Source: an optimization exercise on an open RTL-to-GDS flow (aim: small area, a short achievable clock period and few clock cycles). Production flows keep margins and buffers that such runs may drop. At most, simulation tests tie the RTL to the original design; equivalence was not proved. Some runs may be left out. An edit can pass the tests and still lose a function that they never use. For run 8, only the layout was checked, not whether the RTL still works.

Fig. 1: run 1, close-up of the layout
Window x 55 to 75, y 55 to 75 um. Cells in gray, sequential cells in the stronger gray; small squares are vias.
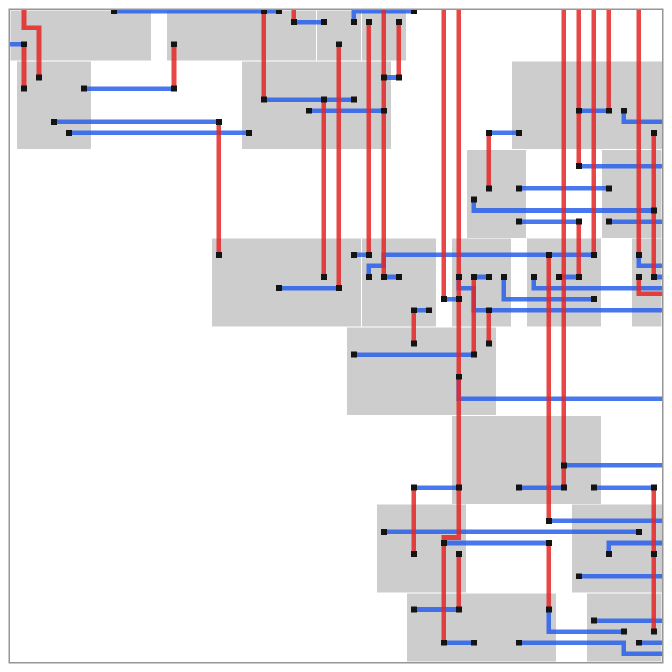
Fig. 2: run 1, signal wires on met4
Drawn at 1.5 px/um.
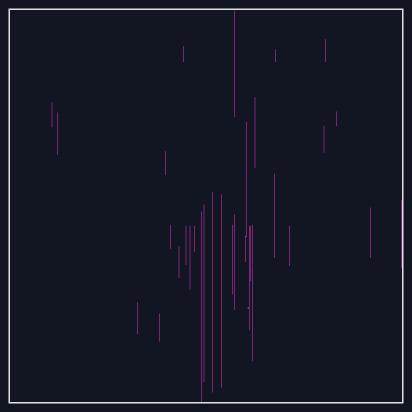
Fig. 3: run 1, hierarchy map of the flops
Drawn at 2 px/um. Other sequential cells in the stronger gray, the rest of the logic in the fainter gray.
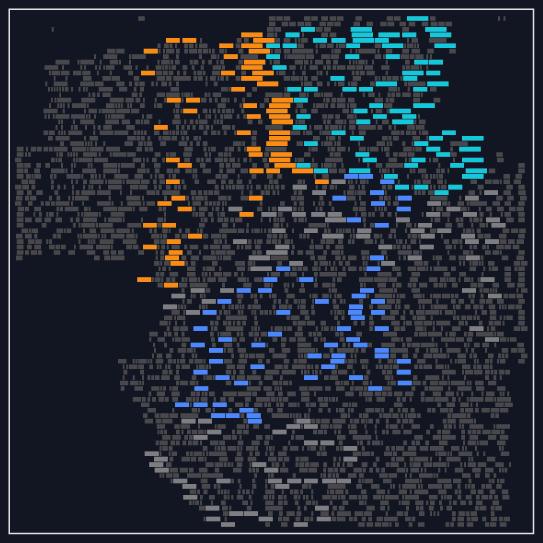
Fig. 4: run 1, wire density map
Drawn at 1.5 px/um. 26 x 26 tiles, from black (low) to pale yellow (high), scaled to the fullest tile. Values are wire area over tile area, all layers added.
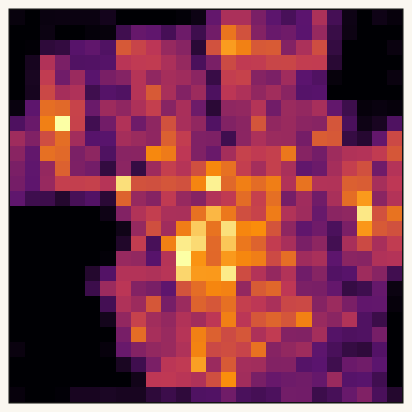
==> design.v <==
`timescale 1ns / 1ps
module Filter(
  	input clk,
	input rst,
	input en,
	input [3:0] addr,
	output reg [8:0] out
    );
reg signed [8:0] sobel_val;
always @(*) begin
	case(addr)
		4'd1, 4'd3, 4'd5, 4'd7: sobel_val = -9'sd1;
		4'd4: sobel_val = 9'sd4;
		default: sobel_val = 9'sd0;
	endcase
end
always@(posedge clk) begin
		if(rst) begin
			out <= 0;
		end
		if(en) begin
			out <= sobel_val;
		end
	end
endmodule
`timescale 1ns / 1ps
module convolution(
  	input clk,
	input signed [8:0] in1,  
	input signed [8:0] in2,
	input [8:0] height,
	input [8:0] width,
	input rst,
	input en,
	input clear,
	output reg [20:0] out,
	output reg done
    );
	reg signed [26:0] data;
	reg [9:0] counter;
	always@(posedge clk) begin
		if(rst || clear)
			counter <= 0;
		else if(en) begin
			if(counter < (height*width)) begin
				counter <= counter + 1;
			end
			else begin
				counter <= 1;
			end
		end
	end
	always@(posedge clk) begin
		if(rst || clear) begin
			data <= 0;
			done <= 0;
		end
		else if(en) begin
			if(counter < (height*width)) begin
				data <= data + in1*in2;
				done <= 0;
			end
			else begin
				if(data > 1048575)
					out <= 1048575;
				else if (data < -1048576) 
					out <= -1048576;
				else
					out <= data; 
				data <= in1*in2;
				done <= 1; 
			end
		end
	end
endmodule
`timescale 1ns / 1ps
module maxpool(
   	input signed [20:0] in,
	input clk,
	input rst,
	input en,
	input [3:0] factor,
	output reg done,
	output reg [20:0] out,
	output [20:0] max
    );
	reg signed [20:0] cur_max;
	reg signed [20:0] abs_max;
	reg [7:0] counter;
	wire [7:0] size;
	wire [4:0] addr;
	wire [20:0] tempout;
	assign addr = counter;
	assign size = factor*factor;
	assign tempout = cur_max;
	assign max = abs_max;
	always@(posedge clk) begin
		if(rst) begin
			cur_max <= 21'b100000000000000000000;
			abs_max <= 0;
			counter <= 0;
			done <= 0;
		end
		else begin
		done <= 0;
		if(en) begin
			if(counter < size) begin
				counter <= counter + 1;
				if(in > cur_max) begin
					cur_max <= in;
				end
			end
			else begin
				done <= 1;
				counter <= 1;
				out <= cur_max;
				cur_max <= in;
			end
			if(in > abs_max) begin
				abs_max <= in;
			end
		end
		end
	end
endmodule
`timescale 1ns / 1ps
module address_l1(
  	input clk,
	input rst,
	input en,
	input [8:0] ht_sm,
	input [8:0] ht_lg,
	input [8:0] wt_sm,
	input [8:0] wt_lg,
	input [9:0] count,
	output [17:0] address_lg,
	output reg conv_done
    );
	wire [8:0] addrx, addry;
	reg [8:0] ADDRX, ADDRY;
	reg [8:0] OFFSET_X, OFFSET_Y;
	assign addrx = ADDRX + OFFSET_X;
	assign addry = ADDRY + OFFSET_Y;
	assign address_lg = addrx + addry*wt_lg;
	always@(posedge clk) begin
		if(rst) begin
			ADDRX <= 0;
			ADDRY <= 0;
			OFFSET_X <= 0;
			OFFSET_Y <= 0;
			conv_done <= 0;
		end
		else if(en) begin
			if(ADDRX < (wt_sm-1)) begin
				ADDRX <= ADDRX + 1;
				conv_done <= 0;
			end
			else begin
				ADDRX <= 0;
				if(ADDRY < (ht_sm-1)) begin
					ADDRY <= ADDRY + 1;
				end
				else begin
					ADDRY <= 0;
				end
			end
			if (count==(ht_sm*wt_sm-1)) begin
				if(OFFSET_X < (wt_lg-wt_sm)) begin
					OFFSET_X <= OFFSET_X + 1;
				end
				else begin
					OFFSET_X <= 0;
					if(OFFSET_Y < (ht_lg-ht_sm)) begin
						OFFSET_Y <= OFFSET_Y + 1;
					end
					else begin
						ADDRX <= 0;
						ADDRY <= 0;
						OFFSET_X <= 0;
						OFFSET_Y <= 0;
						conv_done <= 1;
					end
				end
			end
		end
	end
endmodule
`timescale 1ns / 1ps
module address_l2(
	input clk,
	input rst,
	input en,
	input [8:0] ht_sm,
	input [8:0] ht_lg,
	input [8:0] wt_sm,
	input [8:0] wt_lg,
	input [9:0] count1,
	input [8:0] factor,
	output [17:0] address_lg,
	output reg conv_done
    );
	wire [8:0] addrx, addry;
	reg [8:0] ADDRX, ADDRY;
	reg [8:0] OFFSET_X1, OFFSET_Y1, OFFSET_X2, OFFSET_Y2;
	wire [9:0] limit1;
	wire [9:0] limit2;
	assign limit1 = ht_sm*wt_sm-1;
	assign limit2 = factor*factor-1;
	assign addrx = ADDRX + OFFSET_X1 + OFFSET_X2;
	assign addry = ADDRY + OFFSET_Y1 + OFFSET_Y2;
	assign address_lg = addrx + addry*wt_lg;
	reg [9:0] count2;
	always @(posedge clk) begin
		if (rst) begin
			count2 <= 0;
		end
		else if (en) begin
			if(count1 == limit1) begin
				if(count2 < limit2) begin
					count2 <= count2 + 1;
				end
				else 
					count2 <= 0;
			end
		end
	end
	always@(posedge clk) begin
		if(rst) begin
			ADDRX <= 0;
			ADDRY <= 0;
			OFFSET_X1 <= 0;
			OFFSET_Y1 <= 0;
			OFFSET_X2 <= 0;
			OFFSET_Y2 <= 0;
			conv_done <= 0; 
		end
		else if(en) begin
			if(ADDRX < (wt_sm-1)) begin
				ADDRX <= ADDRX + 1;
				conv_done <= 0;
			end
			else begin
				ADDRX <= 0;
				if(ADDRY < (ht_sm-1)) begin
					ADDRY <= ADDRY + 1;
				end
				else begin
					ADDRY <= 0;
				end
			end
			if (count1==limit1) begin
				if(OFFSET_X1 < factor-1) begin
					OFFSET_X1 <= OFFSET_X1 + 1;
				end
				else begin
					OFFSET_X1 <= 0;
					if(OFFSET_Y1 < factor-1) begin
						OFFSET_Y1 <= OFFSET_Y1 + 1;
					end
					else begin
						OFFSET_X1 <= 0;
						OFFSET_Y1 <= 0;
					end
				end
				if (count2==limit2) begin
					if(OFFSET_X2 < (wt_lg-wt_sm-factor*2+1)) begin
						OFFSET_X2 <= OFFSET_X2 + factor;
					end
					else begin
						OFFSET_X2 <= 0;
						if(OFFSET_Y2 < (ht_lg-ht_sm-factor*2+1)) begin
							OFFSET_Y2 <= OFFSET_Y2 + factor;
						end
						else begin
							ADDRX <= 0;
							ADDRY <= 0;
							OFFSET_X1 <= 0;
							OFFSET_Y1 <= 0;
							OFFSET_Y2 <= 0;
							conv_done <= 1;
						end
					end
				end
			end
		end
	end
endmodule
`timescale 1ns / 1ps
module Top_convolution(
 input clk,
	input rst,
	input start,
	input en,
	input [12:0] addr,
	output [20:0] out,
	output [20:0] max_pl,
	output reg done,
	output pat_en,
	output [9:0] pat_addr,
	input [7:0] pat_dout,
	output img_en,
	output [17:0] img_addr,
	input [7:0] img_dout,
	output pc_en,
	output pc_we,
	output [9:0] pc_addr,
	output [10:0] pc_din,
	input [10:0] pc_dout,
	output ic_en,
	output ic_we,
	output [17:0] ic_addr,
	output [10:0] ic_din,
	input [10:0] ic_dout,
	output pl_en,
	output pl_we,
	output [12:0] pl_addr,
	output [20:0] pl_din,
	input [20:0] pl_dout
    );
	assign out = out_pl;
	reg [8:0] HT_SM, WT_SM;
	wire [8:0] ht_sm, wt_sm; 
	reg [8:0] HT_LG, WT_LG;
	wire [8:0] ht_lg, wt_lg;
	assign ht_sm = HT_SM;
	assign wt_sm = WT_SM;
	assign ht_lg = HT_LG;
	assign wt_lg = WT_LG;
	parameter [8:0] height_fil = 10, width_fil = 8, side_lap = 3, height_filpro = 8, width_filpro = 6,
	height_image = 48, width_image = 40, height_impro = 46, width_impro = 38, factor = 5;
	parameter [3:0] idle = 0, setup = 1, conv_p1 = 2, conv_p2 = 3, delay_p1 = 4, delay_p2 = 5, maxpl = 6, read = 15;
	reg [3:0] current_state, next_state;
	wire done_conv, done_maxpl;
	reg en_conv;
	wire en_maxpl;
	reg en_cnt_l1, en_cnt_l2, en_cnt_sm;
	reg clear;
	wire conv_done_l1, conv_done_l2;
	reg [1:0] conv_sel;
	assign en_maxpl = (conv_sel==3)? done_conv:0;
	wire signed [8:0] in1, in2;
	wire [20:0] out_conv;
	assign in1 = (conv_sel==2'b00)? 0: 
					(conv_sel==2'b01)? out_f: 
					(conv_sel==2'b10)? out_i:out_ip[10:2];
	assign in2 = (conv_sel==2'b00)? 0: 
					(conv_sel==2'b11)? out_fp[10:2]: out_lap;
	wire signed [20:0] in_maxpl, out_maxpl;
	assign in_maxpl = out_conv;
	reg [9:0] ADDR_SM;
	wire [17:0] addr_lg_l1;
	wire [17:0] addr_lg_l2;
	reg [17:0] ADDR_OUT;
	wire en_f, en_i, en_fp, en_ip, en_lap, en_pl;
	reg wr_ip, wr_fp, wr_pl;
	wire [9:0] addr_f;
	wire [17:0] addr_i;
	wire [9:0] addr_fp;
	wire [17:0] addr_ip;
	wire [12:0] addr_pl;
	wire [3:0] addr_lap;
	wire [10:0] in_fp, in_ip;
	wire [10:0] out_fp, out_ip;
	wire signed [20:0] in_pl;
	assign in_fp = out_conv[10:0];
	assign in_ip = out_conv[10:0];
	assign in_pl = out_maxpl;
	wire signed [8:0] out_lap;
	wire signed [7:0] out_i, out_f;	
	wire signed [20:0] out_pl;
	assign en_lap = (conv_sel==3||conv_sel==0)? 0:1;
	assign en_f = (conv_sel==1)? 1:0;
	assign en_i = (conv_sel==2)? 1:0;
	assign en_fp = (conv_sel==0)? 0:
						(conv_sel==1)? done_conv:
						(conv_sel==3)? 1:0;
	assign en_ip = (conv_sel==0)? 0:
						(conv_sel==2)? done_conv:
						(conv_sel==3)? 1:0;
	assign en_pl = (done)? en:done_maxpl;
	assign addr_f = (conv_sel==1)? addr_lg_l1:0;
	assign addr_i = (conv_sel==2)? addr_lg_l1:0;
	assign addr_lap = (conv_sel==0||conv_sel==3)? 0:ADDR_SM;
	assign addr_ip = (conv_sel==0)? 0: 
						  (conv_sel==3)? addr_lg_l2:ADDR_OUT; 
	assign addr_fp = (conv_sel==0)? 0: 
						  (conv_sel==1)? ADDR_OUT[9:0]:ADDR_SM;
	assign addr_pl = (done)? addr:ADDR_OUT[12:0];
	Filter Sobel (
    .clk(clk), 
    .rst(rst), 
    .en(en_lap), 
    .addr(addr_lap),  
    .out(out_lap)
    );
	assign pat_en = en_f;
	assign pat_addr = addr_f;
	assign out_f = pat_dout;
	assign img_en = en_i;
	assign img_addr = addr_i;
	assign out_i = img_dout;
	assign pc_en = en_fp;
	assign pc_we = wr_fp;
	assign pc_addr = addr_fp;
	assign pc_din = in_fp;
	assign out_fp = pc_dout;
	assign ic_en = en_ip;
	assign ic_we = wr_ip;
	assign ic_addr = addr_ip;
	assign ic_din = in_ip;
	assign out_ip = ic_dout;
	assign pl_en = en_pl;
	assign pl_we = wr_pl;
	assign pl_addr = addr_pl;
	assign pl_din = in_pl;
	assign out_pl = pl_dout;
	wire out_trig;
	assign out_trig = (conv_sel==2'b11)? done_maxpl:done_conv;
	always@(posedge clk) begin
		if(rst || clear) begin
			ADDR_OUT <= 0;
		end
		else if(out_trig) begin
			ADDR_OUT <= ADDR_OUT + 1;
		end	
	end
	address_l1 addr_l1 (
    .clk(clk), 
    .rst(rst||clear), 
    .en(en_cnt_l1), 
    .ht_sm(ht_sm), 
    .ht_lg(ht_lg), 
    .wt_sm(wt_sm), 
    .wt_lg(wt_lg), 
    .count(ADDR_SM), 
    .address_lg(addr_lg_l1), 
    .conv_done(conv_done_l1)
    );
	address_l2 addr_l2 (
    .clk(clk), 
    .rst(rst||clear), 
    .en(en_cnt_l2), 
    .ht_sm(ht_sm), 
    .ht_lg(ht_lg), 
    .wt_sm(wt_sm), 
    .wt_lg(wt_lg), 
	 .count1(ADDR_SM),
    .factor(factor), 
    .address_lg(addr_lg_l2), 
    .conv_done(conv_done_l2)
    );
	always@(posedge clk) begin
		if(rst||clear) begin
			ADDR_SM <= 0;
		end
		else if(en_cnt_l1||en_cnt_l2) begin
			if(ADDR_SM < (ht_sm*wt_sm-1)) begin
				ADDR_SM <= ADDR_SM + 1;
			end
			else begin
				ADDR_SM <= 0;
			end	
		end
	end
	convolution convolution (
	 .clk(clk),
    .in1(in1), 
    .in2(in2), 
    .height(ht_sm), 
    .width(wt_sm), 
    .rst(rst), 
    .en(en_conv), 
	 .clear(clear),
    .out(out_conv), 
    .done(done_conv)
    );
	maxpool maxpool (
    .in(in_maxpl), 
    .clk(clk), 
    .rst(rst), 
    .en(en_maxpl), 
    .factor(factor), 
    .done(done_maxpl), 
    .out(out_maxpl),
	 .max(max_pl)
    );
	always @(posedge clk) begin 
		if (rst) begin
			HT_SM <= 0;
			WT_SM <= 0;
			HT_LG <= 0;
			WT_SM <= 0;
			en_conv <= 0;
			en_cnt_l1 <= 0;
			en_cnt_l2 <= 0;
			wr_ip <= 0;
			wr_fp <= 0;
			wr_pl <= 0;
			clear <= 0;
			conv_sel <= 2'b00;
			done <= 0;
			current_state <= idle;
		end
		else
		case(current_state)
			idle: begin
				if(start)
					current_state <= setup;
				else
					current_state <= idle;
			end
			setup: begin
				case(conv_sel) 
					0: begin
						HT_SM <= side_lap;
						WT_SM <= side_lap;
						HT_LG <= height_fil;
						WT_LG <= width_fil;
						en_cnt_l1 <= 1;
						wr_fp <= 1;
						conv_sel <= 2'b01;
					end
					1: begin
						HT_SM <= side_lap;
						WT_SM <= side_lap;
						HT_LG <= height_image;
						WT_LG <= width_image;
						en_cnt_l1 <= 1;
						wr_ip <= 1;
						conv_sel <= 2'b10;
					end
					2: begin
						HT_SM <= height_filpro;
						WT_SM <= width_filpro;
						HT_LG <= height_impro;
						WT_LG <= width_impro;
						en_cnt_l2 <= 1;
						wr_pl <= 1;
						conv_sel <= 2'b11;
					end
				endcase
				current_state <= conv_p1;
			end
			conv_p1: begin
				en_conv <= 1;
				if(conv_done_l1) begin
					en_cnt_l1 <= 0;
					current_state <= conv_p2;
				end
				else if(conv_sel != 3)
					current_state <= conv_p1;
				else
					current_state <= maxpl;
			end
			conv_p2: begin
				en_conv <= 0;
				current_state <= delay_p1;
			end
			maxpl: begin
				if(conv_done_l2) begin
					en_cnt_l2 <= 0;
					current_state <= delay_p1;
				end
				else
					current_state <= maxpl;
			end
			delay_p1: begin
				if(conv_sel==3) begin
					if(done_maxpl) begin
						clear <= 1;
						wr_pl <= 0;
						current_state <= delay_p2;
					end
					else 
						current_state <= delay_p1;
				end
				else begin
					clear <= 1;
					wr_fp <= 0;
					wr_ip <= 0;
					current_state <= delay_p2;
				end
			end
			delay_p2: begin
				clear <= 0;
				if (conv_sel != 3) 
					current_state <= setup;
				else begin
					current_state <= read;
					conv_sel <= 2'b00;
				end
			end
			read: begin
				conv_sel <= 2'b00;
				done <= 1;
			end
		endcase
	end
endmodule
==> run.sh <==
#!/bin/bash
# synth_recipe.tcl (not shown) runs the flow's synth.tcl, then flattens the netlist and writes it again
# the make line also repeats each setting of config.mk as NAME=value (left out here)
make -C /OpenROAD-flow-scripts/flow DESIGN_CONFIG=/design/flow/config.mk WORK_HOME=/design/flow/orfs CLKGATE_MAP_FILE= SYNTH_SCRIPT=/design/flow/synth_recipe.tcl finish
==> config.mk <==
export PLATFORM = sky130hd
export DESIGN_NAME = Top_convolution
export DESIGN_NICKNAME = Top_convolution
export VERILOG_FILES = /design/flow/design.v
export SDC_FILE = /design/flow/constraint.sdc
export NUM_CORES = 4
export LEC_CHECK = 0
export CAP_MARGIN = 20
export CORE_MARGIN = 2
export CORE_UTILIZATION = 40
export SLEW_MARGIN = 20
==> constraint.sdc <==
create_clock -name core_clock -period 11.0 [get_ports {clk}]
set_input_delay 2.2000 -clock core_clock [delete_from_list [all_inputs] [get_ports {clk}]]
set_output_delay 2.2000 -clock core_clock [all_outputs]
set_load 0.01 [all_outputs]
==> out/results.tsv, run 1 <==
stage	metric	value	unit
critical_path	critical path's slowest cell	xnor2_1	
floorplan	die height	261	um
detailed_routing	Remaining DRCs	0	
detailed_routing	sum of routed wire length over all layers	65500	um
run_status	outcome	complete, no violations	
clocking	clock tree from TritonCTS	yes	
critical_path	r2r startpoint	conv_sel[0]$_SDFFE_PP0P_	
clocking	cts repair resizes	0	
sta	worst path setup slack after routing	1.25	ns
floorplan	die boundary width	261	um
critical_path	data arrival time of the worst path	7.55	ns
detailed_routing	Met1 Wirelength	33200	um
flow_run	max-capacitance violation count	0	
grt	GRT Overall Usage	19.0	%
clocking	clock transition time at the flip-flop clock pins of the worst setup and hold paths	0.06	ns
critical_path	number of cells on the worst reg-to-reg path	30	
placed_design	DP Wirelength	51900	um
logic_synthesis	Post-Synthesis Mean Instance Area	8.64	um^2
logic_synthesis	async set or reset register ratio after synthesis	0	%
cells_and_area	max FFs per register	27	
detailed_routing	met3 WL	2540	um
sta	number of hold violations in the final report	0	
clocking	count of H-tree levels built during CTS	1	
logic_synthesis	count of flip-flops with a built-in enable after synthesis	47	
grt	initial antenna violation count	0	
critical_path	WP data required	8.80	ns
clocking	clock network latency to the later pin of the worst-skew pair	0.60	ns
critical_path	buffering stage count on the worst path with inverters included	3	
critical_path	type of element capturing the critical path	primary output	
detailed_routing	highest metal layer with signal wires	met4	
cells_and_area	fin nets	3758	
floorplan	floorplan die area	68300	um^2
cells_and_area	Area growth, synth to finish	13.5	%
cells_and_area	leading cell types in the layout, fill and taps excluded	381 x ha_1, 314 x nor2_1, 288 x inv_1	
critical_path	highest cell delay on the worst timing path	0.56	ns
detailed_routing	post-route ant nets	0	
sta	sum of negative setup slack	0	ns
critical_path	crit-path most repeated cell	ha_1	
grt	pin count of the biggest net entering global routing	68	
cells_and_area	Most flops, register	convolution.data	
logic_synthesis	gate count of the mapped netlist	3064	
cells_and_area	# fillers	6469	
floorplan	num rows	94	
cells_and_area	most frequent standard cell in the layout excluding fill and tap cells	ha_1	
detailed_routing	ratio of routed vias to standard cells	5.22	
hold_path	worst hold path endpoint	maxpool.out[13]$_DFFE_PP_	
sta	setup-violating endpoint count in the final report	0	
hold_path	worst hold path class	flip-flop to flip-flop	
grt	number of global-route vias before repair	20200	
logic_synthesis	unique cell type count in the Yosys netlist	90	
floorplan	I/O pin total	239	
sta	Max-Slew Margin vs Limit	35.2	%
sta	time the final worst path needs with I/O delays and setup	9.75	ns
placed_design	final RePlAce weighted congestion	0.852	
logic_synthesis	sequential fraction of the synthesis area	23.4	%
logic_synthesis	count of synthesis-stage warnings from yosys	6	
detailed_routing	length of the first detailed-routing pass in iterations	5	
critical_path	Setup Crit Path Kind	flip-flop to primary output	
Testbench counts for the RTL of run 1, summed over its fixed seeds: cycles 1,599,120.
Back to the opening pictures, Fig. 1:
color	layer
blue	M1
red	M2
sequential cells in the window	0
most frequent	ha_1 (8), nand2_1 (2), o21a_1 (2)
cells with their middle in the window	18

Back to the opening pictures, Fig. 2:
longest straight run	133 um
wire length on this layer	1470 um
main direction	vertical

Back to the opening pictures, Fig. 3:
color	scope	placed flops
blue	addr_l2	65
cyan	maxpool	72
orange	convolution	59
not colored	90

Back to the opening pictures, Fig. 4:
tiles over half the peak	25%
densest ninth of the die	center
nearly empty tiles	19%

[run 1: through the flow]
stage / utilization, % / instances / hold slack (ns)
finish: 45.8 / 4055 / 0.454
global route: 45.8 / 4055 / 0.471
CTS: 45.8 / 4055 / 0.461
detailed placement: 44.1 / 3997 / 0.440
global placement: 44.1 / 3997 / 0.443
floorplan: - / 3065 / 0.408
[run 1: cells in the mapped netlist (48+ instances only)]
cell	number
nand2_1	207
a21oi_1	162
a21o_1	63
clkbuf_1	82
fa_1	131
nand3_1	66
inv_1	288
ha_1	385
nand4_1	49
and2_1	88
nor2_1	317
xnor2_1	109
xor2_1	72
dfxtp_1	239
and3_1	49
mux2i_1	83
buf_4	48
o21ai_0	108
[run 1: worst max-delay path by stage]
stage | startpoint | to | slack (ns) | cells after the start
floorplan | pc_dout[9] | convolution.data[23]$_SDFFE_PP0P_ | 1.87 | 27
global placement | ic_dout[3] | convolution.data[26]$_SDFFE_PP0P_ | 0.72 | 31
detailed placement | ic_dout[3] | convolution.data[26]$_SDFFE_PP0P_ | 0.70 | 31
CTS | addr_l2.ADDRY[2]$_SDFFE_PP0P_ | ic_addr[11] | 1.19 | 27
global route | addr_l2.ADDRY[2]$_SDFFE_PP0P_ | ic_addr[11] | 0.76 | 27
finish | addr_l2.ADDRY[2]$_SDFFE_PP0P_ | ic_addr[12] | 1.25 | 25
[run 1: kinds of logic (layout without fill, tap and decap cells)]
kind of cell               Yosys count  count (layout)  share of synthesized area [%]
other                                1               2                         0.0142
xor gates and xnor gates           181             181                           5.99
buffers and inverters              440             566                           6.96
adders and majority gates          516             516                           28.1
AOI/OAI and AO/OA                  550             550                           13.3
muxes                               96              96                           3.69
and+or+nand+nor                    994             994                           18.5
DFF                                286             286                           23.4
[run 1: final cells by class]
cell class	count	area, um^2	area share, %
sequential	286	6200	20.6
inverter	289	1080	3.61
tap	864	1080	3.60
clock inverter	20	236	0.787
multi-input combinational	2339	18500	61.5
timing repair buffer	219	2110	7.03
clock buffer	38	852	2.83
## Run 2: files that changed since run 1, shown whole
==> design.v <==
module Filter(
	input [7:0] up,
	input [7:0] left,
	input [7:0] center,
	input [7:0] right,
	input [7:0] down,
	output [8:0] out
    );
	wire [10:0] lap = {1'b0, center, 2'b00} - {3'b0, up} - {3'b0, left} - {3'b0, right} - {3'b0, down};
	assign out = lap[10:2];
endmodule
module convolution(
	input clk,
	input signed [8:0] a,
	input signed [8:0] b,
	input restart,
	output reg signed [22:0] acc
    );
	reg signed [17:0] prod;
	always @(posedge clk) begin
		prod <= a * b;
		if (restart)
			acc <= {{5{prod[17]}}, prod};
		else
			acc <= acc + {{5{prod[17]}}, prod};
	end
endmodule
module maxpool(
	input signed [22:0] in,
	output [20:0] out
    );
	wire ovf = (in[22:20] != 3'b000) && (in[22:20] != 3'b111);
	assign out = ovf ? (in[22] ? 21'h100000 : 21'h0fffff) : in[20:0];
endmodule
`timescale 1ns / 1ps
module Top_convolution(
	input clk,
	input rst,
	input start,
	input en,
	input [12:0] addr,
	output [20:0] out,
	output [20:0] max_pl,
	output reg done,
	output reg pat_en,
	output [9:0] pat_addr,
	input [7:0] pat_dout,
	output reg img_en,
	output [17:0] img_addr,
	input [7:0] img_dout,
	output reg pc_en,
	output reg pc_we,
	output reg [9:0] pc_addr,
	output reg [10:0] pc_din,
	input [10:0] pc_dout,
	output reg ic_en,
	output reg ic_we,
	output reg [17:0] ic_addr,
	output reg [10:0] ic_din,
	input [10:0] ic_dout,
	output pl_en,
	output pl_we,
	output [12:0] pl_addr,
	output [20:0] pl_din,
	input [20:0] pl_dout
    );
	localparam [2:0] S_IDLE = 0, S_FILT = 1, S_DRAIN = 2, S_CORR = 3, S_FIN = 4, S_DONE = 5;
	reg [2:0] state;
	reg pl_en_r, pl_we_r;
	reg [12:0] pl_addr_r;
	reg [20:0] pl_din_r;
	assign pl_en = done ? en : pl_en_r;
	assign pl_addr = done ? addr : pl_addr_r;
	assign pl_we = pl_we_r;
	assign pl_din = pl_din_r;
	assign out = pl_dout;
	reg fph;               
	reg [4:0] fb;          
	reg [5:0] fr;          
	reg [1:0] fk;          
	reg [10:0] ra;         
	assign pat_addr = ra[9:0];
	assign img_addr = {7'b0, ra};
	wire [5:0] f_hlast = fph ? 6'd47 : 6'd9;
	wire [4:0] f_blast = fph ? 5'd18 : 5'd2;
	wire [5:0] f_wm3 = fph ? 6'd37 : 6'd5;
	reg t1_v, t1_ph, t1_k3;
	reg t2_v, t2_ph, t2_s, t2_rok;
	reg [4:0] t1_b, t2_b;
	reg [5:0] t1_r, t2_r;
	reg [1:0] t1_k;
	reg [7:0] sh0, sh1, sh2;       
	reg [7:0] m0, m1, m2, m3;      
	reg [7:0] u1, u2;              
	wire [7:0] pix = t1_ph ? img_dout : pat_dout;
	wire [8:0] fval;
	Filter lap (
		.up(t2_s ? u2 : u1),
		.left(t2_s ? m1 : m0),
		.center(t2_s ? m2 : m1),
		.right(t2_s ? m3 : m2),
		.down(sh2),
		.out(fval)
	);
	wire f_wr = t2_v && t2_rok;
	wire [5:0] f_col = {t2_b, t2_s};
	wire [5:0] f_row = t2_r - 6'd2;
	always @(posedge clk) begin
		if (t1_v) begin
			sh0 <= sh1; sh1 <= sh2; sh2 <= pix;
			if (t1_k3) begin
				m0 <= sh0; m1 <= sh1; m2 <= sh2; m3 <= pix;
				u1 <= m1; u2 <= m2;
			end
		end
	end
	reg [2:0] ci;          
	reg [2:0] cj;          
	reg [4:0] cx;          
	reg [5:0] cy;          
	reg gpass, flush;
	reg [1:0] pkind;       
	reg [5:0] cprev, yprev;
	wire [5:0] ccur = {1'b0, cx} + {3'b0, cj};
	wire [5:0] tailrow = yprev + 6'd8 + {3'b0, ci};
	wire ctail = ~ci[2];
	wire corr_issue = (state == S_CORR);
	reg c1_v, c2_v;
	reg [2:0] c1_i, c2_i, c3_i;
	reg [2:0] c1_l, c2_l, c3_l, c4_l;     
	reg [1:0] c1_k, c2_k, c3_k, c4_k;
	reg [1:0] pend_wr;     
	reg [5:0] blk;
	reg [20:0] wdata;
	wire pl_wr_now = pend_wr[0] && !(corr_issue && ctail);
	reg [2:0] dcnt;
	always @(posedge clk) begin
		if (rst) begin
			state <= S_IDLE;
			done <= 0;
			pat_en <= 0; img_en <= 0;
			fph <= 0; fb <= 0; fr <= 0; fk <= 0; ra <= 0;
			ci <= 0; cj <= 0; cx <= 0; cy <= 0; gpass <= 0; flush <= 0; pkind <= 0;
			dcnt <= 0;
		end else begin
			case (state)
			S_IDLE: if (start) begin
				state <= S_FILT;
				pat_en <= 1;
				fph <= 0; fb <= 0; fr <= 0; fk <= 0; ra <= 0;
			end
			S_FILT: begin
				if (fk != 2'd3) begin
					fk <= fk + 2'd1;
					ra <= ra + 11'd1;
				end else begin
					fk <= 0;
					if (fr != f_hlast) begin
						fr <= fr + 6'd1;
						ra <= ra + {5'b0, f_wm3};
					end else begin
						fr <= 0;
						if (fb != f_blast) begin
							fb <= fb + 5'd1;
							ra <= {5'b0, fb + 5'd1, 1'b0};
						end else begin
							fb <= 0;
							ra <= 0;
							if (!fph) begin
								fph <= 1;
								pat_en <= 0; img_en <= 1;
							end else begin
								img_en <= 0;
								state <= S_DRAIN;
								dcnt <= 0;
							end
						end
					end
				end
			end
			S_DRAIN: begin
				dcnt <= dcnt + 3'd1;
				if (dcnt == 3'd3) begin
					state <= S_CORR;
					ci <= 0; cj <= 0; cx <= 0; cy <= 0;
					gpass <= 1; flush <= 0; pkind <= 0;
				end
			end
			S_CORR: begin
				if (flush && ci == 3'd4) begin
					state <= S_FIN;
				end
				ci <= ci + 3'd1;
				if (ci == 3'd7) begin
					cprev <= ccur;
					yprev <= cy;
					if (cj != 3'd5)
						cj <= cj + 3'd1;
					else begin
						cj <= 0;
						if (gpass) begin
							gpass <= 0;
							pkind <= 2'd1;
						end else begin
							pkind <= 2'd2;
							if (cx != 5'd29)
								cx <= cx + 5'd1;
							else begin
								cx <= 0;
								if (cy != 6'd30)
									cy <= cy + 6'd5;
								else
									flush <= 1;
							end
						end
					end
				end
			end
			S_FIN: begin
				if (blk == 6'd42 && !pend_wr[0] && !pl_we_r)
					state <= S_DONE;
			end
			S_DONE: done <= 1;
			default: state <= S_IDLE;
			endcase
		end
	end
	always @(posedge clk) begin
		if (rst) begin
			t1_v <= 0; t2_v <= 0;
			c1_v <= 0; c2_v <= 0;
			c1_l <= 3'd7; c2_l <= 3'd7; c3_l <= 3'd7; c4_l <= 3'd7;
			c1_k <= 0; c2_k <= 0; c3_k <= 0; c4_k <= 0;
			pc_en <= 0; pc_we <= 0; ic_en <= 0; ic_we <= 0;
			pl_en_r <= 0; pl_we_r <= 0;
		end else begin
			t1_v <= (state == S_FILT);
			t1_ph <= fph; t1_b <= fb; t1_r <= fr; t1_k <= fk; t1_k3 <= (fk == 2'd3);
			t2_v <= t1_v && (t1_k == 2'd1 || t1_k == 2'd2);
			t2_ph <= t1_ph; t2_b <= t1_b; t2_r <= t1_r; t2_s <= (t1_k == 2'd2);
			t2_rok <= (t1_r >= 6'd2);
			c1_v <= corr_issue;
			c1_i <= ci;
			c1_l <= (corr_issue && cj == 3'd0 && ci <= 3'd4) ? ci : 3'd7;
			c1_k <= pkind;
			c2_v <= c1_v; c2_i <= c1_i; c2_l <= c1_l; c2_k <= c1_k;
			c3_i <= c2_i; c3_l <= c2_l; c3_k <= c2_k;
			c4_l <= c3_l; c4_k <= c3_k;
			if (f_wr) begin
				if (!t2_ph) begin
					pc_en <= 1; pc_we <= 1;
					pc_addr <= {4'b0, f_col[2:0], f_row[2:0]};
					pc_din <= {fval[8], fval[8], fval};
					ic_en <= 0; ic_we <= 0;
				end else begin
					pc_en <= 0; pc_we <= 0;
					ic_en <= 1; ic_we <= 1;
					ic_addr <= {6'b0, f_col, f_row};
					ic_din <= {fval[8], fval[8], fval};
				end
			end else if (corr_issue) begin
				pc_en <= 1; pc_we <= 0;
				ic_en <= 1; ic_we <= 0;
				if (gpass) begin
					pc_addr <= {6'b0, (cj != 3'd0 || ci != 3'd0), 3'b0};
					ic_addr <= {11'b0, (cj != 3'd0 || ci != 3'd0), 6'b0};
				end else begin
					pc_addr <= {4'b0, cj, ci};
					ic_addr <= {6'b0, ccur, cy + {3'b0, ci}};
				end
			end else begin
				pc_en <= 0; pc_we <= 0; ic_en <= 0; ic_we <= 0;
			end
			if (f_wr && t2_ph) begin
				pl_en_r <= 1; pl_we_r <= 1;
				pl_addr_r <= {1'b1, f_col, f_row};
				pl_din_r <= {{12{fval[8]}}, fval};
			end else if (corr_issue && ctail) begin
				pl_en_r <= 1; pl_we_r <= 0;
				pl_addr_r <= {1'b1, cprev, tailrow};
			end else if (pl_wr_now) begin
				pl_en_r <= 1; pl_we_r <= 1;
				pl_addr_r <= {7'b0, blk};
				pl_din_r <= wdata;
			end else begin
				pl_en_r <= 0; pl_we_r <= 0;
			end
		end
	end
	reg signed [8:0] icr, plr, pcr;
	reg signed [8:0] pch1, pch2, pch3, pch4;
	always @(posedge clk) begin
		icr <= ic_dout[8:0];
		plr <= pl_dout[8:0];
		pcr <= pc_dout[8:0];
		pch1 <= pcr; pch2 <= pch1; pch3 <= pch2; pch4 <= pch3;
	end
	wire signed [22:0] acc0, acc1, acc2, acc3, acc4;
	convolution lane0 (.clk(clk), .a(icr), .b(pcr), .restart(c4_l == 3'd0), .acc(acc0));
	convolution lane1 (.clk(clk), .a(c3_i < 3'd1 ? plr : icr), .b(pch1), .restart(c4_l == 3'd1), .acc(acc1));
	convolution lane2 (.clk(clk), .a(c3_i < 3'd2 ? plr : icr), .b(pch2), .restart(c4_l == 3'd2), .acc(acc2));
	convolution lane3 (.clk(clk), .a(c3_i < 3'd3 ? plr : icr), .b(pch3), .restart(c4_l == 3'd3), .acc(acc3));
	convolution lane4 (.clk(clk), .a(c3_i < 3'd4 ? plr : icr), .b(pch4), .restart(c4_l == 3'd4), .acc(acc4));
	reg signed [22:0] res;
	reg [2:0] r_l, s_l;
	reg [1:0] r_k, s_k;
	reg signed [20:0] sv;
	wire [20:0] satv;
	maxpool sat (.in(res), .out(satv));
	reg signed [20:0] cur_max, abs_max;
	reg [4:0] pcnt;
	assign max_pl = abs_max;
	wire s_blk = (s_k == 2'd2);
	wire s_abs = s_blk || (s_k == 2'd1 && s_l == 3'd0);
	wire signed [20:0] newmax = (pcnt == 5'd0 || sv > cur_max) ? sv : cur_max;
	always @(posedge clk) begin
		case (c4_l)
			3'd0: res <= acc0;
			3'd1: res <= acc1;
			3'd2: res <= acc2;
			3'd3: res <= acc3;
			default: res <= acc4;
		endcase
		sv <= satv;
		if (rst) begin
			r_l <= 3'd7; r_k <= 0; s_l <= 3'd7; s_k <= 0;
			pcnt <= 0; abs_max <= 0; pend_wr <= 0; blk <= 0;
		end else begin
			r_l <= c4_l; r_k <= (c4_l == 3'd7) ? 2'd0 : c4_k;
			s_l <= r_l; s_k <= r_k;
			if (s_blk) begin
				cur_max <= newmax;
				if (pcnt == 5'd24) begin
					pcnt <= 0;
					wdata <= newmax;
					pend_wr[0] <= 1;
				end else
					pcnt <= pcnt + 5'd1;
			end
			if (pl_wr_now && !(f_wr && t2_ph)) begin
				if (!(s_blk && pcnt == 5'd24))
					pend_wr[0] <= 0;
				blk <= blk + 6'd1;
			end
			if (s_abs && sv > abs_max)
				abs_max <= sv;
		end
	end
endmodule
==> out/results.tsv, run 2 <==
stage	metric	value	unit
logic_synthesis	cell types with the highest counts after synthesis	523 x inv_1, 438 x dfxtp_1, 382 x ha_1, 381 x fa_1, 368 x nand2_1	
logic_synthesis	count of synthesis-stage warnings from yosys	2	
floorplan	die boundary width	341	um
sta	setup-violating endpoint count in the final report	0	
logic_synthesis	main combinational cell family by area after synthesis	adder cells	
placed_design	final RePlAce weighted congestion	0.841	
clocking	clock tree from TritonCTS	yes	
critical_path	type of element capturing the critical path	flip-flop	
detailed_routing	post-route ant nets	0	
sta	worst path setup slack after routing	4.04	ns
sta	time the final worst path needs with I/O delays and setup	6.96	ns
floorplan	I/O pin total	239	
placed_design	DP Wirelength	79700	um
sta	Max-Slew Margin vs Limit	31.6	%
floorplan	die height	341	um
hold_path	worst hold path endpoint	s_l[2]$_SDFF_PP1_	
critical_path	data arrival time of the worst path	7.47	ns
critical_path	number of cells on the worst reg-to-reg path	22	
floorplan	num rows	123	
run_status	outcome	complete, no violations	
logic_synthesis	sequential fraction of the synthesis area	34.7	%
logic_synthesis	adder-cell area share of the yosys netlist	27.3	%
cells_and_area	most frequent standard cell in the layout excluding fill and tap cells	inv_1	
critical_path	r2r startpoint	c3_i[2]$_DFFE_PN_	
logic_synthesis	leading cell type by number of instances after synthesis	inv_1	
logic_synthesis	unique cell type count in the Yosys netlist	92	
logic_synthesis	async set or reset register ratio after synthesis	0	%
detailed_routing	sum of routed wire length over all layers	103000	um
sta	number of hold violations in the final report	0	
detailed_routing	met3 WL	4410	um
grt	pin count of the biggest net entering global routing	60	
hold_path	worst hold path class	flip-flop to flip-flop	
detailed_routing	Remaining DRCs	0	
cells_and_area	fin nets	5393	
clocking	count of H-tree levels built during CTS	3	
logic_synthesis	mux cell area share after synthesis	5.26	%
logic_synthesis	area share of xor/xnor cells in the synthesized design	4.23	%
grt	GRT Overall Usage	17.7	%
floorplan	floorplan die area	117000	um^2
clocking	clock transition time at the flip-flop clock pins of the worst setup and hold paths	0.06	ns
critical_path	Setup Crit Path Kind	flip-flop to flip-flop	
critical_path	critical path's slowest cell	nor2_1	
cells_and_area	Area growth, synth to finish	12.9	%
logic_synthesis	simple-gate portion of the synthesized area	13.0	%
sta	sum of negative setup slack	0	ns
critical_path	WP data required	11.51	ns
clocking	clock network latency to the later pin of the worst-skew pair	0.65	ns
clocking	cts repair resizes	0	
logic_synthesis	post-synthesis compound-gate area fraction	9.22	%
detailed_routing	Met1 Wirelength	48000	um
Testbench counts for the RTL of run 2, summed over its fixed seeds: cycles 333,984.
## run 2: through the flow
| stage | cells | utilization [%] | hold WS, ns |
|---|---|---|---|
| after floorplan | 4443 | - | 0.326 |
| after global placement | 5973 | 43.2 | 0.382 |
| after detailed placement | 5973 | 43.2 | 0.390 |
| after CTS | 6116 | 45.6 | 0.400 |
| after global routing | 6117 | 45.6 | 0.415 |
| final | 6120 | 45.6 | 0.407 |
## run 2: worst register-to-register path, delay by kind of cell (launching register included)
family	cells	cell delay (ns)
fa+ha+maj	7	2.68
compound gates	7	1.60
simple gates	3	1.07
flops	1	0.68
mux	1	0.51
xor+xnor	1	0.14
buf+inv	3	0.13
## run 2: cell type report
type / count / area (um^2)
timing repair buffer: 211 / 2070
antenna: 3 / 7.51
tap: 1500 / 1880
sequential: 672 / 15800
inverter: 523 / 1960
multi-input combinational: 3068 / 27000
clock inverter: 33 / 439
fill: 10700 / 61300
clock buffer: 110 / 2280
## run 2: worst max-delay path by stage
| stage | startpoint | to | slack (ns) | cells past startpoint |
|---|---|---|---|---|
| floorplan | c3_i[2]$_DFFE_PN_ | lane2.prod[17]$_DFF_P_ | 4.99 | 23 |
| detailed placement | c3_i[2]$_DFFE_PN_ | lane1.prod[17]$_DFF_P_ | 4.14 | 18 |
| finish | c3_i[2]$_DFFE_PN_ | lane2.prod[17]$_DFF_P_ | 4.04 | 22 |
| global placement | c3_i[2]$_DFFE_PN_ | lane2.prod[17]$_DFF_P_ | 4.24 | 22 |
| CTS | c3_i[2]$_DFFE_PN_ | lane1.prod[17]$_DFF_P_ | 4.10 | 18 |
| global route | c3_i[2]$_DFFE_PN_ | lane1.prod[17]$_DFF_P_ | 3.77 | 22 |
## run 2: kinds of logic (layout without fill, tap and decap cells)
group                      Yosys count  count (layout)
AOI/OAI and AO/OA                  646             646
xor gates and xnor gates           220             220
adders and majority gates          764             764
buffers and inverters              703             877
DFF                                672             672
muxes                              191             191
other                                1              20
and+or+nand+nor                   1230            1230
Fig. 5: run 2, signal wires on met4
Drawn at 1 px/um.
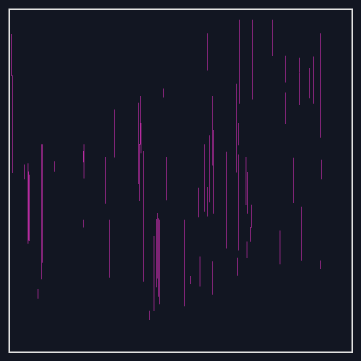
longest straight run	135 um
main direction	vertical

Fig. 6: run 2, close-up of the layout
Window x 75 to 95, y 75 to 95 um. Cells in gray, sequential cells in the stronger gray; small squares are vias.
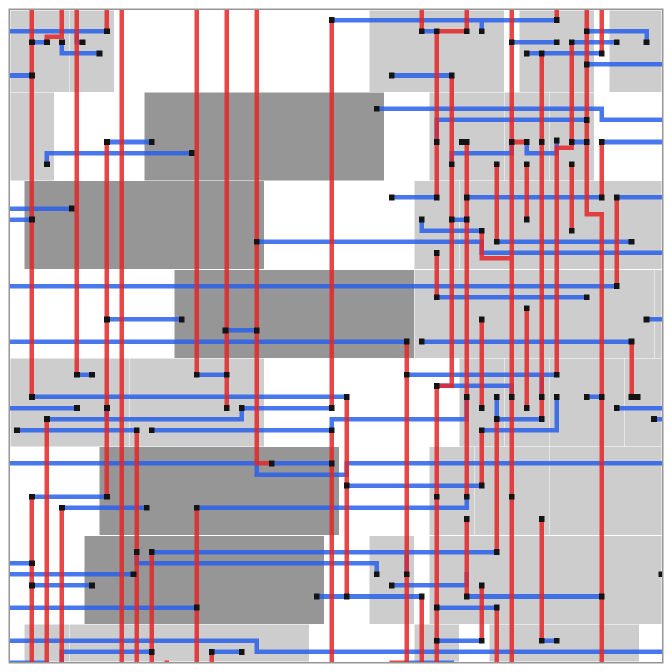
color	layer
red	M2
blue	M1
sequential cells in the window	5
most frequent	nand2_1 (7), dfxtp_1 (5)
netlist names of flops here include	lane0.prod (2), pch1 (2)
cells with their middle in the window	26

--- run 3 (changed files replaced; the others as in run 2) ---
==> design.v <==
module Filter(
	input [7:0] up,
	input [7:0] left,
	input [7:0] center,
	input [7:0] right,
	input [7:0] down,
	output [8:0] out
    );
	wire [10:0] lap = {1'b0, center, 2'b00} - ({3'b0, up} + {3'b0, left} + {3'b0, right} + {3'b0, down});
	assign out = lap[10:2];
endmodule
module convolution(
	input clk,
	input [8:0] a,
	input [8:0] b,
	input restart,
	output reg [22:0] s,
	output reg [22:0] c
    );
	wire [22:0] sa = restart ? 23'h206000 : s;
	wire [22:0] ca = restart ? 23'h0 : c;
	wire t0;
	wire t1;
	wire t2;
	wire t3;
	wire t4;
	wire t5;
	wire t6;
	wire t7;
	wire t8;
	wire t9;
	wire t10;
	wire t11;
	wire t12;
	wire t13;
	wire t14;
	wire t15;
	wire t16;
	wire t17;
	wire t18;
	wire t19;
	wire t20;
	wire t21;
	wire t22;
	wire t23;
	wire t24;
	wire t25;
	wire t26;
	wire t27;
	wire t28;
	wire t29;
	wire t30;
	wire t31;
	wire t32;
	wire t33;
	wire t34;
	wire t35;
	wire t36;
	wire t37;
	wire t38;
	wire t39;
	wire t40;
	wire t41;
	wire t42;
	wire t43;
	wire t44;
	wire t45;
	wire t46;
	wire t47;
	wire t48;
	wire t49;
	wire t50;
	wire t51;
	wire t52;
	wire t53;
	wire t54;
	wire t55;
	wire t56;
	wire t57;
	wire t58;
	wire t59;
	wire t60;
	wire t61;
	wire t62;
	wire t63;
	wire t64;
	wire t65;
	wire t66;
	wire t67;
	wire t68;
	wire t69;
	wire t70;
	wire t71;
	wire t72;
	wire t73;
	wire t74;
	wire t75;
	wire t76;
	wire t77;
	wire t78;
	wire t79;
	wire t80;
	wire t81;
	wire t82;
	wire t83;
	wire t84;
	wire t85;
	wire t86;
	wire t87;
	wire t88;
	wire t89;
	wire t90;
	wire t91;
	wire t92;
	wire t93;
	wire t94;
	wire t95;
	wire t96;
	wire t97;
	wire t98;
	wire t99;
	wire t100;
	wire t101;
	wire t102;
	wire t103;
	wire t104;
	wire t105;
	wire t106;
	wire t107;
	wire t108;
	wire t109;
	wire t110;
	wire t111;
	wire t112;
	wire t113;
	wire t114;
	wire t115;
	wire t116;
	wire t117;
	wire t118;
	wire t119;
	wire t120;
	wire t121;
	wire t122;
	wire t123;
	wire t124;
	wire t125;
	wire t126;
	wire t127;
	wire t128;
	wire t129;
	wire t130;
	wire t131;
	wire t132;
	wire t133;
	wire t134;
	wire t135;
	wire t136;
	wire t137;
	wire t138;
	wire t139;
	wire t140;
	wire t141;
	wire t142;
	wire t143;
	wire t144;
	wire t145;
	wire t146;
	wire t147;
	wire t148;
	wire t149;
	wire t150;
	wire t151;
	wire t152;
	wire t153;
	wire t154;
	wire t155;
	wire t156;
	wire t157;
	wire t158;
	wire t159;
	wire t160;
	wire t161;
	wire t162;
	wire t163;
	wire t164;
	wire t165;
	wire t166;
	wire t167;
	wire t168;
	wire t169;
	wire t170;
	wire t171;
	wire t172;
	wire t173;
	wire t174;
	wire t175;
	wire t176;
	wire t177;
	wire t178;
	wire t179;
	wire t180;
	wire t181;
	wire t182;
	wire t183;
	wire t184;
	wire t185;
	wire t186;
	wire t187;
	wire t188;
	wire t189;
	assign t0 = (a[0] & b[7]) ^ (a[1] & b[6]);
	assign t1 = (a[0] & b[7]) & (a[1] & b[6]);
	assign t2 = (a[1] & b[7]) ^ (a[2] & b[6]) ^ (a[3] & b[5]);
	assign t3 = ((a[1] & b[7]) & (a[2] & b[6])) | ((a[1] & b[7]) & (a[3] & b[5])) | ((a[2] & b[6]) & (a[3] & b[5]));
	assign t4 = (a[4] & b[4]) ^ (a[5] & b[3]);
	assign t5 = (a[4] & b[4]) & (a[5] & b[3]);
	assign t6 = (a[2] & b[7]) ^ (a[3] & b[6]) ^ (a[4] & b[5]);
	assign t7 = ((a[2] & b[7]) & (a[3] & b[6])) | ((a[2] & b[7]) & (a[4] & b[5])) | ((a[3] & b[6]) & (a[4] & b[5]));
	assign t8 = (a[5] & b[4]) ^ (a[6] & b[3]);
	assign t9 = (a[5] & b[4]) & (a[6] & b[3]);
	assign t10 = (a[3] & b[7]) ^ (a[4] & b[6]) ^ (a[5] & b[5]);
	assign t11 = ((a[3] & b[7]) & (a[4] & b[6])) | ((a[3] & b[7]) & (a[5] & b[5])) | ((a[4] & b[6]) & (a[5] & b[5]));
	assign t12 = (a[0] & b[4]) ^ (a[1] & b[3]);
	assign t13 = (a[0] & b[4]) & (a[1] & b[3]);
	assign t14 = (a[0] & b[5]) ^ (a[1] & b[4]) ^ (a[2] & b[3]);
	assign t15 = ((a[0] & b[5]) & (a[1] & b[4])) | ((a[0] & b[5]) & (a[2] & b[3])) | ((a[1] & b[4]) & (a[2] & b[3]));
	assign t16 = (a[3] & b[2]) ^ (a[4] & b[1]);
	assign t17 = (a[3] & b[2]) & (a[4] & b[1]);
	assign t18 = (a[0] & b[6]) ^ (a[1] & b[5]) ^ (a[2] & b[4]);
	assign t19 = ((a[0] & b[6]) & (a[1] & b[5])) | ((a[0] & b[6]) & (a[2] & b[4])) | ((a[1] & b[5]) & (a[2] & b[4]));
	assign t20 = (a[3] & b[3]) ^ (a[4] & b[2]) ^ (a[5] & b[1]);
	assign t21 = ((a[3] & b[3]) & (a[4] & b[2])) | ((a[3] & b[3]) & (a[5] & b[1])) | ((a[4] & b[2]) & (a[5] & b[1]));
	assign t22 = (a[6] & b[0]) ^ sa[6];
	assign t23 = (a[6] & b[0]) & sa[6];
	assign t24 = t0 ^ (a[2] & b[5]) ^ (a[3] & b[4]);
	assign t25 = (t0 & (a[2] & b[5])) | (t0 & (a[3] & b[4])) | ((a[2] & b[5]) & (a[3] & b[4]));
	assign t26 = (a[4] & b[3]) ^ (a[5] & b[2]) ^ (a[6] & b[1]);
	assign t27 = ((a[4] & b[3]) & (a[5] & b[2])) | ((a[4] & b[3]) & (a[6] & b[1])) | ((a[5] & b[2]) & (a[6] & b[1]));
	assign t28 = (a[7] & b[0]) ^ sa[7] ^ ca[7];
	assign t29 = ((a[7] & b[0]) & sa[7]) | ((a[7] & b[0]) & ca[7]) | (sa[7] & ca[7]);
	assign t30 = t1 ^ t2 ^ t4;
	assign t31 = (t1 & t2) | (t1 & t4) | (t2 & t4);
	assign t32 = (a[6] & b[2]) ^ (a[7] & b[1]) ^ ~(a[0] & b[8]);
	assign t33 = ((a[6] & b[2]) & (a[7] & b[1])) | ((a[6] & b[2]) & ~(a[0] & b[8])) | ((a[7] & b[1]) & ~(a[0] & b[8]));
	assign t34 = ~(a[8] & b[0]) ^ sa[8] ^ ca[8];
	assign t35 = (~(a[8] & b[0]) & sa[8]) | (~(a[8] & b[0]) & ca[8]) | (sa[8] & ca[8]);
	assign t36 = t3 ^ t5 ^ t6;
	assign t37 = (t3 & t5) | (t3 & t6) | (t5 & t6);
	assign t38 = t8 ^ (a[7] & b[2]) ^ ~(a[1] & b[8]);
	assign t39 = (t8 & (a[7] & b[2])) | (t8 & ~(a[1] & b[8])) | ((a[7] & b[2]) & ~(a[1] & b[8]));
	assign t40 = ~(a[8] & b[1]) ^ sa[9] ^ ca[9];
	assign t41 = (~(a[8] & b[1]) & sa[9]) | (~(a[8] & b[1]) & ca[9]) | (sa[9] & ca[9]);
	assign t42 = t7 ^ t9 ^ t10;
	assign t43 = (t7 & t9) | (t7 & t10) | (t9 & t10);
	assign t44 = (a[6] & b[4]) ^ (a[7] & b[3]) ^ ~(a[2] & b[8]);
	assign t45 = ((a[6] & b[4]) & (a[7] & b[3])) | ((a[6] & b[4]) & ~(a[2] & b[8])) | ((a[7] & b[3]) & ~(a[2] & b[8]));
	assign t46 = ~(a[8] & b[2]) ^ sa[10] ^ ca[10];
	assign t47 = (~(a[8] & b[2]) & sa[10]) | (~(a[8] & b[2]) & ca[10]) | (sa[10] & ca[10]);
	assign t48 = t11 ^ (a[4] & b[7]) ^ (a[5] & b[6]);
	assign t49 = (t11 & (a[4] & b[7])) | (t11 & (a[5] & b[6])) | ((a[4] & b[7]) & (a[5] & b[6]));
	assign t50 = (a[6] & b[5]) ^ (a[7] & b[4]) ^ ~(a[3] & b[8]);
	assign t51 = ((a[6] & b[5]) & (a[7] & b[4])) | ((a[6] & b[5]) & ~(a[3] & b[8])) | ((a[7] & b[4]) & ~(a[3] & b[8]));
	assign t52 = ~(a[8] & b[3]) ^ sa[11] ^ ca[11];
	assign t53 = (~(a[8] & b[3]) & sa[11]) | (~(a[8] & b[3]) & ca[11]) | (sa[11] & ca[11]);
	assign t54 = (a[5] & b[7]) ^ (a[6] & b[6]) ^ (a[7] & b[5]);
	assign t55 = ((a[5] & b[7]) & (a[6] & b[6])) | ((a[5] & b[7]) & (a[7] & b[5])) | ((a[6] & b[6]) & (a[7] & b[5]));
	assign t56 = ~(a[4] & b[8]) ^ ~(a[8] & b[4]) ^ sa[12];
	assign t57 = (~(a[4] & b[8]) & ~(a[8] & b[4])) | (~(a[4] & b[8]) & sa[12]) | (~(a[8] & b[4]) & sa[12]);
	assign t58 = (a[6] & b[7]) ^ (a[7] & b[6]) ^ ~(a[5] & b[8]);
	assign t59 = ((a[6] & b[7]) & (a[7] & b[6])) | ((a[6] & b[7]) & ~(a[5] & b[8])) | ((a[7] & b[6]) & ~(a[5] & b[8]));
	assign t60 = (a[0] & b[2]) ^ (a[1] & b[1]);
	assign t61 = (a[0] & b[2]) & (a[1] & b[1]);
	assign t62 = (a[0] & b[3]) ^ (a[1] & b[2]) ^ (a[2] & b[1]);
	assign t63 = ((a[0] & b[3]) & (a[1] & b[2])) | ((a[0] & b[3]) & (a[2] & b[1])) | ((a[1] & b[2]) & (a[2] & b[1]));
	assign t64 = (a[3] & b[0]) ^ sa[3];
	assign t65 = (a[3] & b[0]) & sa[3];
	assign t66 = t12 ^ (a[2] & b[2]) ^ (a[3] & b[1]);
	assign t67 = (t12 & (a[2] & b[2])) | (t12 & (a[3] & b[1])) | ((a[2] & b[2]) & (a[3] & b[1]));
	assign t68 = (a[4] & b[0]) ^ sa[4] ^ ca[4];
	assign t69 = ((a[4] & b[0]) & sa[4]) | ((a[4] & b[0]) & ca[4]) | (sa[4] & ca[4]);
	assign t70 = t13 ^ t14 ^ t16;
	assign t71 = (t13 & t14) | (t13 & t16) | (t14 & t16);
	assign t72 = (a[5] & b[0]) ^ sa[5] ^ ca[5];
	assign t73 = ((a[5] & b[0]) & sa[5]) | ((a[5] & b[0]) & ca[5]) | (sa[5] & ca[5]);
	assign t74 = t15 ^ t17 ^ t18;
	assign t75 = (t15 & t17) | (t15 & t18) | (t17 & t18);
	assign t76 = t20 ^ t22 ^ ca[6];
	assign t77 = (t20 & t22) | (t20 & ca[6]) | (t22 & ca[6]);
	assign t78 = t19 ^ t21 ^ t23;
	assign t79 = (t19 & t21) | (t19 & t23) | (t21 & t23);
	assign t80 = t24 ^ t26 ^ t28;
	assign t81 = (t24 & t26) | (t24 & t28) | (t26 & t28);
	assign t82 = t25 ^ t27 ^ t29;
	assign t83 = (t25 & t27) | (t25 & t29) | (t27 & t29);
	assign t84 = t30 ^ t32 ^ t34;
	assign t85 = (t30 & t32) | (t30 & t34) | (t32 & t34);
	assign t86 = t31 ^ t33 ^ t35;
	assign t87 = (t31 & t33) | (t31 & t35) | (t33 & t35);
	assign t88 = t36 ^ t38 ^ t40;
	assign t89 = (t36 & t38) | (t36 & t40) | (t38 & t40);
	assign t90 = t37 ^ t39 ^ t41;
	assign t91 = (t37 & t39) | (t37 & t41) | (t39 & t41);
	assign t92 = t42 ^ t44 ^ t46;
	assign t93 = (t42 & t44) | (t42 & t46) | (t44 & t46);
	assign t94 = t43 ^ t45 ^ t47;
	assign t95 = (t43 & t45) | (t43 & t47) | (t45 & t47);
	assign t96 = t48 ^ t50 ^ t52;
	assign t97 = (t48 & t50) | (t48 & t52) | (t50 & t52);
	assign t98 = t49 ^ t51 ^ t53;
	assign t99 = (t49 & t51) | (t49 & t53) | (t51 & t53);
	assign t100 = t54 ^ t56 ^ ca[12];
	assign t101 = (t54 & t56) | (t54 & ca[12]) | (t56 & ca[12]);
	assign t102 = t55 ^ t57 ^ t58;
	assign t103 = (t55 & t57) | (t55 & t58) | (t57 & t58);
	assign t104 = ~(a[8] & b[5]) ^ sa[13] ^ ca[13];
	assign t105 = (~(a[8] & b[5]) & sa[13]) | (~(a[8] & b[5]) & ca[13]) | (sa[13] & ca[13]);
	assign t106 = t59 ^ (a[7] & b[7]) ^ ~(a[6] & b[8]);
	assign t107 = (t59 & (a[7] & b[7])) | (t59 & ~(a[6] & b[8])) | ((a[7] & b[7]) & ~(a[6] & b[8]));
	assign t108 = ~(a[8] & b[6]) ^ sa[14] ^ ca[14];
	assign t109 = (~(a[8] & b[6]) & sa[14]) | (~(a[8] & b[6]) & ca[14]) | (sa[14] & ca[14]);
	assign t110 = ~(a[7] & b[8]) ^ ~(a[8] & b[7]) ^ sa[15];
	assign t111 = (~(a[7] & b[8]) & ~(a[8] & b[7])) | (~(a[7] & b[8]) & sa[15]) | (~(a[8] & b[7]) & sa[15]);
	assign t112 = (a[0] & b[1]) ^ (a[1] & b[0]);
	assign t113 = (a[0] & b[1]) & (a[1] & b[0]);
	assign t114 = t60 ^ (a[2] & b[0]) ^ sa[2];
	assign t115 = (t60 & (a[2] & b[0])) | (t60 & sa[2]) | ((a[2] & b[0]) & sa[2]);
	assign t116 = t61 ^ t62 ^ t64;
	assign t117 = (t61 & t62) | (t61 & t64) | (t62 & t64);
	assign t118 = t63 ^ t65 ^ t66;
	assign t119 = (t63 & t65) | (t63 & t66) | (t65 & t66);
	assign t120 = t67 ^ t69 ^ t70;
	assign t121 = (t67 & t69) | (t67 & t70) | (t69 & t70);
	assign t122 = t71 ^ t73 ^ t74;
	assign t123 = (t71 & t73) | (t71 & t74) | (t73 & t74);
	assign t124 = t75 ^ t77 ^ t78;
	assign t125 = (t75 & t77) | (t75 & t78) | (t77 & t78);
	assign t126 = t79 ^ t81 ^ t82;
	assign t127 = (t79 & t81) | (t79 & t82) | (t81 & t82);
	assign t128 = t83 ^ t85 ^ t86;
	assign t129 = (t83 & t85) | (t83 & t86) | (t85 & t86);
	assign t130 = t87 ^ t89 ^ t90;
	assign t131 = (t87 & t89) | (t87 & t90) | (t89 & t90);
	assign t132 = t91 ^ t93 ^ t94;
	assign t133 = (t91 & t93) | (t91 & t94) | (t93 & t94);
	assign t134 = t95 ^ t97 ^ t98;
	assign t135 = (t95 & t97) | (t95 & t98) | (t97 & t98);
	assign t136 = t99 ^ t101 ^ t102;
	assign t137 = (t99 & t101) | (t99 & t102) | (t101 & t102);
	assign t138 = t103 ^ t105 ^ t106;
	assign t139 = (t103 & t105) | (t103 & t106) | (t105 & t106);
	assign t140 = t107 ^ t109 ^ t110;
	assign t141 = (t107 & t109) | (t107 & t110) | (t109 & t110);
	assign t142 = t111 ^ (a[8] & b[8]) ^ sa[16];
	assign t143 = (t111 & (a[8] & b[8])) | (t111 & sa[16]) | ((a[8] & b[8]) & sa[16]);
	assign t144 = (a[0] & b[0]) ^ sa[0];
	assign t145 = (a[0] & b[0]) & sa[0];
	assign t146 = t112 ^ sa[1] ^ ca[1];
	assign t147 = (t112 & sa[1]) | (t112 & ca[1]) | (sa[1] & ca[1]);
	assign t148 = t113 ^ t114 ^ ca[2];
	assign t149 = (t113 & t114) | (t113 & ca[2]) | (t114 & ca[2]);
	assign t150 = t115 ^ t116 ^ ca[3];
	assign t151 = (t115 & t116) | (t115 & ca[3]) | (t116 & ca[3]);
	assign t152 = t117 ^ t118 ^ t68;
	assign t153 = (t117 & t118) | (t117 & t68) | (t118 & t68);
	assign t154 = t119 ^ t120 ^ t72;
	assign t155 = (t119 & t120) | (t119 & t72) | (t120 & t72);
	assign t156 = t121 ^ t122 ^ t76;
	assign t157 = (t121 & t122) | (t121 & t76) | (t122 & t76);
	assign t158 = t123 ^ t124 ^ t80;
	assign t159 = (t123 & t124) | (t123 & t80) | (t124 & t80);
	assign t160 = t125 ^ t126 ^ t84;
	assign t161 = (t125 & t126) | (t125 & t84) | (t126 & t84);
	assign t162 = t127 ^ t128 ^ t88;
	assign t163 = (t127 & t128) | (t127 & t88) | (t128 & t88);
	assign t164 = t129 ^ t130 ^ t92;
	assign t165 = (t129 & t130) | (t129 & t92) | (t130 & t92);
	assign t166 = t131 ^ t132 ^ t96;
	assign t167 = (t131 & t132) | (t131 & t96) | (t132 & t96);
	assign t168 = t133 ^ t134 ^ t100;
	assign t169 = (t133 & t134) | (t133 & t100) | (t134 & t100);
	assign t170 = t135 ^ t136 ^ t104;
	assign t171 = (t135 & t136) | (t135 & t104) | (t136 & t104);
	assign t172 = t137 ^ t138 ^ t108;
	assign t173 = (t137 & t138) | (t137 & t108) | (t138 & t108);
	assign t174 = t139 ^ t140 ^ ca[15];
	assign t175 = (t139 & t140) | (t139 & ca[15]) | (t140 & ca[15]);
	assign t176 = t141 ^ t142 ^ ca[16];
	assign t177 = (t141 & t142) | (t141 & ca[16]) | (t142 & ca[16]);
	assign t178 = t143 ^ sa[17] ^ ca[17];
	assign t179 = (t143 & sa[17]) | (t143 & ca[17]) | (sa[17] & ca[17]);
	assign t180 = sa[18] ^ ca[18];
	assign t181 = sa[18] & ca[18];
	assign t182 = sa[19] ^ ca[19];
	assign t183 = sa[19] & ca[19];
	assign t184 = sa[20] ^ ca[20];
	assign t185 = sa[20] & ca[20];
	assign t186 = sa[21] ^ ca[21];
	assign t187 = sa[21] & ca[21];
	assign t188 = sa[22] ^ ca[22];
	assign t189 = sa[22] & ca[22];
	always @(posedge clk) begin
		s <= {t187, t185, t183, t181, t179, t177, t175, t173, t171, t169, t167, t165, t163, t161, t159, t157, t155, t153, t151, t149, t147, t145, t144};
		c <= {t188, t186, t184, t182, t180, t178, t176, t174, t172, t170, t168, t166, t164, t162, t160, t158, t156, t154, t152, t150, t148, t146, ca[0]};
	end
endmodule
module maxpool(
	input signed [22:0] in,
	output [20:0] out
    );
	wire ovf = (in[22:20] != 3'b000) && (in[22:20] != 3'b111);
	assign out = ovf ? (in[22] ? 21'h100000 : 21'h0fffff) : in[20:0];
endmodule
`timescale 1ns / 1ps
module Top_convolution(
	input clk,
	input rst,
	input start,
	input en,
	input [12:0] addr,
	output [20:0] out,
	output [20:0] max_pl,
	output reg done,
	output reg pat_en,
	output [9:0] pat_addr,
	input [7:0] pat_dout,
	output reg img_en,
	output [17:0] img_addr,
	input [7:0] img_dout,
	output reg pc_en,
	output reg pc_we,
	output [9:0] pc_addr,
	output [10:0] pc_din,
	input [10:0] pc_dout,
	output reg ic_en,
	output reg ic_we,
	output [17:0] ic_addr,
	output [10:0] ic_din,
	input [10:0] ic_dout,
	output pl_en,
	output pl_we,
	output [12:0] pl_addr,
	output [20:0] pl_din,
	input [20:0] pl_dout
    );
	localparam [2:0] S_IDLE = 0, S_FILT = 1, S_DRAIN = 2, S_CORR = 3, S_FIN = 4, S_DONE = 5;
	reg [2:0] state;
	reg [5:0] pc_a;
	reg [11:0] ic_a;
	reg pl_en_r, pl_we_r, pl_res;
	reg [12:0] pl_a;
	reg [8:0] fr_d;                  
	reg signed [20:0] cur_max, abs_max;
	assign pc_addr = {4'b0, pc_a};
	assign ic_addr = {6'b0, ic_a};
	assign pc_din = {fr_d[8], fr_d[8], fr_d};
	assign ic_din = {fr_d[8], fr_d[8], fr_d};
	assign pl_en = done ? en : pl_en_r;
	assign pl_addr = done ? addr : pl_a;
	assign pl_we = pl_we_r;
	assign pl_din = {cur_max[20:9], pl_res ? cur_max[8:0] : fr_d};
	assign out = pl_dout;
	assign max_pl = abs_max;
	reg fph;               
	reg [2:0] fb;          
	reg [5:0] fr;          
	reg [2:0] fk;          
	reg [10:0] ra;         
	reg [5:0] fbase;       
	assign pat_addr = ra[9:0];
	assign img_addr = {7'b0, ra};
	wire [5:0] f_hlast = fph ? 6'd43 : 6'd9;
	wire [2:0] f_blast = fph ? 3'd6 : 3'd1;
	wire [5:0] f_wm6 = fph ? 6'd34 : 6'd2;
	reg t1_v, t1_ph, t1_rok;
	reg [2:0] t1_k;
	reg [5:0] t1_base, t1_r;
	reg t2_wr, t2_ph;
	reg [5:0] t2_col, t2_row;
	reg [119:0] T;
	wire [7:0] pix = t1_ph ? img_dout : pat_dout;
	always @(posedge clk)
		T <= {T[111:0], pix};
	wire [8:0] fval;
	Filter lap (
		.up(T[119:112]),
		.left(T[71:64]),
		.center(T[63:56]),
		.right(T[55:48]),
		.down(T[7:0]),
		.out(fval)
	);
	reg [2:0] ci;          
	reg [2:0] cj;          
	reg [4:0] cx;          
	reg [5:0] cy;          
	reg gpass, flush;
	reg [1:0] pkind;       
	reg [5:0] cprev, yprev;
	wire [5:0] ccur = {1'b0, cx} + {3'b0, cj};
	wire [5:0] tailrow = yprev + 6'd8 + {3'b0, ci};
	wire ctail = ~ci[2];
	wire corr_issue = (state == S_CORR);
	reg [2:0] c1_i, c2_i;
	reg [4:1] c3_sel;                   
	reg [2:0] c1_l, c2_l, c3_l;         
	reg [1:0] c1_k, c2_k, c3_k;
	reg pend;              
	reg [5:0] blk;
	wire pl_wr_now = pend && !(corr_issue && ctail);
	reg [1:0] dcnt;
	always @(posedge clk) begin
		if (rst) begin
			state <= S_IDLE;
			done <= 0;
			pat_en <= 0; img_en <= 0;
			fph <= 0; fb <= 0; fr <= 0; fk <= 0; ra <= 0; fbase <= 0;
			ci <= 0; cj <= 0; cx <= 0; cy <= 0; gpass <= 0; flush <= 0; pkind <= 0;
			dcnt <= 0;
		end else begin
			case (state)
			S_IDLE: if (start) begin
				state <= S_FILT;
				pat_en <= 1;
				fph <= 0; fb <= 0; fr <= 0; fk <= 0; ra <= 0; fbase <= 0;
			end
			S_FILT: begin
				if (fk != 3'd6) begin
					fk <= fk + 3'd1;
					ra <= ra + 11'd1;
				end else begin
					fk <= 0;
					if (fr != f_hlast) begin
						fr <= fr + 6'd1;
						ra <= ra + {5'b0, f_wm6};
					end else begin
						fr <= 0;
						if (fb != f_blast) begin
							fb <= fb + 3'd1;
							fbase <= fbase + 6'd5;
							ra <= {5'b0, fbase + 6'd5};
						end else begin
							fb <= 0;
							fbase <= 0;
							ra <= 0;
							if (!fph) begin
								fph <= 1;
								pat_en <= 0; img_en <= 1;
							end else begin
								img_en <= 0;
								state <= S_DRAIN;
								dcnt <= 0;
							end
						end
					end
				end
			end
			S_DRAIN: begin
				dcnt <= dcnt + 2'd1;
				if (dcnt == 2'd2) begin
					state <= S_CORR;
					ci <= 0; cj <= 0; cx <= 0; cy <= 0;
					gpass <= 1; flush <= 0; pkind <= 0;
				end
			end
			S_CORR: begin
				if (flush && ci == 3'd4)
					state <= S_FIN;
				ci <= ci + 3'd1;
				if (ci == 3'd7) begin
					cprev <= ccur;
					yprev <= cy;
					if (cj != 3'd5)
						cj <= cj + 3'd1;
					else begin
						cj <= 0;
						if (gpass) begin
							gpass <= 0;
							pkind <= 2'd1;
						end else begin
							pkind <= 2'd2;
							if (cx != 5'd29)
								cx <= cx + 5'd1;
							else begin
								cx <= 0;
								if (cy != 6'd30)
									cy <= cy + 6'd5;
								else
									flush <= 1;
							end
						end
					end
				end
			end
			S_FIN: begin
				if (blk == 6'd42 && !pend && !pl_we_r)
					state <= S_DONE;
			end
			S_DONE: done <= 1;
			default: state <= S_IDLE;
			endcase
		end
	end
	wire [5:0] t1_col = t1_base + {3'b0, t1_k} - 6'd1;
	always @(posedge clk) begin
		t1_ph <= fph; t1_base <= fbase; t1_r <= fr; t1_k <= fk;
		t1_rok <= (fr >= 6'd2);
		t2_ph <= t1_ph; t2_col <= t1_col; t2_row <= t1_r - 6'd2;
		c1_i <= ci; c2_i <= c1_i;
		c3_sel <= {c2_i < 3'd4, c2_i < 3'd3, c2_i < 3'd2, c2_i < 3'd1};
		c1_k <= pkind; c2_k <= c1_k; c3_k <= c2_k;
		if (rst) begin
			t1_v <= 0; t2_wr <= 0;
			c1_l <= 3'd7; c2_l <= 3'd7; c3_l <= 3'd7;
			pc_en <= 0; pc_we <= 0; ic_en <= 0; ic_we <= 0;
			pl_en_r <= 0; pl_we_r <= 0; pl_res <= 0;
		end else begin
			t1_v <= (state == S_FILT);
			t2_wr <= t1_v && t1_rok && (t1_k != 3'd0) && (t1_k != 3'd6) && (t1_ph || t1_col < 6'd6);
			c1_l <= (corr_issue && cj == 3'd0 && ci <= 3'd4) ? ci : 3'd7;
			c2_l <= c1_l; c3_l <= c2_l;
			fr_d <= fval;
			pl_res <= corr_issue || state == S_FIN;
			if (t2_wr) begin
				pc_en <= !t2_ph; pc_we <= !t2_ph;
				ic_en <= t2_ph; ic_we <= t2_ph;
				pc_a <= {t2_col[2:0], t2_row[2:0]};
				ic_a <= {t2_col, t2_row};
			end else begin
				pc_en <= corr_issue; pc_we <= 0;
				ic_en <= corr_issue; ic_we <= 0;
				if (gpass) begin
					pc_a <= {2'b0, (cj != 3'd0 || ci != 3'd0), 3'b0};
					ic_a <= {5'b0, (cj != 3'd0 || ci != 3'd0), 6'b0};
				end else begin
					pc_a <= {cj, ci};
					ic_a <= {ccur, cy + {3'b0, ci}};
				end
			end
			if (t2_wr) begin
				pl_en_r <= t2_ph; pl_we_r <= t2_ph;
				pl_a <= {1'b1, t2_col, t2_row};
			end else if (corr_issue && ctail) begin
				pl_en_r <= 1; pl_we_r <= 0;
				pl_a <= {1'b1, cprev, tailrow};
			end else begin
				pl_en_r <= pl_wr_now; pl_we_r <= pl_wr_now;
				pl_a <= {7'b0, blk};
			end
		end
	end
	reg [8:0] icr, plr, pcr;
	reg [8:0] pch1, pch2, pch3, pch4;
	always @(posedge clk) begin
		icr <= ic_dout[8:0];
		plr <= pl_dout[8:0];
		pcr <= pc_dout[8:0];
		pch1 <= pcr; pch2 <= pch1; pch3 <= pch2; pch4 <= pch3;
	end
	wire [22:0] s0, s1, s2, s3, s4, k0, k1, k2, k3, k4;
	convolution lane0 (.clk(clk), .a(icr), .b(pcr), .restart(c3_l == 3'd0), .s(s0), .c(k0));
	convolution lane1 (.clk(clk), .a(c3_sel[1] ? plr : icr), .b(pch1), .restart(c3_l == 3'd1), .s(s1), .c(k1));
	convolution lane2 (.clk(clk), .a(c3_sel[2] ? plr : icr), .b(pch2), .restart(c3_l == 3'd2), .s(s2), .c(k2));
	convolution lane3 (.clk(clk), .a(c3_sel[3] ? plr : icr), .b(pch3), .restart(c3_l == 3'd3), .s(s3), .c(k3));
	convolution lane4 (.clk(clk), .a(c3_sel[4] ? plr : icr), .b(pch4), .restart(c3_l == 3'd4), .s(s4), .c(k4));
	reg [22:0] ssel, csel;
	always @(*) begin
		case (c3_l)
			3'd0: begin ssel = s0; csel = k0; end
			3'd1: begin ssel = s1; csel = k1; end
			3'd2: begin ssel = s2; csel = k2; end
			3'd3: begin ssel = s3; csel = k3; end
			default: begin ssel = s4; csel = k4; end
		endcase
	end
	reg [22:0] res;
	reg [2:0] r_l;
	reg [1:0] r_k;
	wire [20:0] satv;
	maxpool sat (.in(res), .out(satv));
	wire signed [20:0] sv = satv;
	reg [4:0] pcnt;
	wire r_blk = (r_k == 2'd2);
	wire r_abs = r_blk || (r_k == 2'd1 && r_l == 3'd0);
	wire signed [20:0] newmax = (pcnt == 5'd0 || sv > cur_max) ? sv : cur_max;
	always @(posedge clk) begin
		res <= ssel + csel;
		if (rst) begin
			r_l <= 3'd7; r_k <= 0;
			pcnt <= 0; abs_max <= 0; pend <= 0; blk <= 0;
		end else begin
			r_l <= c3_l; r_k <= (c3_l == 3'd7) ? 2'd0 : c3_k;
			if (r_blk) begin
				cur_max <= newmax;
				pcnt <= (pcnt == 5'd24) ? 5'd0 : pcnt + 5'd1;
			end
			if (r_blk && pcnt == 5'd24)
				pend <= 1;
			else if (pl_wr_now && !t2_wr)
				pend <= 0;
			if (pl_wr_now && !t2_wr)
				blk <= blk + 6'd1;
			if (r_abs && sv > abs_max)
				abs_max <= sv;
		end
	end
endmodule
==> config.mk <==
export PLATFORM = sky130hd
export DESIGN_NAME = Top_convolution
export DESIGN_NICKNAME = Top_convolution
export VERILOG_FILES = /design/flow/design.v
export SDC_FILE = /design/flow/constraint.sdc
export NUM_CORES = 4
export LEC_CHECK = 0
export CAP_MARGIN = 20
export CORE_MARGIN = 2
export CORE_UTILIZATION = 70
export SLEW_MARGIN = 20
==> out/results.tsv, run 3 <==
stage	metric	value	unit
placed_design	DP Wirelength	67100	um
critical_path	number of cells on the worst reg-to-reg path	9	
cells_and_area	# fillers	3406	
floorplan	num rows	85	
critical_path	type of element capturing the critical path	primary output	
logic_synthesis	mux cell area share after synthesis	6.58	%
clocking	count of H-tree levels built during CTS	3	
floorplan	die boundary width	237	um
logic_synthesis	Main synth FF type	dfxtp_1	
critical_path	Setup Crit Path Kind	primary input to primary output	
logic_synthesis	main combinational cell family by area after synthesis	adder cells	
run_status	outcome	complete, no violations	
hold_path	worst hold path class	flip-flop to flip-flop	
critical_path	crit-path most repeated cell	clkdlybuf4s50_1	
cells_and_area	most frequent standard cell in the layout excluding fill and tap cells	dfxtp_1	
cells_and_area	final cell area excluding filler cells	42500	um^2
logic_synthesis	gate count of the mapped netlist	3510	
critical_path	data arrival time of the worst path	3.38	ns
sta	number of hold violations in the final report	0	
cells_and_area	max FFs per register	120	
clocking	clock network latency to the later pin of the worst-skew pair	0.62	ns
sta	time the final worst path needs with I/O delays and setup	5.58	ns
clocking	clock transition time at the flip-flop clock pins of the worst setup and hold paths	0.06	ns
logic_synthesis	simple-gate portion of the synthesized area	14.4	%
critical_path	WP data required	8.80	ns
floorplan	die height	237	um
sta	worst path setup slack after routing	5.42	ns
detailed_routing	starting DRC count in detailed routing	1847	
clocking	cts repair resizes	0	
hold_path	worst hold path endpoint	T[107]$_DFF_P_	
sta	setup-violating endpoint count in the final report	0	
detailed_routing	length of the first detailed-routing pass in iterations	5	
grt	number of global-route vias before repair	26900	
detailed_routing	Remaining DRCs	0	
grt	GRT Overall Usage	32.8	%
grt	pin count of the biggest net entering global routing	77	
floorplan	floorplan die area	56300	um^2
critical_path	critical path startpoint	addr[2]	
cells_and_area	leading cell types in the layout, fill and taps excluded	589 x dfxtp_1, 466 x inv_1, 421 x fa_1	
logic_synthesis	cell types with the highest counts after synthesis	592 x dfxtp_1, 466 x inv_1, 421 x fa_1, 335 x and2_1, 263 x nand2_1	
logic_synthesis	unique cell type count in the Yosys netlist	84	
critical_path	critical path's slowest cell	clkdlybuf4s50_1	
floorplan	I/O pin total	239	
critical_path	critical path depth	3	
logic_synthesis	count of flip-flops with a built-in enable after synthesis	73	
placed_design	final RePlAce weighted congestion	0.978	
logic_synthesis	sequential fraction of the synthesis area	36.9	%
detailed_routing	post-route ant nets	0	
grt	initial antenna violation count	6	
logic_synthesis	leading cell type by number of instances after synthesis	dfxtp_1	
clocking	clock tree from TritonCTS	yes	
critical_path	r2r startpoint	c3_sel[2]$_DFF_P_	
sta	Max-Slew Margin vs Limit	22.0	%
sta	sum of negative setup slack	0	ns
cells_and_area	Area growth, synth to finish	11.6	%
logic_synthesis	post-synthesis compound-gate area fraction	4.87	%
logic_synthesis	area share of xor/xnor cells in the synthesized design	1.82	%
detailed_routing	sum of routed wire length over all layers	89200	um
flow_run	max-capacitance violation count	0	
cells_and_area	Most flops, register	T	
detailed_routing	ratio of routed vias to standard cells	5.75	
logic_synthesis	adder-cell area share of the yosys netlist	28.3	%
critical_path	buffering stage count on the worst path with inverters included	2	
critical_path	highest cell delay on the worst timing path	0.50	ns
logic_synthesis	async set or reset register ratio after synthesis	0	%
logic_synthesis	count of synthesis-stage warnings from yosys	2	
Testbench counts for the RTL of run 3, summed over its fixed seeds: cycles 298,584.
[run 3: kinds of logic (layout without fill, tap and decap cells)]
group / Yosys count / after routing
AND/OR/NAND/NOR: 1045 / 1045
flip-flops: 665 / 665
buffers and inverters: 640 / 803
adder cells (fa/ha/maj): 608 / 608
AO/OA/AOI/OAI: 290 / 290
multiplexers: 182 / 182
XOR/XNOR: 79 / 79
other: 1 / 18
[run 3: metal layers]
layer | GRT usage [%] | vias up | share of wire (%)
li1 | - | 11300 | -
met1 | 45.2 | 12700 | 42
met2 | 52.4 | 1017 | 46
met3 | 7.94 | 194 | 8.9
met4 | 9.43 | 4 | 2.7
met5 | 0 | - | 0.063
[run 3: layout make-up]
| cell class | instances | area [um^2] | area share [%] |
|---|---|---|---|
| inverters | 467 | 1750 | 4.12 |
| clock inverters | 30 | 392 | 0.921 |
| diodes | 1 | 2.50 | 0.00588 |
| flip-flops and latches | 665 | 14000 | 33.0 |
| multi-input cells | 2221 | 21400 | 50.3 |
| well taps | 696 | 871 | 2.05 |
| clock buffers | 98 | 2040 | 4.79 |
| repair buffers | 208 | 2040 | 4.80 |
[run 3: worst reg2reg max path: cells and delay by family, from the launching register on]
kind	cells	cell delay, ns
fa+ha+maj	5	2.41
mux	1	1.01
flops	1	0.77
simple gates	1	0.14
buf+inv	2	0.11
[run 3: metrics by stage]
step,hold slack [ns],instances
floorplan,0.310,3526
global placement,0.310,4257
detailed placement,0.312,4257
CTS,0.311,4385
global route,0.325,4385
finish,0.311,4386
[run 3: how the worst max path moves through the flow]
stage / slack, ns / end
after floorplan: 6.32 / pl_addr[0]
after global placement: 5.44 / pl_addr[12]
after detailed placement: 5.43 / pl_addr[2]
after CTS: 5.42 / pl_addr[2]
after global routing: 5.40 / pl_addr[10]
final: 5.42 / pl_addr[2]
Fig. 7: run 3, signal wires on met4
Drawn at 1.5 px/um.
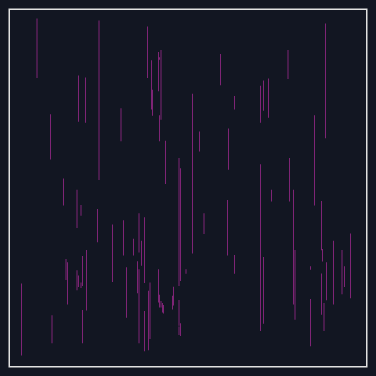
wire length on this layer	2420 um
longest straight run	111 um
nets with wire on the layer	60
main direction	vertical

Fig. 8: run 3, routing congestion map
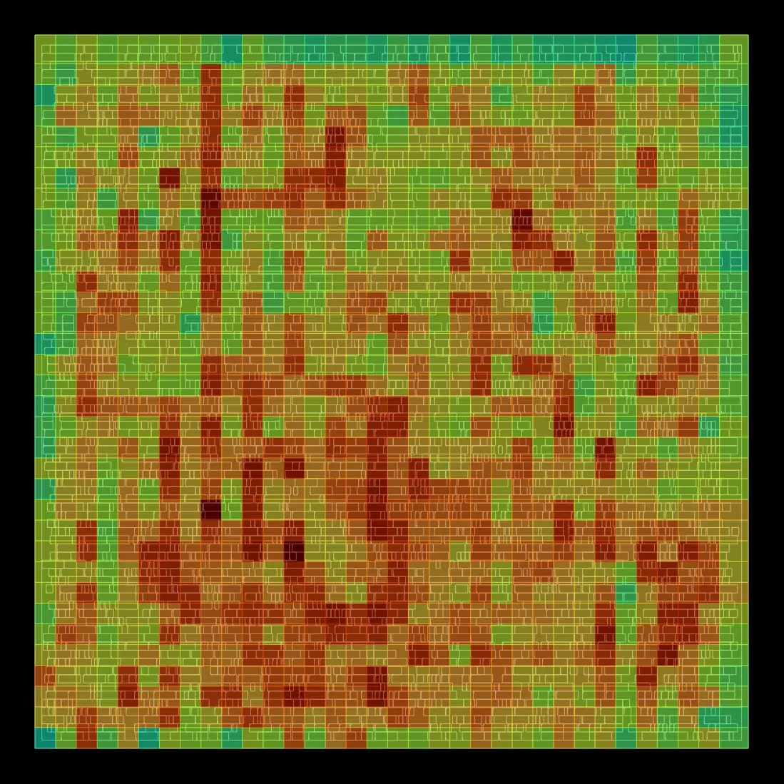
met2 Use GR: 52.4%
final core utilization: 79.0%

==> run 3 -> run 4 <==
--- a/config.mk
+++ b/config.mk
@@ -9,3 +9,3 @@
 export CORE_MARGIN = 2
-export CORE_UTILIZATION = 70
+export CORE_UTILIZATION = 40
 export SLEW_MARGIN = 20
==> out/results.tsv, run 4 <==
stage	metric	value	unit
run_status	outcome	complete, no violations	
sta	unrepaired setup endpoints after global routing	false	
grt	global-route wire length before repair	145000	um
clocking	clock tree root driver cell	clkbuf_16	
placed_design	cell area after placement	40900	um^2
floorplan	starting utilization of the core area	40.2	%
clocking	buffer depth of the longest clock path	3	
logic_synthesis	count of flip-flops with a built-in enable after synthesis	73	
cells_and_area	leading cell types in the layout, fill and taps excluded	589 x dfxtp_1, 466 x inv_1, 421 x fa_1	
clocking	clock tree from TritonCTS	yes	
sta	slew at the pin with the worst max-slew slack	1.08	ns
detailed_routing	post-route ant nets	0	
clocking	cts hold-fix bufs	0	
detailed_routing	sum of routed wire length over all layers	88900	um
cells_and_area	final cell area excluding filler cells	43500	um^2
sta	worst clock skew on the final layout	0.0523	ns
clocking	# Post-CTS Setup Buffers	0	
logic_synthesis	count of synthesis-stage warnings from yosys	2	
cells_and_area	area of the multi-input gates	21400	um^2
sta	number of hold violations in the final report	0	
sta	time the final worst path needs with I/O delays and setup	5.56	ns
cells_and_area	fraction of final layout cells sized beyond drive strength 1	8.73	%
sta	setup-violating endpoint count in the final report	0	
clocking	count of H-tree levels built during CTS	3	
floorplan	die height	313	um
critical_path	WP data required	8.80	ns
grt	number of global-route vias before repair	25500	
logic_synthesis	leading cell type by number of instances after synthesis	dfxtp_1	
grt	GRT Overall Usage	18.9	%
logic_synthesis	gate count of the mapped netlist	3510	
cells_and_area	# fillers	8796	
clocking	clock network latency to the later pin of the worst-skew pair	0.66	ns
logic_synthesis	async set or reset register ratio after synthesis	0	%
floorplan	area of the core	94700	um^2
grt	initial antenna violation count	4	
clocking	number of clock sinks seen by CTS	665	
grt	pin count of the biggest net entering global routing	61	
logic_synthesis	unique cell type count in the Yosys netlist	84	
floorplan	num rows	113	
placed_design	instance count after placement with tap cells included	4830	
sta	Max-Slew Margin vs Limit	26.1	%
flow_run	max-capacitance violation count	0	
hold_path	worst hold path class	flip-flop to flip-flop	
cells_and_area	most frequent standard cell in the layout excluding fill and tap cells	dfxtp_1	
floorplan	die boundary width	313	um
critical_path	data arrival time of the worst path	3.36	ns
critical_path	type of element capturing the critical path	primary output	
cells_and_area	max FFs per register	120	
detailed_routing	length of the first detailed-routing pass in iterations	5	
logic_synthesis	Main synth FF type	dfxtp_1	
cells_and_area	register area	14000	um^2
critical_path	Setup Crit Path Kind	primary input to primary output	
detailed_routing	ratio of routed vias to standard cells	4.81	
floorplan	I/O pin total	239	
placed_design	final RePlAce weighted congestion	0.891	
sta	sum of negative setup slack	0	ns
logic_synthesis	Post-Synthesis Mean Instance Area	10.9	um^2
critical_path	startpoint kind of the worst setup timing path	primary input	
floorplan	floorplan die area	97700	um^2
detailed_routing	Remaining DRCs	0	
logic_synthesis	sequential fraction of the synthesis area	36.9	%
clocking	clock transition time at the flip-flop clock pins of the worst setup and hold paths	0.06	ns
clocking	cts repair resizes	0	
placed_design	DP Wirelength	69400	um
detailed_routing	starting DRC count in detailed routing	1312	
grt	leftover overflow at the end of global routing	0	
sta	Max Clock Freq	180	MHz
logic_synthesis	largest cells by area after synthesis	dfxtp_1 31%, fa_1 22%, ha_1 6.1%, edfxtp_1 5.8%, and2_1 5.5%	
cells_and_area	Non-Filler Instances	4966	
cells_and_area	fin nets	4326	
logic_synthesis	cell types with the highest counts after synthesis	592 x dfxtp_1, 466 x inv_1, 421 x fa_1, 335 x and2_1, 263 x nand2_1	
cells_and_area	Most flops, register	T	
cells_and_area	final core utilization	45.9	%
logic_synthesis	post-synthesis cell type with the largest combined area	dfxtp_1	
cells_and_area	Area growth, synth to finish	14.1	%
## run 4: cell count changes in the layout (fill, tap and decap cells not counted), moves of 2 or more
cell / change
clkinv_16: +5
inv_4: +2
bufinv_16: -3
clkinvlp_4: -3
clkbuf_8: +6
clkbuf_1: -5
clkbuf_16: +2
clkinv_4: +5
buf_4: +3
## run 4: kinds of logic after synthesis
group	synth area share [%]
other	0.00984
AOI/OAI and AO/OA	4.87
xor gates and xnor gates	1.82
muxes	6.58
and+or+nand+nor	14.4
buffers and inverters	7.17
adders and majority gates	28.3
DFF	36.9
## run 4: layer usage
metal / track usage, % / vias up / share of wire, %
met4: 5.17 / 0 / 2.1
met5: 0 / - / 0
met3: 2.69 / 108 / 4.8
li1: - / 11400 / -
met2: 31.0 / 456 / 47
met1: 26.4 / 12000 / 46
## run 4: worst paths after layout
check                    start                  end  slack (ns)  cells after the start
max                    addr[0]           pl_addr[0]        5.44                      3
min reg2reg    c1_k[1]$_DFF_P_      c2_k[1]$_DFF_P_        0.30                      0
min            c1_k[1]$_DFF_P_      c2_k[1]$_DFF_P_        0.30                      0
max reg2reg  c3_sel[4]$_DFF_P_  lane4.c[11]$_DFF_P_        6.50                      9
## run 4: critical path: stages
cell and delay (ns):
clkdlybuf4s50_1 0.40, mux2_2 0.27, clkdlybuf4s50_1 0.48
## run 4: metrics by stage
step	hold WS, ns	setup slack (ns)
6_report	0.304	5.44
3_5_place_dp	0.312	5.43
4_1_cts	0.302	5.43
2_1_floorplan	0.310	6.32
5_1_grt	0.316	5.41
3_3_place_gp	0.310	5.47
## run 4: cell type report
type                    instances  area share [%]
inverters                     467            4.03
diodes                          1         0.00576
multi-input cells            2221            49.2
repair buffers                212            4.81
clock inverters                35            1.04
clock buffers                 100            4.94
well taps                    1265            3.64
flip-flops and latches        665            32.3
Fig. 9: run 4, routing congestion map
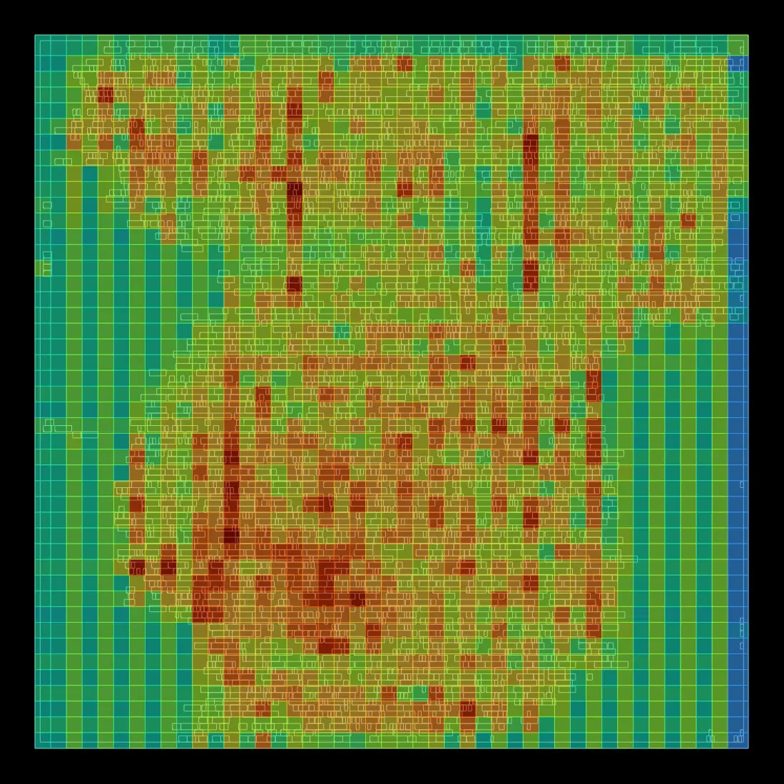
met2 Use GR: 31.0%
met1 track demand over resource: 26.4%
Avg WL per Cell: 17.9 um

Fig. 10: run 4, signal wires on met4
Drawn at 1 px/um.
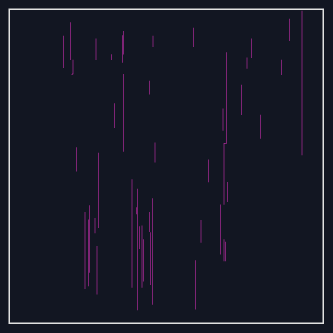
nets with wire on the layer	25
main direction	vertical
wire length on this layer	1890 um
longest straight run	144 um
share of all routed wire	2.1%

==> run 4 -> run 5 <==
--- a/design.v
+++ b/design.v
@@ -464,3 +464,2 @@
 	reg fph;               
-	reg [2:0] fb;          
 	reg [5:0] fr;          
@@ -472,3 +471,3 @@
 	wire [5:0] f_hlast = fph ? 6'd43 : 6'd9;
-	wire [2:0] f_blast = fph ? 3'd6 : 3'd1;
+	wire [5:0] f_blast = fph ? 6'd30 : 6'd5;
 	wire [5:0] f_wm6 = fph ? 6'd34 : 6'd2;
@@ -505,3 +504,3 @@
 	reg [4:1] c3_sel;                   
-	reg [2:0] c1_l, c2_l, c3_l;         
+	reg [4:0] c1_l, c2_l, c3_l, c3_r;   
 	reg [1:0] c1_k, c2_k, c3_k;
@@ -516,3 +515,3 @@
 			pat_en <= 0; img_en <= 0;
-			fph <= 0; fb <= 0; fr <= 0; fk <= 0; ra <= 0; fbase <= 0;
+			fph <= 0; fr <= 0; fk <= 0; ra <= 0; fbase <= 0;
 			ci <= 0; cj <= 0; cx <= 0; cy <= 0; gpass <= 0; flush <= 0; pkind <= 0;
@@ -524,3 +523,3 @@
 				pat_en <= 1;
-				fph <= 0; fb <= 0; fr <= 0; fk <= 0; ra <= 0; fbase <= 0;
+				fph <= 0; fr <= 0; fk <= 0; ra <= 0; fbase <= 0;
 			end
@@ -537,4 +536,3 @@
 						fr <= 0;
-						if (fb != f_blast) begin
-							fb <= fb + 3'd1;
+						if (fbase != f_blast) begin
 							fbase <= fbase + 6'd5;
@@ -542,3 +540,2 @@
 						end else begin
-							fb <= 0;
 							fbase <= 0;
@@ -613,3 +610,3 @@
 			t1_v <= 0; t2_wr <= 0;
-			c1_l <= 3'd7; c2_l <= 3'd7; c3_l <= 3'd7;
+			c1_l <= 0; c2_l <= 0; c3_l <= 0; c3_r <= 0;
 			pc_en <= 0; pc_we <= 0; ic_en <= 0; ic_we <= 0;
@@ -619,4 +616,4 @@
 			t2_wr <= t1_v && t1_rok && (t1_k != 3'd0) && (t1_k != 3'd6) && (t1_ph || t1_col < 6'd6);
-			c1_l <= (corr_issue && cj == 3'd0 && ci <= 3'd4) ? ci : 3'd7;
-			c2_l <= c1_l; c3_l <= c2_l;
+			c1_l <= (corr_issue && cj == 3'd0 && ci <= 3'd4) ? (5'd1 << ci) : 5'd0;
+			c2_l <= c1_l; c3_l <= c2_l; c3_r <= c2_l;
 			fr_d <= fval;
@@ -660,19 +657,13 @@
 	wire [22:0] s0, s1, s2, s3, s4, k0, k1, k2, k3, k4;
-	convolution lane0 (.clk(clk), .a(icr), .b(pcr), .restart(c3_l == 3'd0), .s(s0), .c(k0));
-	convolution lane1 (.clk(clk), .a(c3_sel[1] ? plr : icr), .b(pch1), .restart(c3_l == 3'd1), .s(s1), .c(k1));
-	convolution lane2 (.clk(clk), .a(c3_sel[2] ? plr : icr), .b(pch2), .restart(c3_l == 3'd2), .s(s2), .c(k2));
-	convolution lane3 (.clk(clk), .a(c3_sel[3] ? plr : icr), .b(pch3), .restart(c3_l == 3'd3), .s(s3), .c(k3));
-	convolution lane4 (.clk(clk), .a(c3_sel[4] ? plr : icr), .b(pch4), .restart(c3_l == 3'd4), .s(s4), .c(k4));
-	reg [22:0] ssel, csel;
-	always @(*) begin
-		case (c3_l)
-			3'd0: begin ssel = s0; csel = k0; end
-			3'd1: begin ssel = s1; csel = k1; end
-			3'd2: begin ssel = s2; csel = k2; end
-			3'd3: begin ssel = s3; csel = k3; end
-			default: begin ssel = s4; csel = k4; end
-		endcase
-	end
+	convolution lane0 (.clk(clk), .a(icr), .b(pcr), .restart(c3_l[0]), .s(s0), .c(k0));
+	convolution lane1 (.clk(clk), .a(c3_sel[1] ? plr : icr), .b(pch1), .restart(c3_l[1]), .s(s1), .c(k1));
+	convolution lane2 (.clk(clk), .a(c3_sel[2] ? plr : icr), .b(pch2), .restart(c3_l[2]), .s(s2), .c(k2));
+	convolution lane3 (.clk(clk), .a(c3_sel[3] ? plr : icr), .b(pch3), .restart(c3_l[3]), .s(s3), .c(k3));
+	convolution lane4 (.clk(clk), .a(c3_sel[4] ? plr : icr), .b(pch4), .restart(c3_l[4]), .s(s4), .c(k4));
+	wire [22:0] ssel = ({23{c3_r[0]}} & s0) | ({23{c3_r[1]}} & s1) | ({23{c3_r[2]}} & s2) |
+	                   ({23{c3_r[3]}} & s3) | ({23{c3_r[4]}} & s4);
+	wire [22:0] csel = ({23{c3_r[0]}} & k0) | ({23{c3_r[1]}} & k1) | ({23{c3_r[2]}} & k2) |
+	                   ({23{c3_r[3]}} & k3) | ({23{c3_r[4]}} & k4);
 	reg [22:0] res;
-	reg [2:0] r_l;
+	reg r_l0;
 	reg [1:0] r_k;
@@ -683,3 +674,3 @@
 	wire r_blk = (r_k == 2'd2);
-	wire r_abs = r_blk || (r_k == 2'd1 && r_l == 3'd0);
+	wire r_abs = r_blk || (r_k == 2'd1 && r_l0);
 	wire signed [20:0] newmax = (pcnt == 5'd0 || sv > cur_max) ? sv : cur_max;
@@ -688,6 +679,6 @@
 		if (rst) begin
-			r_l <= 3'd7; r_k <= 0;
+			r_l0 <= 0; r_k <= 0;
 			pcnt <= 0; abs_max <= 0; pend <= 0; blk <= 0;
 		end else begin
-			r_l <= c3_l; r_k <= (c3_l == 3'd7) ? 2'd0 : c3_k;
+			r_l0 <= c3_r[0]; r_k <= (c3_r == 5'd0) ? 2'd0 : c3_k;
 			if (r_blk) begin
==> flow/run.sh (new file) <==
#!/bin/bash
# The standard layout (standard.sh), with the port buffers made from
# buf_2 cells instead of the buffer cell buffer_ports picks by default.
export BUFFER_PORTS_ARGS="-buffer_cell sky130_fd_sc_hd__buf_2"
bash standard.sh > standard.log 2>&1
==> standard.sh (new file) <==
#!/bin/bash
# synth_recipe.tcl (not shown) runs the flow's synth.tcl, then flattens the netlist and writes it again
# the make line also repeats each setting of config.mk as NAME=value (left out here)
make -C /OpenROAD-flow-scripts/flow DESIGN_CONFIG=/design/flow/config.mk WORK_HOME=/design/flow/orfs CLKGATE_MAP_FILE= SYNTH_SCRIPT=/design/flow/synth_recipe.tcl "${@:-finish}"
removed: run.sh
==> out/results.tsv, run 5 <==
stage	metric	value	unit
floorplan	I/O pin total	239	
logic_synthesis	async set or reset register ratio after synthesis	0	%
detailed_routing	ratio of routed vias to standard cells	4.87	
logic_synthesis	Post-Synthesis Mean Instance Area	10.6	um^2
placed_design	final RePlAce weighted congestion	0.838	
clocking	clock network latency to the later pin of the worst-skew pair	0.66	ns
sta	setup-violating endpoint count in the final report	0	
sta	Max-Slew Margin vs Limit	25.9	%
clocking	clock tree from TritonCTS	yes	
logic_synthesis	gate count of the mapped netlist	3520	
hold_path	worst hold path class	flip-flop to flip-flop	
detailed_routing	highest metal layer with signal wires	met5	
sta	worst clock skew on the final layout	0.0334	ns
logic_synthesis	largest cells by area after synthesis	dfxtp_1 32%, fa_1 22%, ha_1 6.2%, edfxtp_1 5.9%, inv_1 4.5%	
sta	unrepaired setup endpoints after global routing	false	
detailed_routing	sum of routed wire length over all layers	90500	um
clocking	number of clock sinks seen by CTS	666	
logic_synthesis	count of flip-flops with a built-in enable after synthesis	73	
floorplan	starting utilization of the core area	40.3	%
critical_path	dominant delay contributor by cell family on the critical path	multiplexers	
grt	GRT Overall Usage	19.5	%
critical_path	startpoint kind of the worst setup timing path	primary input	
detailed_routing	starting DRC count in detailed routing	1710	
floorplan	num rows	112	
critical_path	crit-path most repeated cell	buf_2	
critical_path	critical path's slowest cell	mux2_2	
detailed_routing	post-route ant nets	0	
cells_and_area	fin nets	4323	
floorplan	die boundary width	310	um
detailed_routing	Met1 Wirelength	40300	um
clocking	cts repair resizes	0	
cells_and_area	most frequent standard cell in the layout excluding fill and tap cells	dfxtp_1	
logic_synthesis	leading cell type by number of instances after synthesis	dfxtp_1	
cells_and_area	Area growth, synth to finish	11.8	%
grt	number of global-route vias before repair	25100	
placed_design	DP Wirelength	67500	um
clocking	count of H-tree levels built during CTS	3	
detailed_routing	met3 WL	5430	um
critical_path	Setup Crit Path Kind	primary input to primary output	
cells_and_area	fraction of final layout cells sized beyond drive strength 1	11.9	%
run_status	outcome	complete, no violations	
detailed_routing	length of the first detailed-routing pass in iterations	8	
clocking	# Post-CTS Setup Buffers	0	
floorplan	die height	310	um
detailed_routing	routed wire length on met2	42400	um
critical_path	data arrival time of the worst path	2.68	ns
logic_synthesis	sequential fraction of the synthesis area	37.5	%
clocking	cts hold-fix bufs	0	
logic_synthesis	Main synth FF type	dfxtp_1	
cells_and_area	max FFs per register	120	
Testbench counts for the RTL of run 5, summed over its fixed seeds: cycles 298,584.
[run 5: cell count changes in the layout (fill, tap and decap cells not counted), moves of 46 or more]
| cell | delta |
|---|---|
| and2_1 | -159 |
| nor2b_1 | +163 |
| a22oi_1 | +47 |
| a222oi_1 | +46 |
| clkdlybuf4s50_1 | -192 |
| buf_2 | +192 |
[run 5: area by class of cell]
cell class	count	area, um^2
antenna	1	2.50
clock buffer	109	2290
clock inverter	34	350
fill	8834	51200
inverter	449	1690
multi-input combinational	2233	20800
sequential	666	14100
tap	1254	1570
timing repair buffer	212	1120
[run 5: metal layers]
layer / GRT usage (%) / vias to the layer above
met5: 0 / -
met4: 6.15 / 2
met3: 3.83 / 121
met2: 31.4 / 569
met1: 26.3 / 12000
li1: - / 11400
[run 5: final timing paths]
check | cells after the start | slack (ns) | start | to
hold reg to reg | 0 | 0.32 | c1_i[0]$_DFF_P_ | c2_i[0]$_DFF_P_
setup / recovery | 3 | 6.12 | addr[8] | pl_addr[8]
setup reg to reg | 9 | 6.63 | c3_sel[3]$_DFF_P_ | lane3.c[11]$_DFF_P_
hold / removal | 0 | 0.32 | c1_i[0]$_DFF_P_ | c2_i[0]$_DFF_P_
[run 5: logic make-up (layout without fill, tap and decap cells)]
| logic type | Yosys count | after routing | synth area share, % |
|---|---|---|---|
| other | 1 | 18 | 0.0100 |
| adder cells (fa/ha/maj) | 607 | 607 | 28.7 |
| multiplexers | 97 | 97 | 2.79 |
| flip-flops | 666 | 666 | 37.5 |
| buffers and inverters | 637 | 804 | 7.19 |
| AO/OA/AOI/OAI | 360 | 360 | 6.77 |
| XOR/XNOR | 82 | 82 | 1.92 |
| AND/OR/NAND/NOR | 1070 | 1070 | 15.1 |
[run 5: metrics by stage]
step	util [%]	instances	setup slack, ns	hold slack, ns	instance area (um^2)
6_report	45.0	4958	6.12	0.317	41900
5_1_grt	45.0	4958	6.10	0.326	41900
4_1_cts	45.0	4956	6.12	0.326	41800
3_5_place_dp	42.1	4813	6.12	0.312	39200
3_3_place_gp	42.1	4813	6.12	0.310	39200
2_1_floorplan	-	3536	5.10	0.310	37500
Fig. 11: run 5, power grid
Drawn at 1.5 px/um. Pins as bars on the die edge. Tap cells in gray.
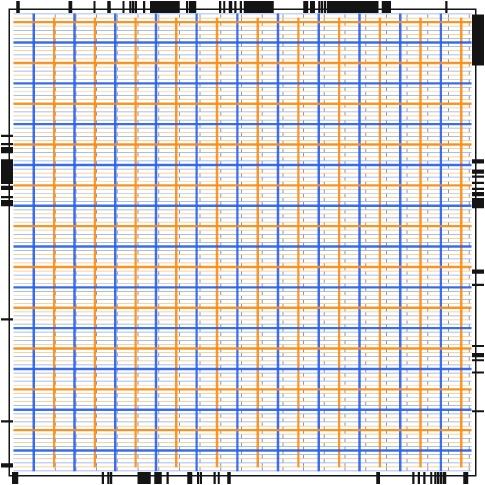
color	net
orange	VDD
blue	VSS
signal pins	239
met1 rails	113
rows	112
met4 straps	22
met5 straps	22

Fig. 12: run 5, wire density map
Drawn at 1 px/um. 31 x 31 tiles, from black (low) to pale yellow (high), scaled to the fullest tile. Values are wire area over tile area, all layers added.
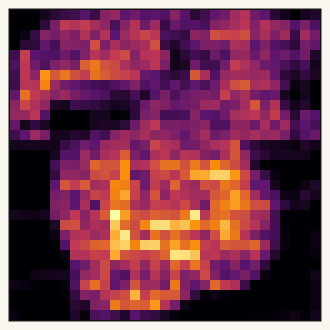
densest ninth of the die	bottom center
mean over tiles	0.15
tiles over half the peak	21%
nearly empty tiles	18%
emptiest ninth of the die	lower right
fullest tile	0.50

==> run 5 -> run 6 <==
--- a/config.mk
+++ b/config.mk
@@ -9,3 +9,5 @@
 export CORE_MARGIN = 2
-export CORE_UTILIZATION = 40
+export CORE_UTILIZATION = 60
+export CTS_BUF_LIST = sky130_fd_sc_hd__clkbuf_8
+export CTS_CLUSTER_SIZE = 30
 export SLEW_MARGIN = 20
==> out/results.tsv, run 6 <==
stage	metric	value	unit
clocking	clock transition time at the flip-flop clock pins of the worst setup and hold paths	0.06	ns
placed_design	final RePlAce weighted congestion	0.909	
floorplan	floorplan die area	64400	um^2
run_status	outcome	complete, no violations	
grt	met1 track demand over resource	38.9	%
floorplan	I/O pin total	239	
grt	number of global-route vias before repair	26100	
logic_synthesis	largest cells by area after synthesis	dfxtp_1 32%, fa_1 22%, ha_1 6.2%, edfxtp_1 5.9%, inv_1 4.5%	
logic_synthesis	gate count of the mapped netlist	3520	
logic_synthesis	count of synthesis-stage warnings from yosys	2	
floorplan	starting utilization of the core area	60.7	%
logic_synthesis	leading cell type by number of instances after synthesis	dfxtp_1	
sta	time the final worst path needs with I/O delays and setup	4.90	ns
critical_path	WP data required	8.80	ns
critical_path	Setup Crit Path Kind	primary input to primary output	
critical_path	critical path depth	3	
logic_synthesis	cell types with the highest counts after synthesis	593 x dfxtp_1, 449 x inv_1, 421 x fa_1, 268 x nor2b_1, 266 x nand2_1	
critical_path	buffering stage count on the worst path with inverters included	2	
hold_path	worst hold path class	flip-flop to flip-flop	
hold_path	worst hold path cell count	0	
sta	slew at the pin with the worst max-slew slack	1.12	ns
critical_path	type of element capturing the critical path	primary output	
grt	pin count of the biggest net entering global routing	81	
critical_path	startpoint kind of the worst setup timing path	primary input	
clocking	clock tree root driver cell	clkbuf_8	
cells_and_area	Area growth, synth to finish	9.58	%
sta	number of hold violations in the final report	0	
floorplan	die height	254	um
detailed_routing	sum of routed wire length over all layers	87800	um
clocking	count of H-tree levels built during CTS	3	
clocking	clock tree from TritonCTS	yes	
logic_synthesis	Main synth FF type	dfxtp_1	
critical_path	r2r startpoint	c3_sel[2]$_DFF_P_	
cells_and_area	max FFs per register	120	
sta	Max-Slew Margin vs Limit	23.0	%
sta	Max Clock Freq	204	MHz
grt	met2 Use GR	45.4	%
placed_design	DP Wirelength	66100	um
logic_synthesis	sequential fraction of the synthesis area	37.5	%
sta	setup-violating endpoint count in the final report	0	
sta	worst clock skew on the final layout	0.0295	ns
cells_and_area	Most flops, register	T	
detailed_routing	starting DRC count in detailed routing	1597	
cells_and_area	most frequent standard cell in the layout excluding fill and tap cells	dfxtp_1	
cells_and_area	fin nets	4350	
floorplan	die boundary width	254	um
detailed_routing	length of the first detailed-routing pass in iterations	7	
sta	sum of negative setup slack	0	ns
grt	initial antenna violation count	1	
clocking	buffer depth of the longest clock path	3	
critical_path	critical-path cell list	buf_2, mux2_2, buf_2	
detailed_routing	Remaining DRCs	0	
grt	leftover overflow at the end of global routing	0	
floorplan	num rows	91	
clocking	number of clock sinks seen by CTS	666	
grt	GRT Overall Usage	28.2	%
grt	met3 routing resource usage after global routing	5.41	%
logic_synthesis	count of flip-flops with a built-in enable after synthesis	73	
critical_path	critical path's slowest cell	mux2_2	
-- run 6: cell count changes in the layout (fill, tap and decap cells not counted), moves of 2 or more --
cell | previous run | this run
clkbuf_1 | 13 | 0
inv_1 | 448 | 481
clkinv_2 | 10 | 18
clkinv_16 | 2 | 0
clkinv_4 | 4 | 0
inv_4 | 3 | 0
bufinv_16 | 2 | 7
inv_16 | 2 | 0
clkinv_1 | 2 | 0
clkbuf_16 | 82 | 0
clkbuf_8 | 14 | 136
clkinvlp_4 | 6 | 2
buf_4 | 18 | 15
-- run 6: cell families (layout without fill, tap and decap cells) --
kind of cell             after synthesis  in the layout  share of synthesized area, %
AND/OR/NAND/NOR                     1070           1070                          15.1
adder cells (fa/ha/maj)              607            607                          28.7
buffers and inverters                637            858                          7.19
XOR/XNOR                              82             82                          1.92
multiplexers                          97             97                          2.79
other                                  1             19                        0.0100
AO/OA/AOI/OAI                        360            360                          6.77
flip-flops                           666            666                          37.5
-- run 6: through the flow --
step | instances | area [um^2] | hold WS [ns] | setup slack, ns
floorplan | 3536 | 37500 | 0.310 | 5.10
global placement | 4393 | 38700 | 0.311 | 6.11
detailed placement | 4393 | 38700 | 0.312 | 6.10
CTS | 4594 | 41000 | 0.306 | 6.10
global route | 4595 | 41000 | 0.319 | 6.08
finish | 4596 | 41000 | 0.311 | 6.10
-- run 6: cell type report --
| type | instances | area (um^2) | area share, % |
|---|---|---|---|
| Antenna cell | 2 | 5.00 | 0.0122 |
| Clock buffer | 136 | 1870 | 4.56 |
| Clock inverter | 65 | 508 | 1.24 |
| Inverter | 449 | 1690 | 4.11 |
| Multi-Input combinational cell | 2233 | 20800 | 50.6 |
| Sequential cell | 666 | 14100 | 34.3 |
| Tap cell | 837 | 1050 | 2.55 |
| Timing Repair Buffer | 208 | 1080 | 2.63 |
-- run 6: layer usage --
metal,wire (um),share of wire (%)
met5,0,0
met4,2560,2.9
met3,5590,6.4
met2,41200,47
met1,38400,44
-- run 6: path summary, 6_finish.rpt --
path	slack (ns)	end
hold reg to reg	0.31	T[91]$_DFF_P_
setup reg to reg	6.56	lane2.c[11]$_DFF_P_
hold / removal	0.31	T[91]$_DFF_P_
setup / recovery	6.10	pl_addr[10]
Fig. 13: run 6, close-up of the layout
Window x 53 to 73, y 53 to 73 um. Cells in gray, sequential cells in the stronger gray; small squares are vias.
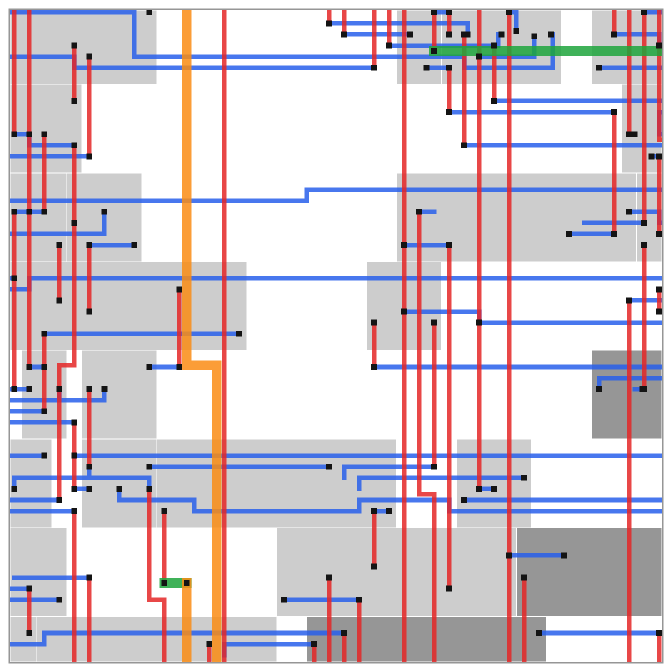
color	layer
orange	M4
red	M2
blue	M1
green	M3
cells with their middle in the window	20
sequential cells in the window	2
netlist names of flops here include	lane0.c (1), lane0.s (1)
most frequent	fa_1 (6), and2_1 (4), nor2b_1 (3)

Fig. 14: run 6, signal wires on met4
Drawn at 1.5 px/um.
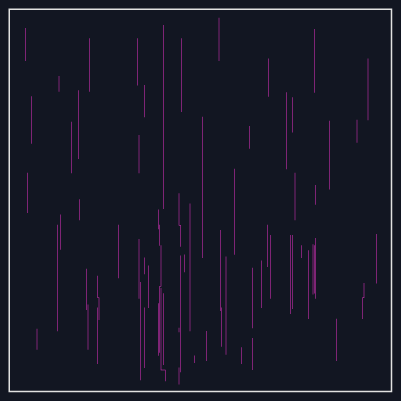
share of all routed wire	2.9%
longest straight run	122 um
nets with wire on the layer	42
wire length on this layer	2560 um
main direction	vertical

==> run 6 -> run 7 <==
==> flow/run.sh (replaced) <==
#!/bin/bash
# The standard layout (standard.sh), with the port buffers made from
# buf_2 cells, and clock tree synthesis without dummy loads.
export BUFFER_PORTS_ARGS="-buffer_cell sky130_fd_sc_hd__buf_2"
export CTS_ARGS="-sink_clustering_enable -repair_clock_nets -dont_use_dummy_load -sink_clustering_size 30 -buf_list sky130_fd_sc_hd__clkbuf_8"
bash standard.sh > standard.log 2>&1
==> out/results.tsv, run 7 <==
stage	metric	value	unit
logic_synthesis	Main synth FF type	dfxtp_1	
critical_path	r2r startpoint	c3_sel[2]$_DFF_P_	
placed_design	count of buffers from port buffering	193	
clocking	total CTS buffers	109	
grt	number of global-route vias before repair	25900	
sta	number of pins exceeding their max-slew limit in the final report	0	
critical_path	WP data required	8.80	ns
logic_synthesis	count of synthesis-stage warnings from yosys	2	
logic_synthesis	leading cell type by number of instances after synthesis	dfxtp_1	
cells_and_area	max FFs per register	120	
detailed_routing	met3 WL	5390	um
floorplan	floorplan die area	64400	um^2
critical_path	buffering stage count on the worst path with inverters included	2	
sta	Max Clock Freq	204	MHz
critical_path	crit-path most repeated cell	buf_2	
critical_path	data arrival time of the worst path	2.70	ns
clocking	clock tree from TritonCTS	yes	
critical_path	number of cells on the worst reg-to-reg path	9	
detailed_routing	routed wire length on met2	40900	um
critical_path	critical path's slowest cell	mux2_2	
logic_synthesis	Post-Synthesis Mean Instance Area	10.6	um^2
logic_synthesis	largest cells by area after synthesis	dfxtp_1 32%, fa_1 22%, ha_1 6.2%, edfxtp_1 5.9%, inv_1 4.5%	
grt	global-route wire length before repair	140000	um
critical_path	Critical path destination	pl_addr[10]	
clocking	number of clock sinks seen by CTS	666	
cells_and_area	fraction of final layout cells sized beyond drive strength 1	11.3	%
flow_run	max-capacitance violation count	0	
detailed_routing	post-route ant nets	0	
floorplan	I/O pin total	239	
placed_design	DP Wirelength	66100	um
sta	Max-Slew Margin vs Limit	24.7	%
run_status	outcome	complete, no violations	
floorplan	area of the core	61700	um^2
clocking	clock transition time at the flip-flop clock pins of the worst setup and hold paths	0.05	ns
critical_path	dominant delay contributor by cell family on the critical path	multiplexers	
detailed_routing	length of the first detailed-routing pass in iterations	9	
critical_path	type of element capturing the critical path	primary output	
sta	worst clock skew on the final layout	0.0783	ns
clocking	cts repair resizes	0	
detailed_routing	number of vias after detailed routing	24600	
floorplan	die height	254	um
logic_synthesis	Mapped Area	37500	um^2
logic_synthesis	cell types with the highest counts after synthesis	593 x dfxtp_1, 449 x inv_1, 421 x fa_1, 268 x nor2b_1, 266 x nand2_1	
critical_path	critical-path cell list	buf_2, mux2_2, buf_2	
sta	time the final worst path needs with I/O delays and setup	4.90	ns
clocking	count of H-tree levels built during CTS	3	
hold_path	worst hold path class	flip-flop to flip-flop	
detailed_routing	Remaining DRCs	0	
logic_synthesis	unique cell type count in the Yosys netlist	75	
floorplan	num rows	91	
logic_synthesis	number of synthesized register bits	666	
clocking	clock network latency to the later pin of the worst-skew pair	0.71	ns
cells_and_area	Area growth, synth to finish	7.23	%
sta	unrepaired setup endpoints after global routing	false	
sta	slew at the pin with the worst max-slew slack	1.11	ns
critical_path	capturing point of the worst reg2reg path	lane2.c[11]$_DFF_P_	
critical_path	critical path depth	3	
logic_synthesis	async set or reset register ratio after synthesis	0	%
detailed_routing	ratio of routed vias to standard cells	5.45	
detailed_routing	Avg WL per Cell	19.3	um
grt	leftover overflow at the end of global routing	0	
sta	share of the cycle needed by the critical path after routing	44.5	%
cells_and_area	leading cell types in the layout, fill and taps excluded	588 x dfxtp_1, 448 x inv_1, 421 x fa_1	
detailed_routing	Met1 Wirelength	38400	um
sta	sum of negative setup slack	0	ns
cells_and_area	most frequent standard cell in the layout excluding fill and tap cells	dfxtp_1	
grt	initial antenna violation count	2	
detailed_routing	highest metal layer with signal wires	met4	
clocking	clock tree root driver cell	clkbuf_8	
critical_path	highest cell delay on the worst timing path	0.26	ns
detailed_routing	sum of routed wire length over all layers	87100	um
critical_path	critical-path maximum fanout	1	
clocking	cts hold-fix bufs	0	
grt	met1 track demand over resource	38.8	%
critical_path	startpoint kind of the worst setup timing path	primary input	
placed_design	final RePlAce weighted congestion	0.909	
floorplan	die boundary width	254	um
critical_path	Worst R2R Setup Slack	6.64	ns
clocking	# Post-CTS Setup Buffers	0	
cells_and_area	fin nets	4350	
floorplan	starting utilization of the core area	60.7	%
logic_synthesis	count of flip-flops with a built-in enable after synthesis	73	
detailed_routing	starting DRC count in detailed routing	1725	
logic_synthesis	area share of the leading cell type in the synthesized netlist	31.7	%
grt	pin count of the biggest net entering global routing	81	
critical_path	critical path startpoint	addr[10]	
clocking	buffer depth of the longest clock path	3	
logic_synthesis	sequential fraction of the synthesis area	37.5	%
cells_and_area	Most flops, register	T	
sta	number of hold violations in the final report	0	
critical_path	Setup Crit Path Kind	primary input to primary output	
logic_synthesis	post-synthesis cell type with the largest combined area	dfxtp_1	
logic_synthesis	gate count of the mapped netlist	3520	
sta	setup-violating endpoint count in the final report	0	
[run 7: cell types whose count changed in the layout (fill, tap and decap cells not counted), sizes merged]
| cell | change |
|---|---|
| bufinv | -7 |
| clkinv | -20 |
| clkbuf | -27 |
| clkinvlp | -2 |
| inv | -36 |
[run 7: final cells by class]
class,instances,area (um^2)
fillers,4936,21500
multi-input cells,2233,20800
flip-flops and latches,666,14100
inverters,449,1690
clock buffers,109,1500
repair buffers,208,1080
well taps,837,1050
diodes,2,5.00
[run 7: worst register-to-register path, cell delays in order (launching register included)]
cell	delay, ns
dfxtp_1	0.58
mux2i_1	0.92
nor2b_1	0.16
fa_1	0.48
fa_1	0.55
inv_1	0.07
fa_1	0.45
fa_1	0.52
inv_1	0.05
fa_1	0.45
[run 7: how the worst min path moves through the flow]
stage,startpoint,endpoint,slack (ns),cells after the start
after global routing,T[83]$_DFF_P_,T[91]$_DFF_P_,0.29,0
after CTS,T[83]$_DFF_P_,T[91]$_DFF_P_,0.28,0
after detailed placement,T[24]$_DFF_P_,T[32]$_DFF_P_,0.31,0
after global placement,T[23]$_DFF_P_,T[31]$_DFF_P_,0.31,0
after floorplan,T[92]$_DFF_P_,T[100]$_DFF_P_,0.31,0
final,T[83]$_DFF_P_,T[91]$_DFF_P_,0.29,0
[run 7: kinds of logic after synthesis]
| kind of cell | Yosys count | share of synthesized area (%) |
|---|---|---|
| simple gates | 1070 | 15.1 |
| compound gates | 360 | 6.77 |
| buf+inv | 637 | 7.19 |
| mux | 97 | 2.79 |
| other cells | 1 | 0.0100 |
| fa+ha+maj | 607 | 28.7 |
| xor+xnor | 82 | 1.92 |
| flops | 666 | 37.5 |
[run 7: through the flow]
step | cells | setup slack (ns) | hold WS (ns) | area (um^2)
floorplan | 3536 | 5.10 | 0.310 | 37500
global placement | 4393 | 6.11 | 0.311 | 38700
detailed placement | 4393 | 6.10 | 0.312 | 38700
CTS | 4502 | 6.10 | 0.279 | 40200
global route | 4503 | 6.08 | 0.286 | 40200
finish | 4504 | 6.10 | 0.288 | 40200
Fig. 15: run 7, routing congestion map
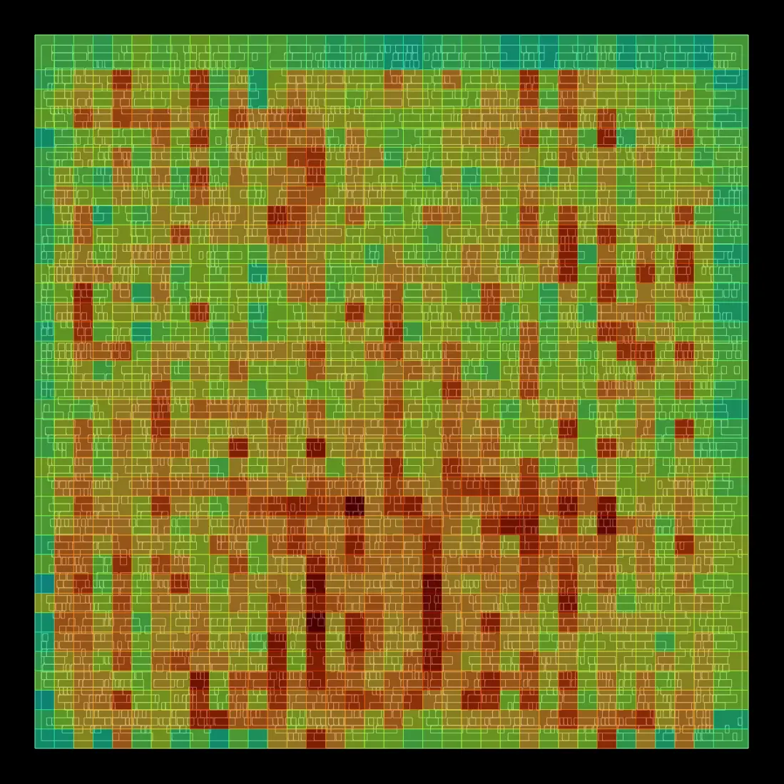
GRT Overall Usage: 28.1%
met2 Use GR: 45.2%
Top Usage Layer GRT: met2
met3 routing resource usage after global routing: 5.38%
final core utilization: 65.1%

Fig. 16: run 7, power grid
Drawn at 2 px/um. Pins as bars on the die edge. Tap cells in gray.
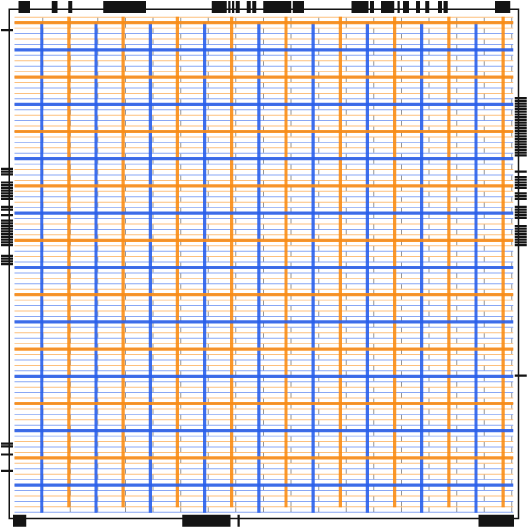
color	net
orange	VDD
blue	VSS
met4 straps	18
tap cells	837
rows	91
signal pins	239

==> run 8: too many edits to list; what changed since run 7 <==
design.v: 698 -> 726 lines; modules unchanged: 3
  Top_convolution: edited, 284 -> 312 lines
==> flow/run.sh (replaced) <==
#!/bin/bash
# The standard layout (standard.sh), with the port buffers made from
# buf_2 cells instead of the buffer cell buffer_ports picks by default.
export BUFFER_PORTS_ARGS="-buffer_cell sky130_fd_sc_hd__buf_2"
bash standard.sh > standard.log 2>&1
==> out/results.tsv, run 8 <==
stage	metric	value	unit
logic_synthesis	sequential fraction of the synthesis area	40.6	%
logic_synthesis	count of synthesis-stage warnings from yosys	2	
logic_synthesis	count of flip-flops with a built-in enable after synthesis	224	
cells_and_area	Most flops, register	T	
hold_path	beginning of the worst hold path	pq[10]$_DFF_P_	
sta	number of pins exceeding their max-slew limit in the final report	0	
logic_synthesis	unique cell type count in the Yosys netlist	81	
critical_path	type of element capturing the critical path	flip-flop	
logic_synthesis	largest cells by area after synthesis	dfxtp_1 24%, fa_1 20%, edfxtp_1 16%, ha_1 6.2%, inv_1 4.3%	
logic_synthesis	cell types with the highest counts after synthesis	505 x dfxtp_1, 475 x inv_1, 423 x fa_1, 293 x nand2_1, 256 x and2_1	
cells_and_area	most frequent standard cell in the layout excluding fill and tap cells	inv_1	
grt	GRT Overall Usage	28.8	%
sta	Max Clock Freq	171	MHz
critical_path	Setup Crit Path Kind	flip-flop to flip-flop	
detailed_routing	sum of routed wire length over all layers	101000	um
critical_path	buffering stage count on the worst path with inverters included	1	
clocking	clock tree from TritonCTS	yes	
critical_path	capturing point of the worst reg2reg path	lane4.c[9]$_DFF_P_	
clocking	count of H-tree levels built during CTS	3	
clocking	number of clock sinks seen by CTS	729	
cells_and_area	final core utilization	66.4	%
floorplan	num rows	96	
logic_synthesis	leading cell type by number of instances after synthesis	dfxtp_1	
floorplan	I/O pin total	239	
grt	initial antenna violation count	2	
run_status	outcome	complete, no violations	
sta	share of the cycle needed by the critical path after routing	53.1	%
floorplan	starting utilization of the core area	60.5	%
placed_design	final RePlAce weighted congestion	0.929	
critical_path	crit-path most repeated cell	fa_1	
critical_path	highest cell delay on the worst timing path	0.79	ns
detailed_routing	number of vias after detailed routing	27100	
flow_run	max-capacitance violation count	0	
logic_synthesis	gate count of the mapped netlist	3785	
grt	leftover overflow at the end of global routing	0	
critical_path	critical-path maximum fanout	13	
critical_path	critical path's slowest cell	a21oi_1	
clocking	clock tree root driver cell	clkbuf_8	
sta	time the final worst path needs with I/O delays and setup	5.84	ns
logic_synthesis	Main synth FF type	dfxtp_1	
critical_path	dominant delay contributor by cell family on the critical path	adder cells	
sta	number of hold violations in the final report	0	
[run 8: changes by cell type after synthesis, moves of 13 or more]
cell / change
a21oi_1: +44
a22o_1: -13
and2_1: +80
buf_2: +14
dfxtp_1: -88
edfxtp_1: +151
ha_1: +20
inv_1: +26
nand2_1: +27
nand2b_1: -22
nor2_1: +13
nor2b_1: -69
o21a_1: +16
[run 8: cells by family after synthesis]
group                    after synthesis  synth area share, %
AO/OA/AOI/OAI                        441                 7.41
buffers and inverters                692                 7.07
multiplexers                         100                 2.60
flip-flops                           729                 40.6
XOR/XNOR                              76                 1.61
AND/OR/NAND/NOR                     1117                 14.0
other                                  1              0.00905
adder cells (fa/ha/maj)              629                 26.6
[run 8: area by class of cell]
cell class                      instances  area, um^2  area share (%)
Clock buffer                          145        2000            4.39
Multi-Input combinational cell       2383       21800            47.9
Inverter                              475        1780            3.92
Clock inverter                         80         751            1.65
Antenna cell                            2        5.00          0.0110
Sequential cell                       729       16800            37.1
Timing Repair Buffer                  227        1180            2.60
Tap cell                              882        1100            2.43
[run 8: worst max path at each step]
| stage | from | to | slack, ns | cells after the start |
|---|---|---|---|---|
| final | c3_odd$_DFF_P_ | lane4.c[9]$_DFF_P_ | 5.16 | 11 |
| after global placement | c3_odd$_DFF_P_ | lane4.c[9]$_DFF_P_ | 5.29 | 11 |
| after detailed placement | c3_odd$_DFF_P_ | lane4.c[9]$_DFF_P_ | 5.27 | 11 |
| after CTS | c3_odd$_DFF_P_ | lane4.c[9]$_DFF_P_ | 5.22 | 11 |
| after floorplan | rst | cur_max[0]$_DFFE_PP_ | 4.74 | 2 |
| after global routing | c3_odd$_DFF_P_ | lane4.c[11]$_DFF_P_ | 4.91 | 12 |
[run 8: metrics by stage]
step,worst slack [ns],cells,hold WS [ns],instance area (um^2)
floorplan,4.74,3804,0.310,41500
global placement,5.29,4696,0.310,42700
detailed placement,5.27,4696,0.312,42700
CTS,5.22,4921,0.322,45400
global route,4.91,4922,0.309,45400
finish,5.16,4923,0.316,45400
[run 8: per-layer routing]
layer / track usage, % / vias up / routed length (um)
met5: 0 / - / 0
met4: 8.79 / 0 / 2730
met3: 6.78 / 195 / 6910
met2: 46.6 / 740 / 47700
met1: 38.7 / 13600 / 43200
li1: - / 12600 / -
Fig. 17: run 8, power grid
Drawn at 2 px/um. Pins as bars on the die edge. Tap cells in gray.
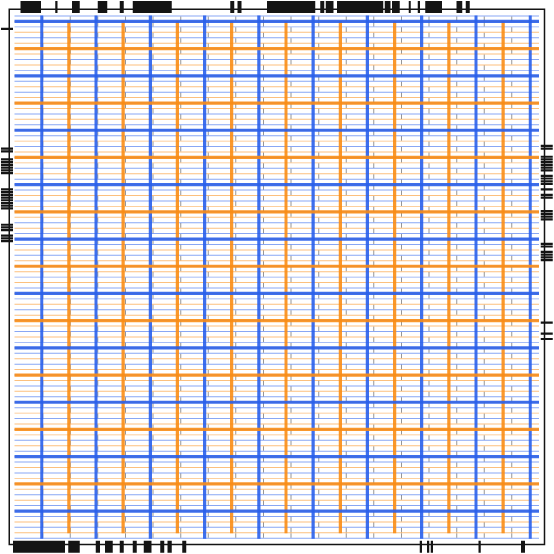
color	net
blue	VSS
orange	VDD
signal pins	239
tap cells	882
met4 straps	19

Fig. 18: run 8, close-up of the layout
Window x 57 to 77, y 57 to 77 um. Cells in gray, sequential cells in the stronger gray; small squares are vias.
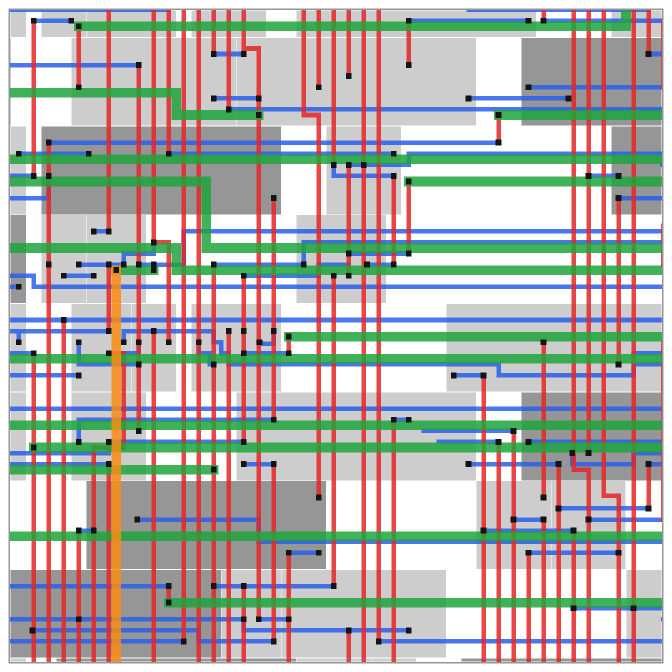
color	layer
red	M2
green	M3
blue	M1
orange	M4
sequential cells in the window	5
netlist names of flops here include	lane2.s (2), lane3.c (2)
cells with their middle in the window	21
most frequent	dfxtp_1 (5), nor2b_1 (3), fa_1 (3)

## what the ideal ports hide
Ports are ideal in the flow. The routed layouts listed here were re-timed in OpenROAD. Step 1, drivers: a clkbuf_16 drives clk and a buf_2 each remaining input, both assumed. Step 2 times the ports against the registers' clock, not the clock port: input delays grow and output delays shrink by t, the midpoint of the rising clock arrivals with the driver on. Slacks: no drivers / after step 1 / after step 2; pairs: no drivers / after step 1.
| run | shift t [ns] | setup WS [ns] | hold WS [ns] |
|---|---|---|---|
| run 1 | 0.646 | 1.246 / 1.186 / 0.744 | 0.454 / 0.454 / 0.454 |
| run 2 | 0.705 | 4.041 / 4.041 / 4.041 | 0.407 / 0.407 / 0.407 |
| run 3 | 0.673 | 5.423 / 5.399 / 5.399 | 0.311 / 0.311 / 0.311 |
| run 4 | 0.701 | 5.443 / 5.421 / 5.421 | 0.304 / 0.304 / 0.304 |
| run 5 | 0.708 | 6.122 / 6.099 / 6.099 | 0.317 / 0.317 / 0.317 |
| run 6 | 0.766 | 6.104 / 6.084 / 6.084 | 0.311 / 0.311 / 0.311 |
| run 7 | 0.727 | 6.102 / 6.082 / 6.082 | 0.288 / 0.288 / 0.288 |
| run 8 | 0.801 | 5.162 / 5.162 / 5.162 | 0.316 / 0.316 / 0.316 |
After both steps setup and hold are still met in every run listed. The setup slack of run 1, which loses most, moves by -0.060 ns with the drivers and by -0.502 ns with both steps.
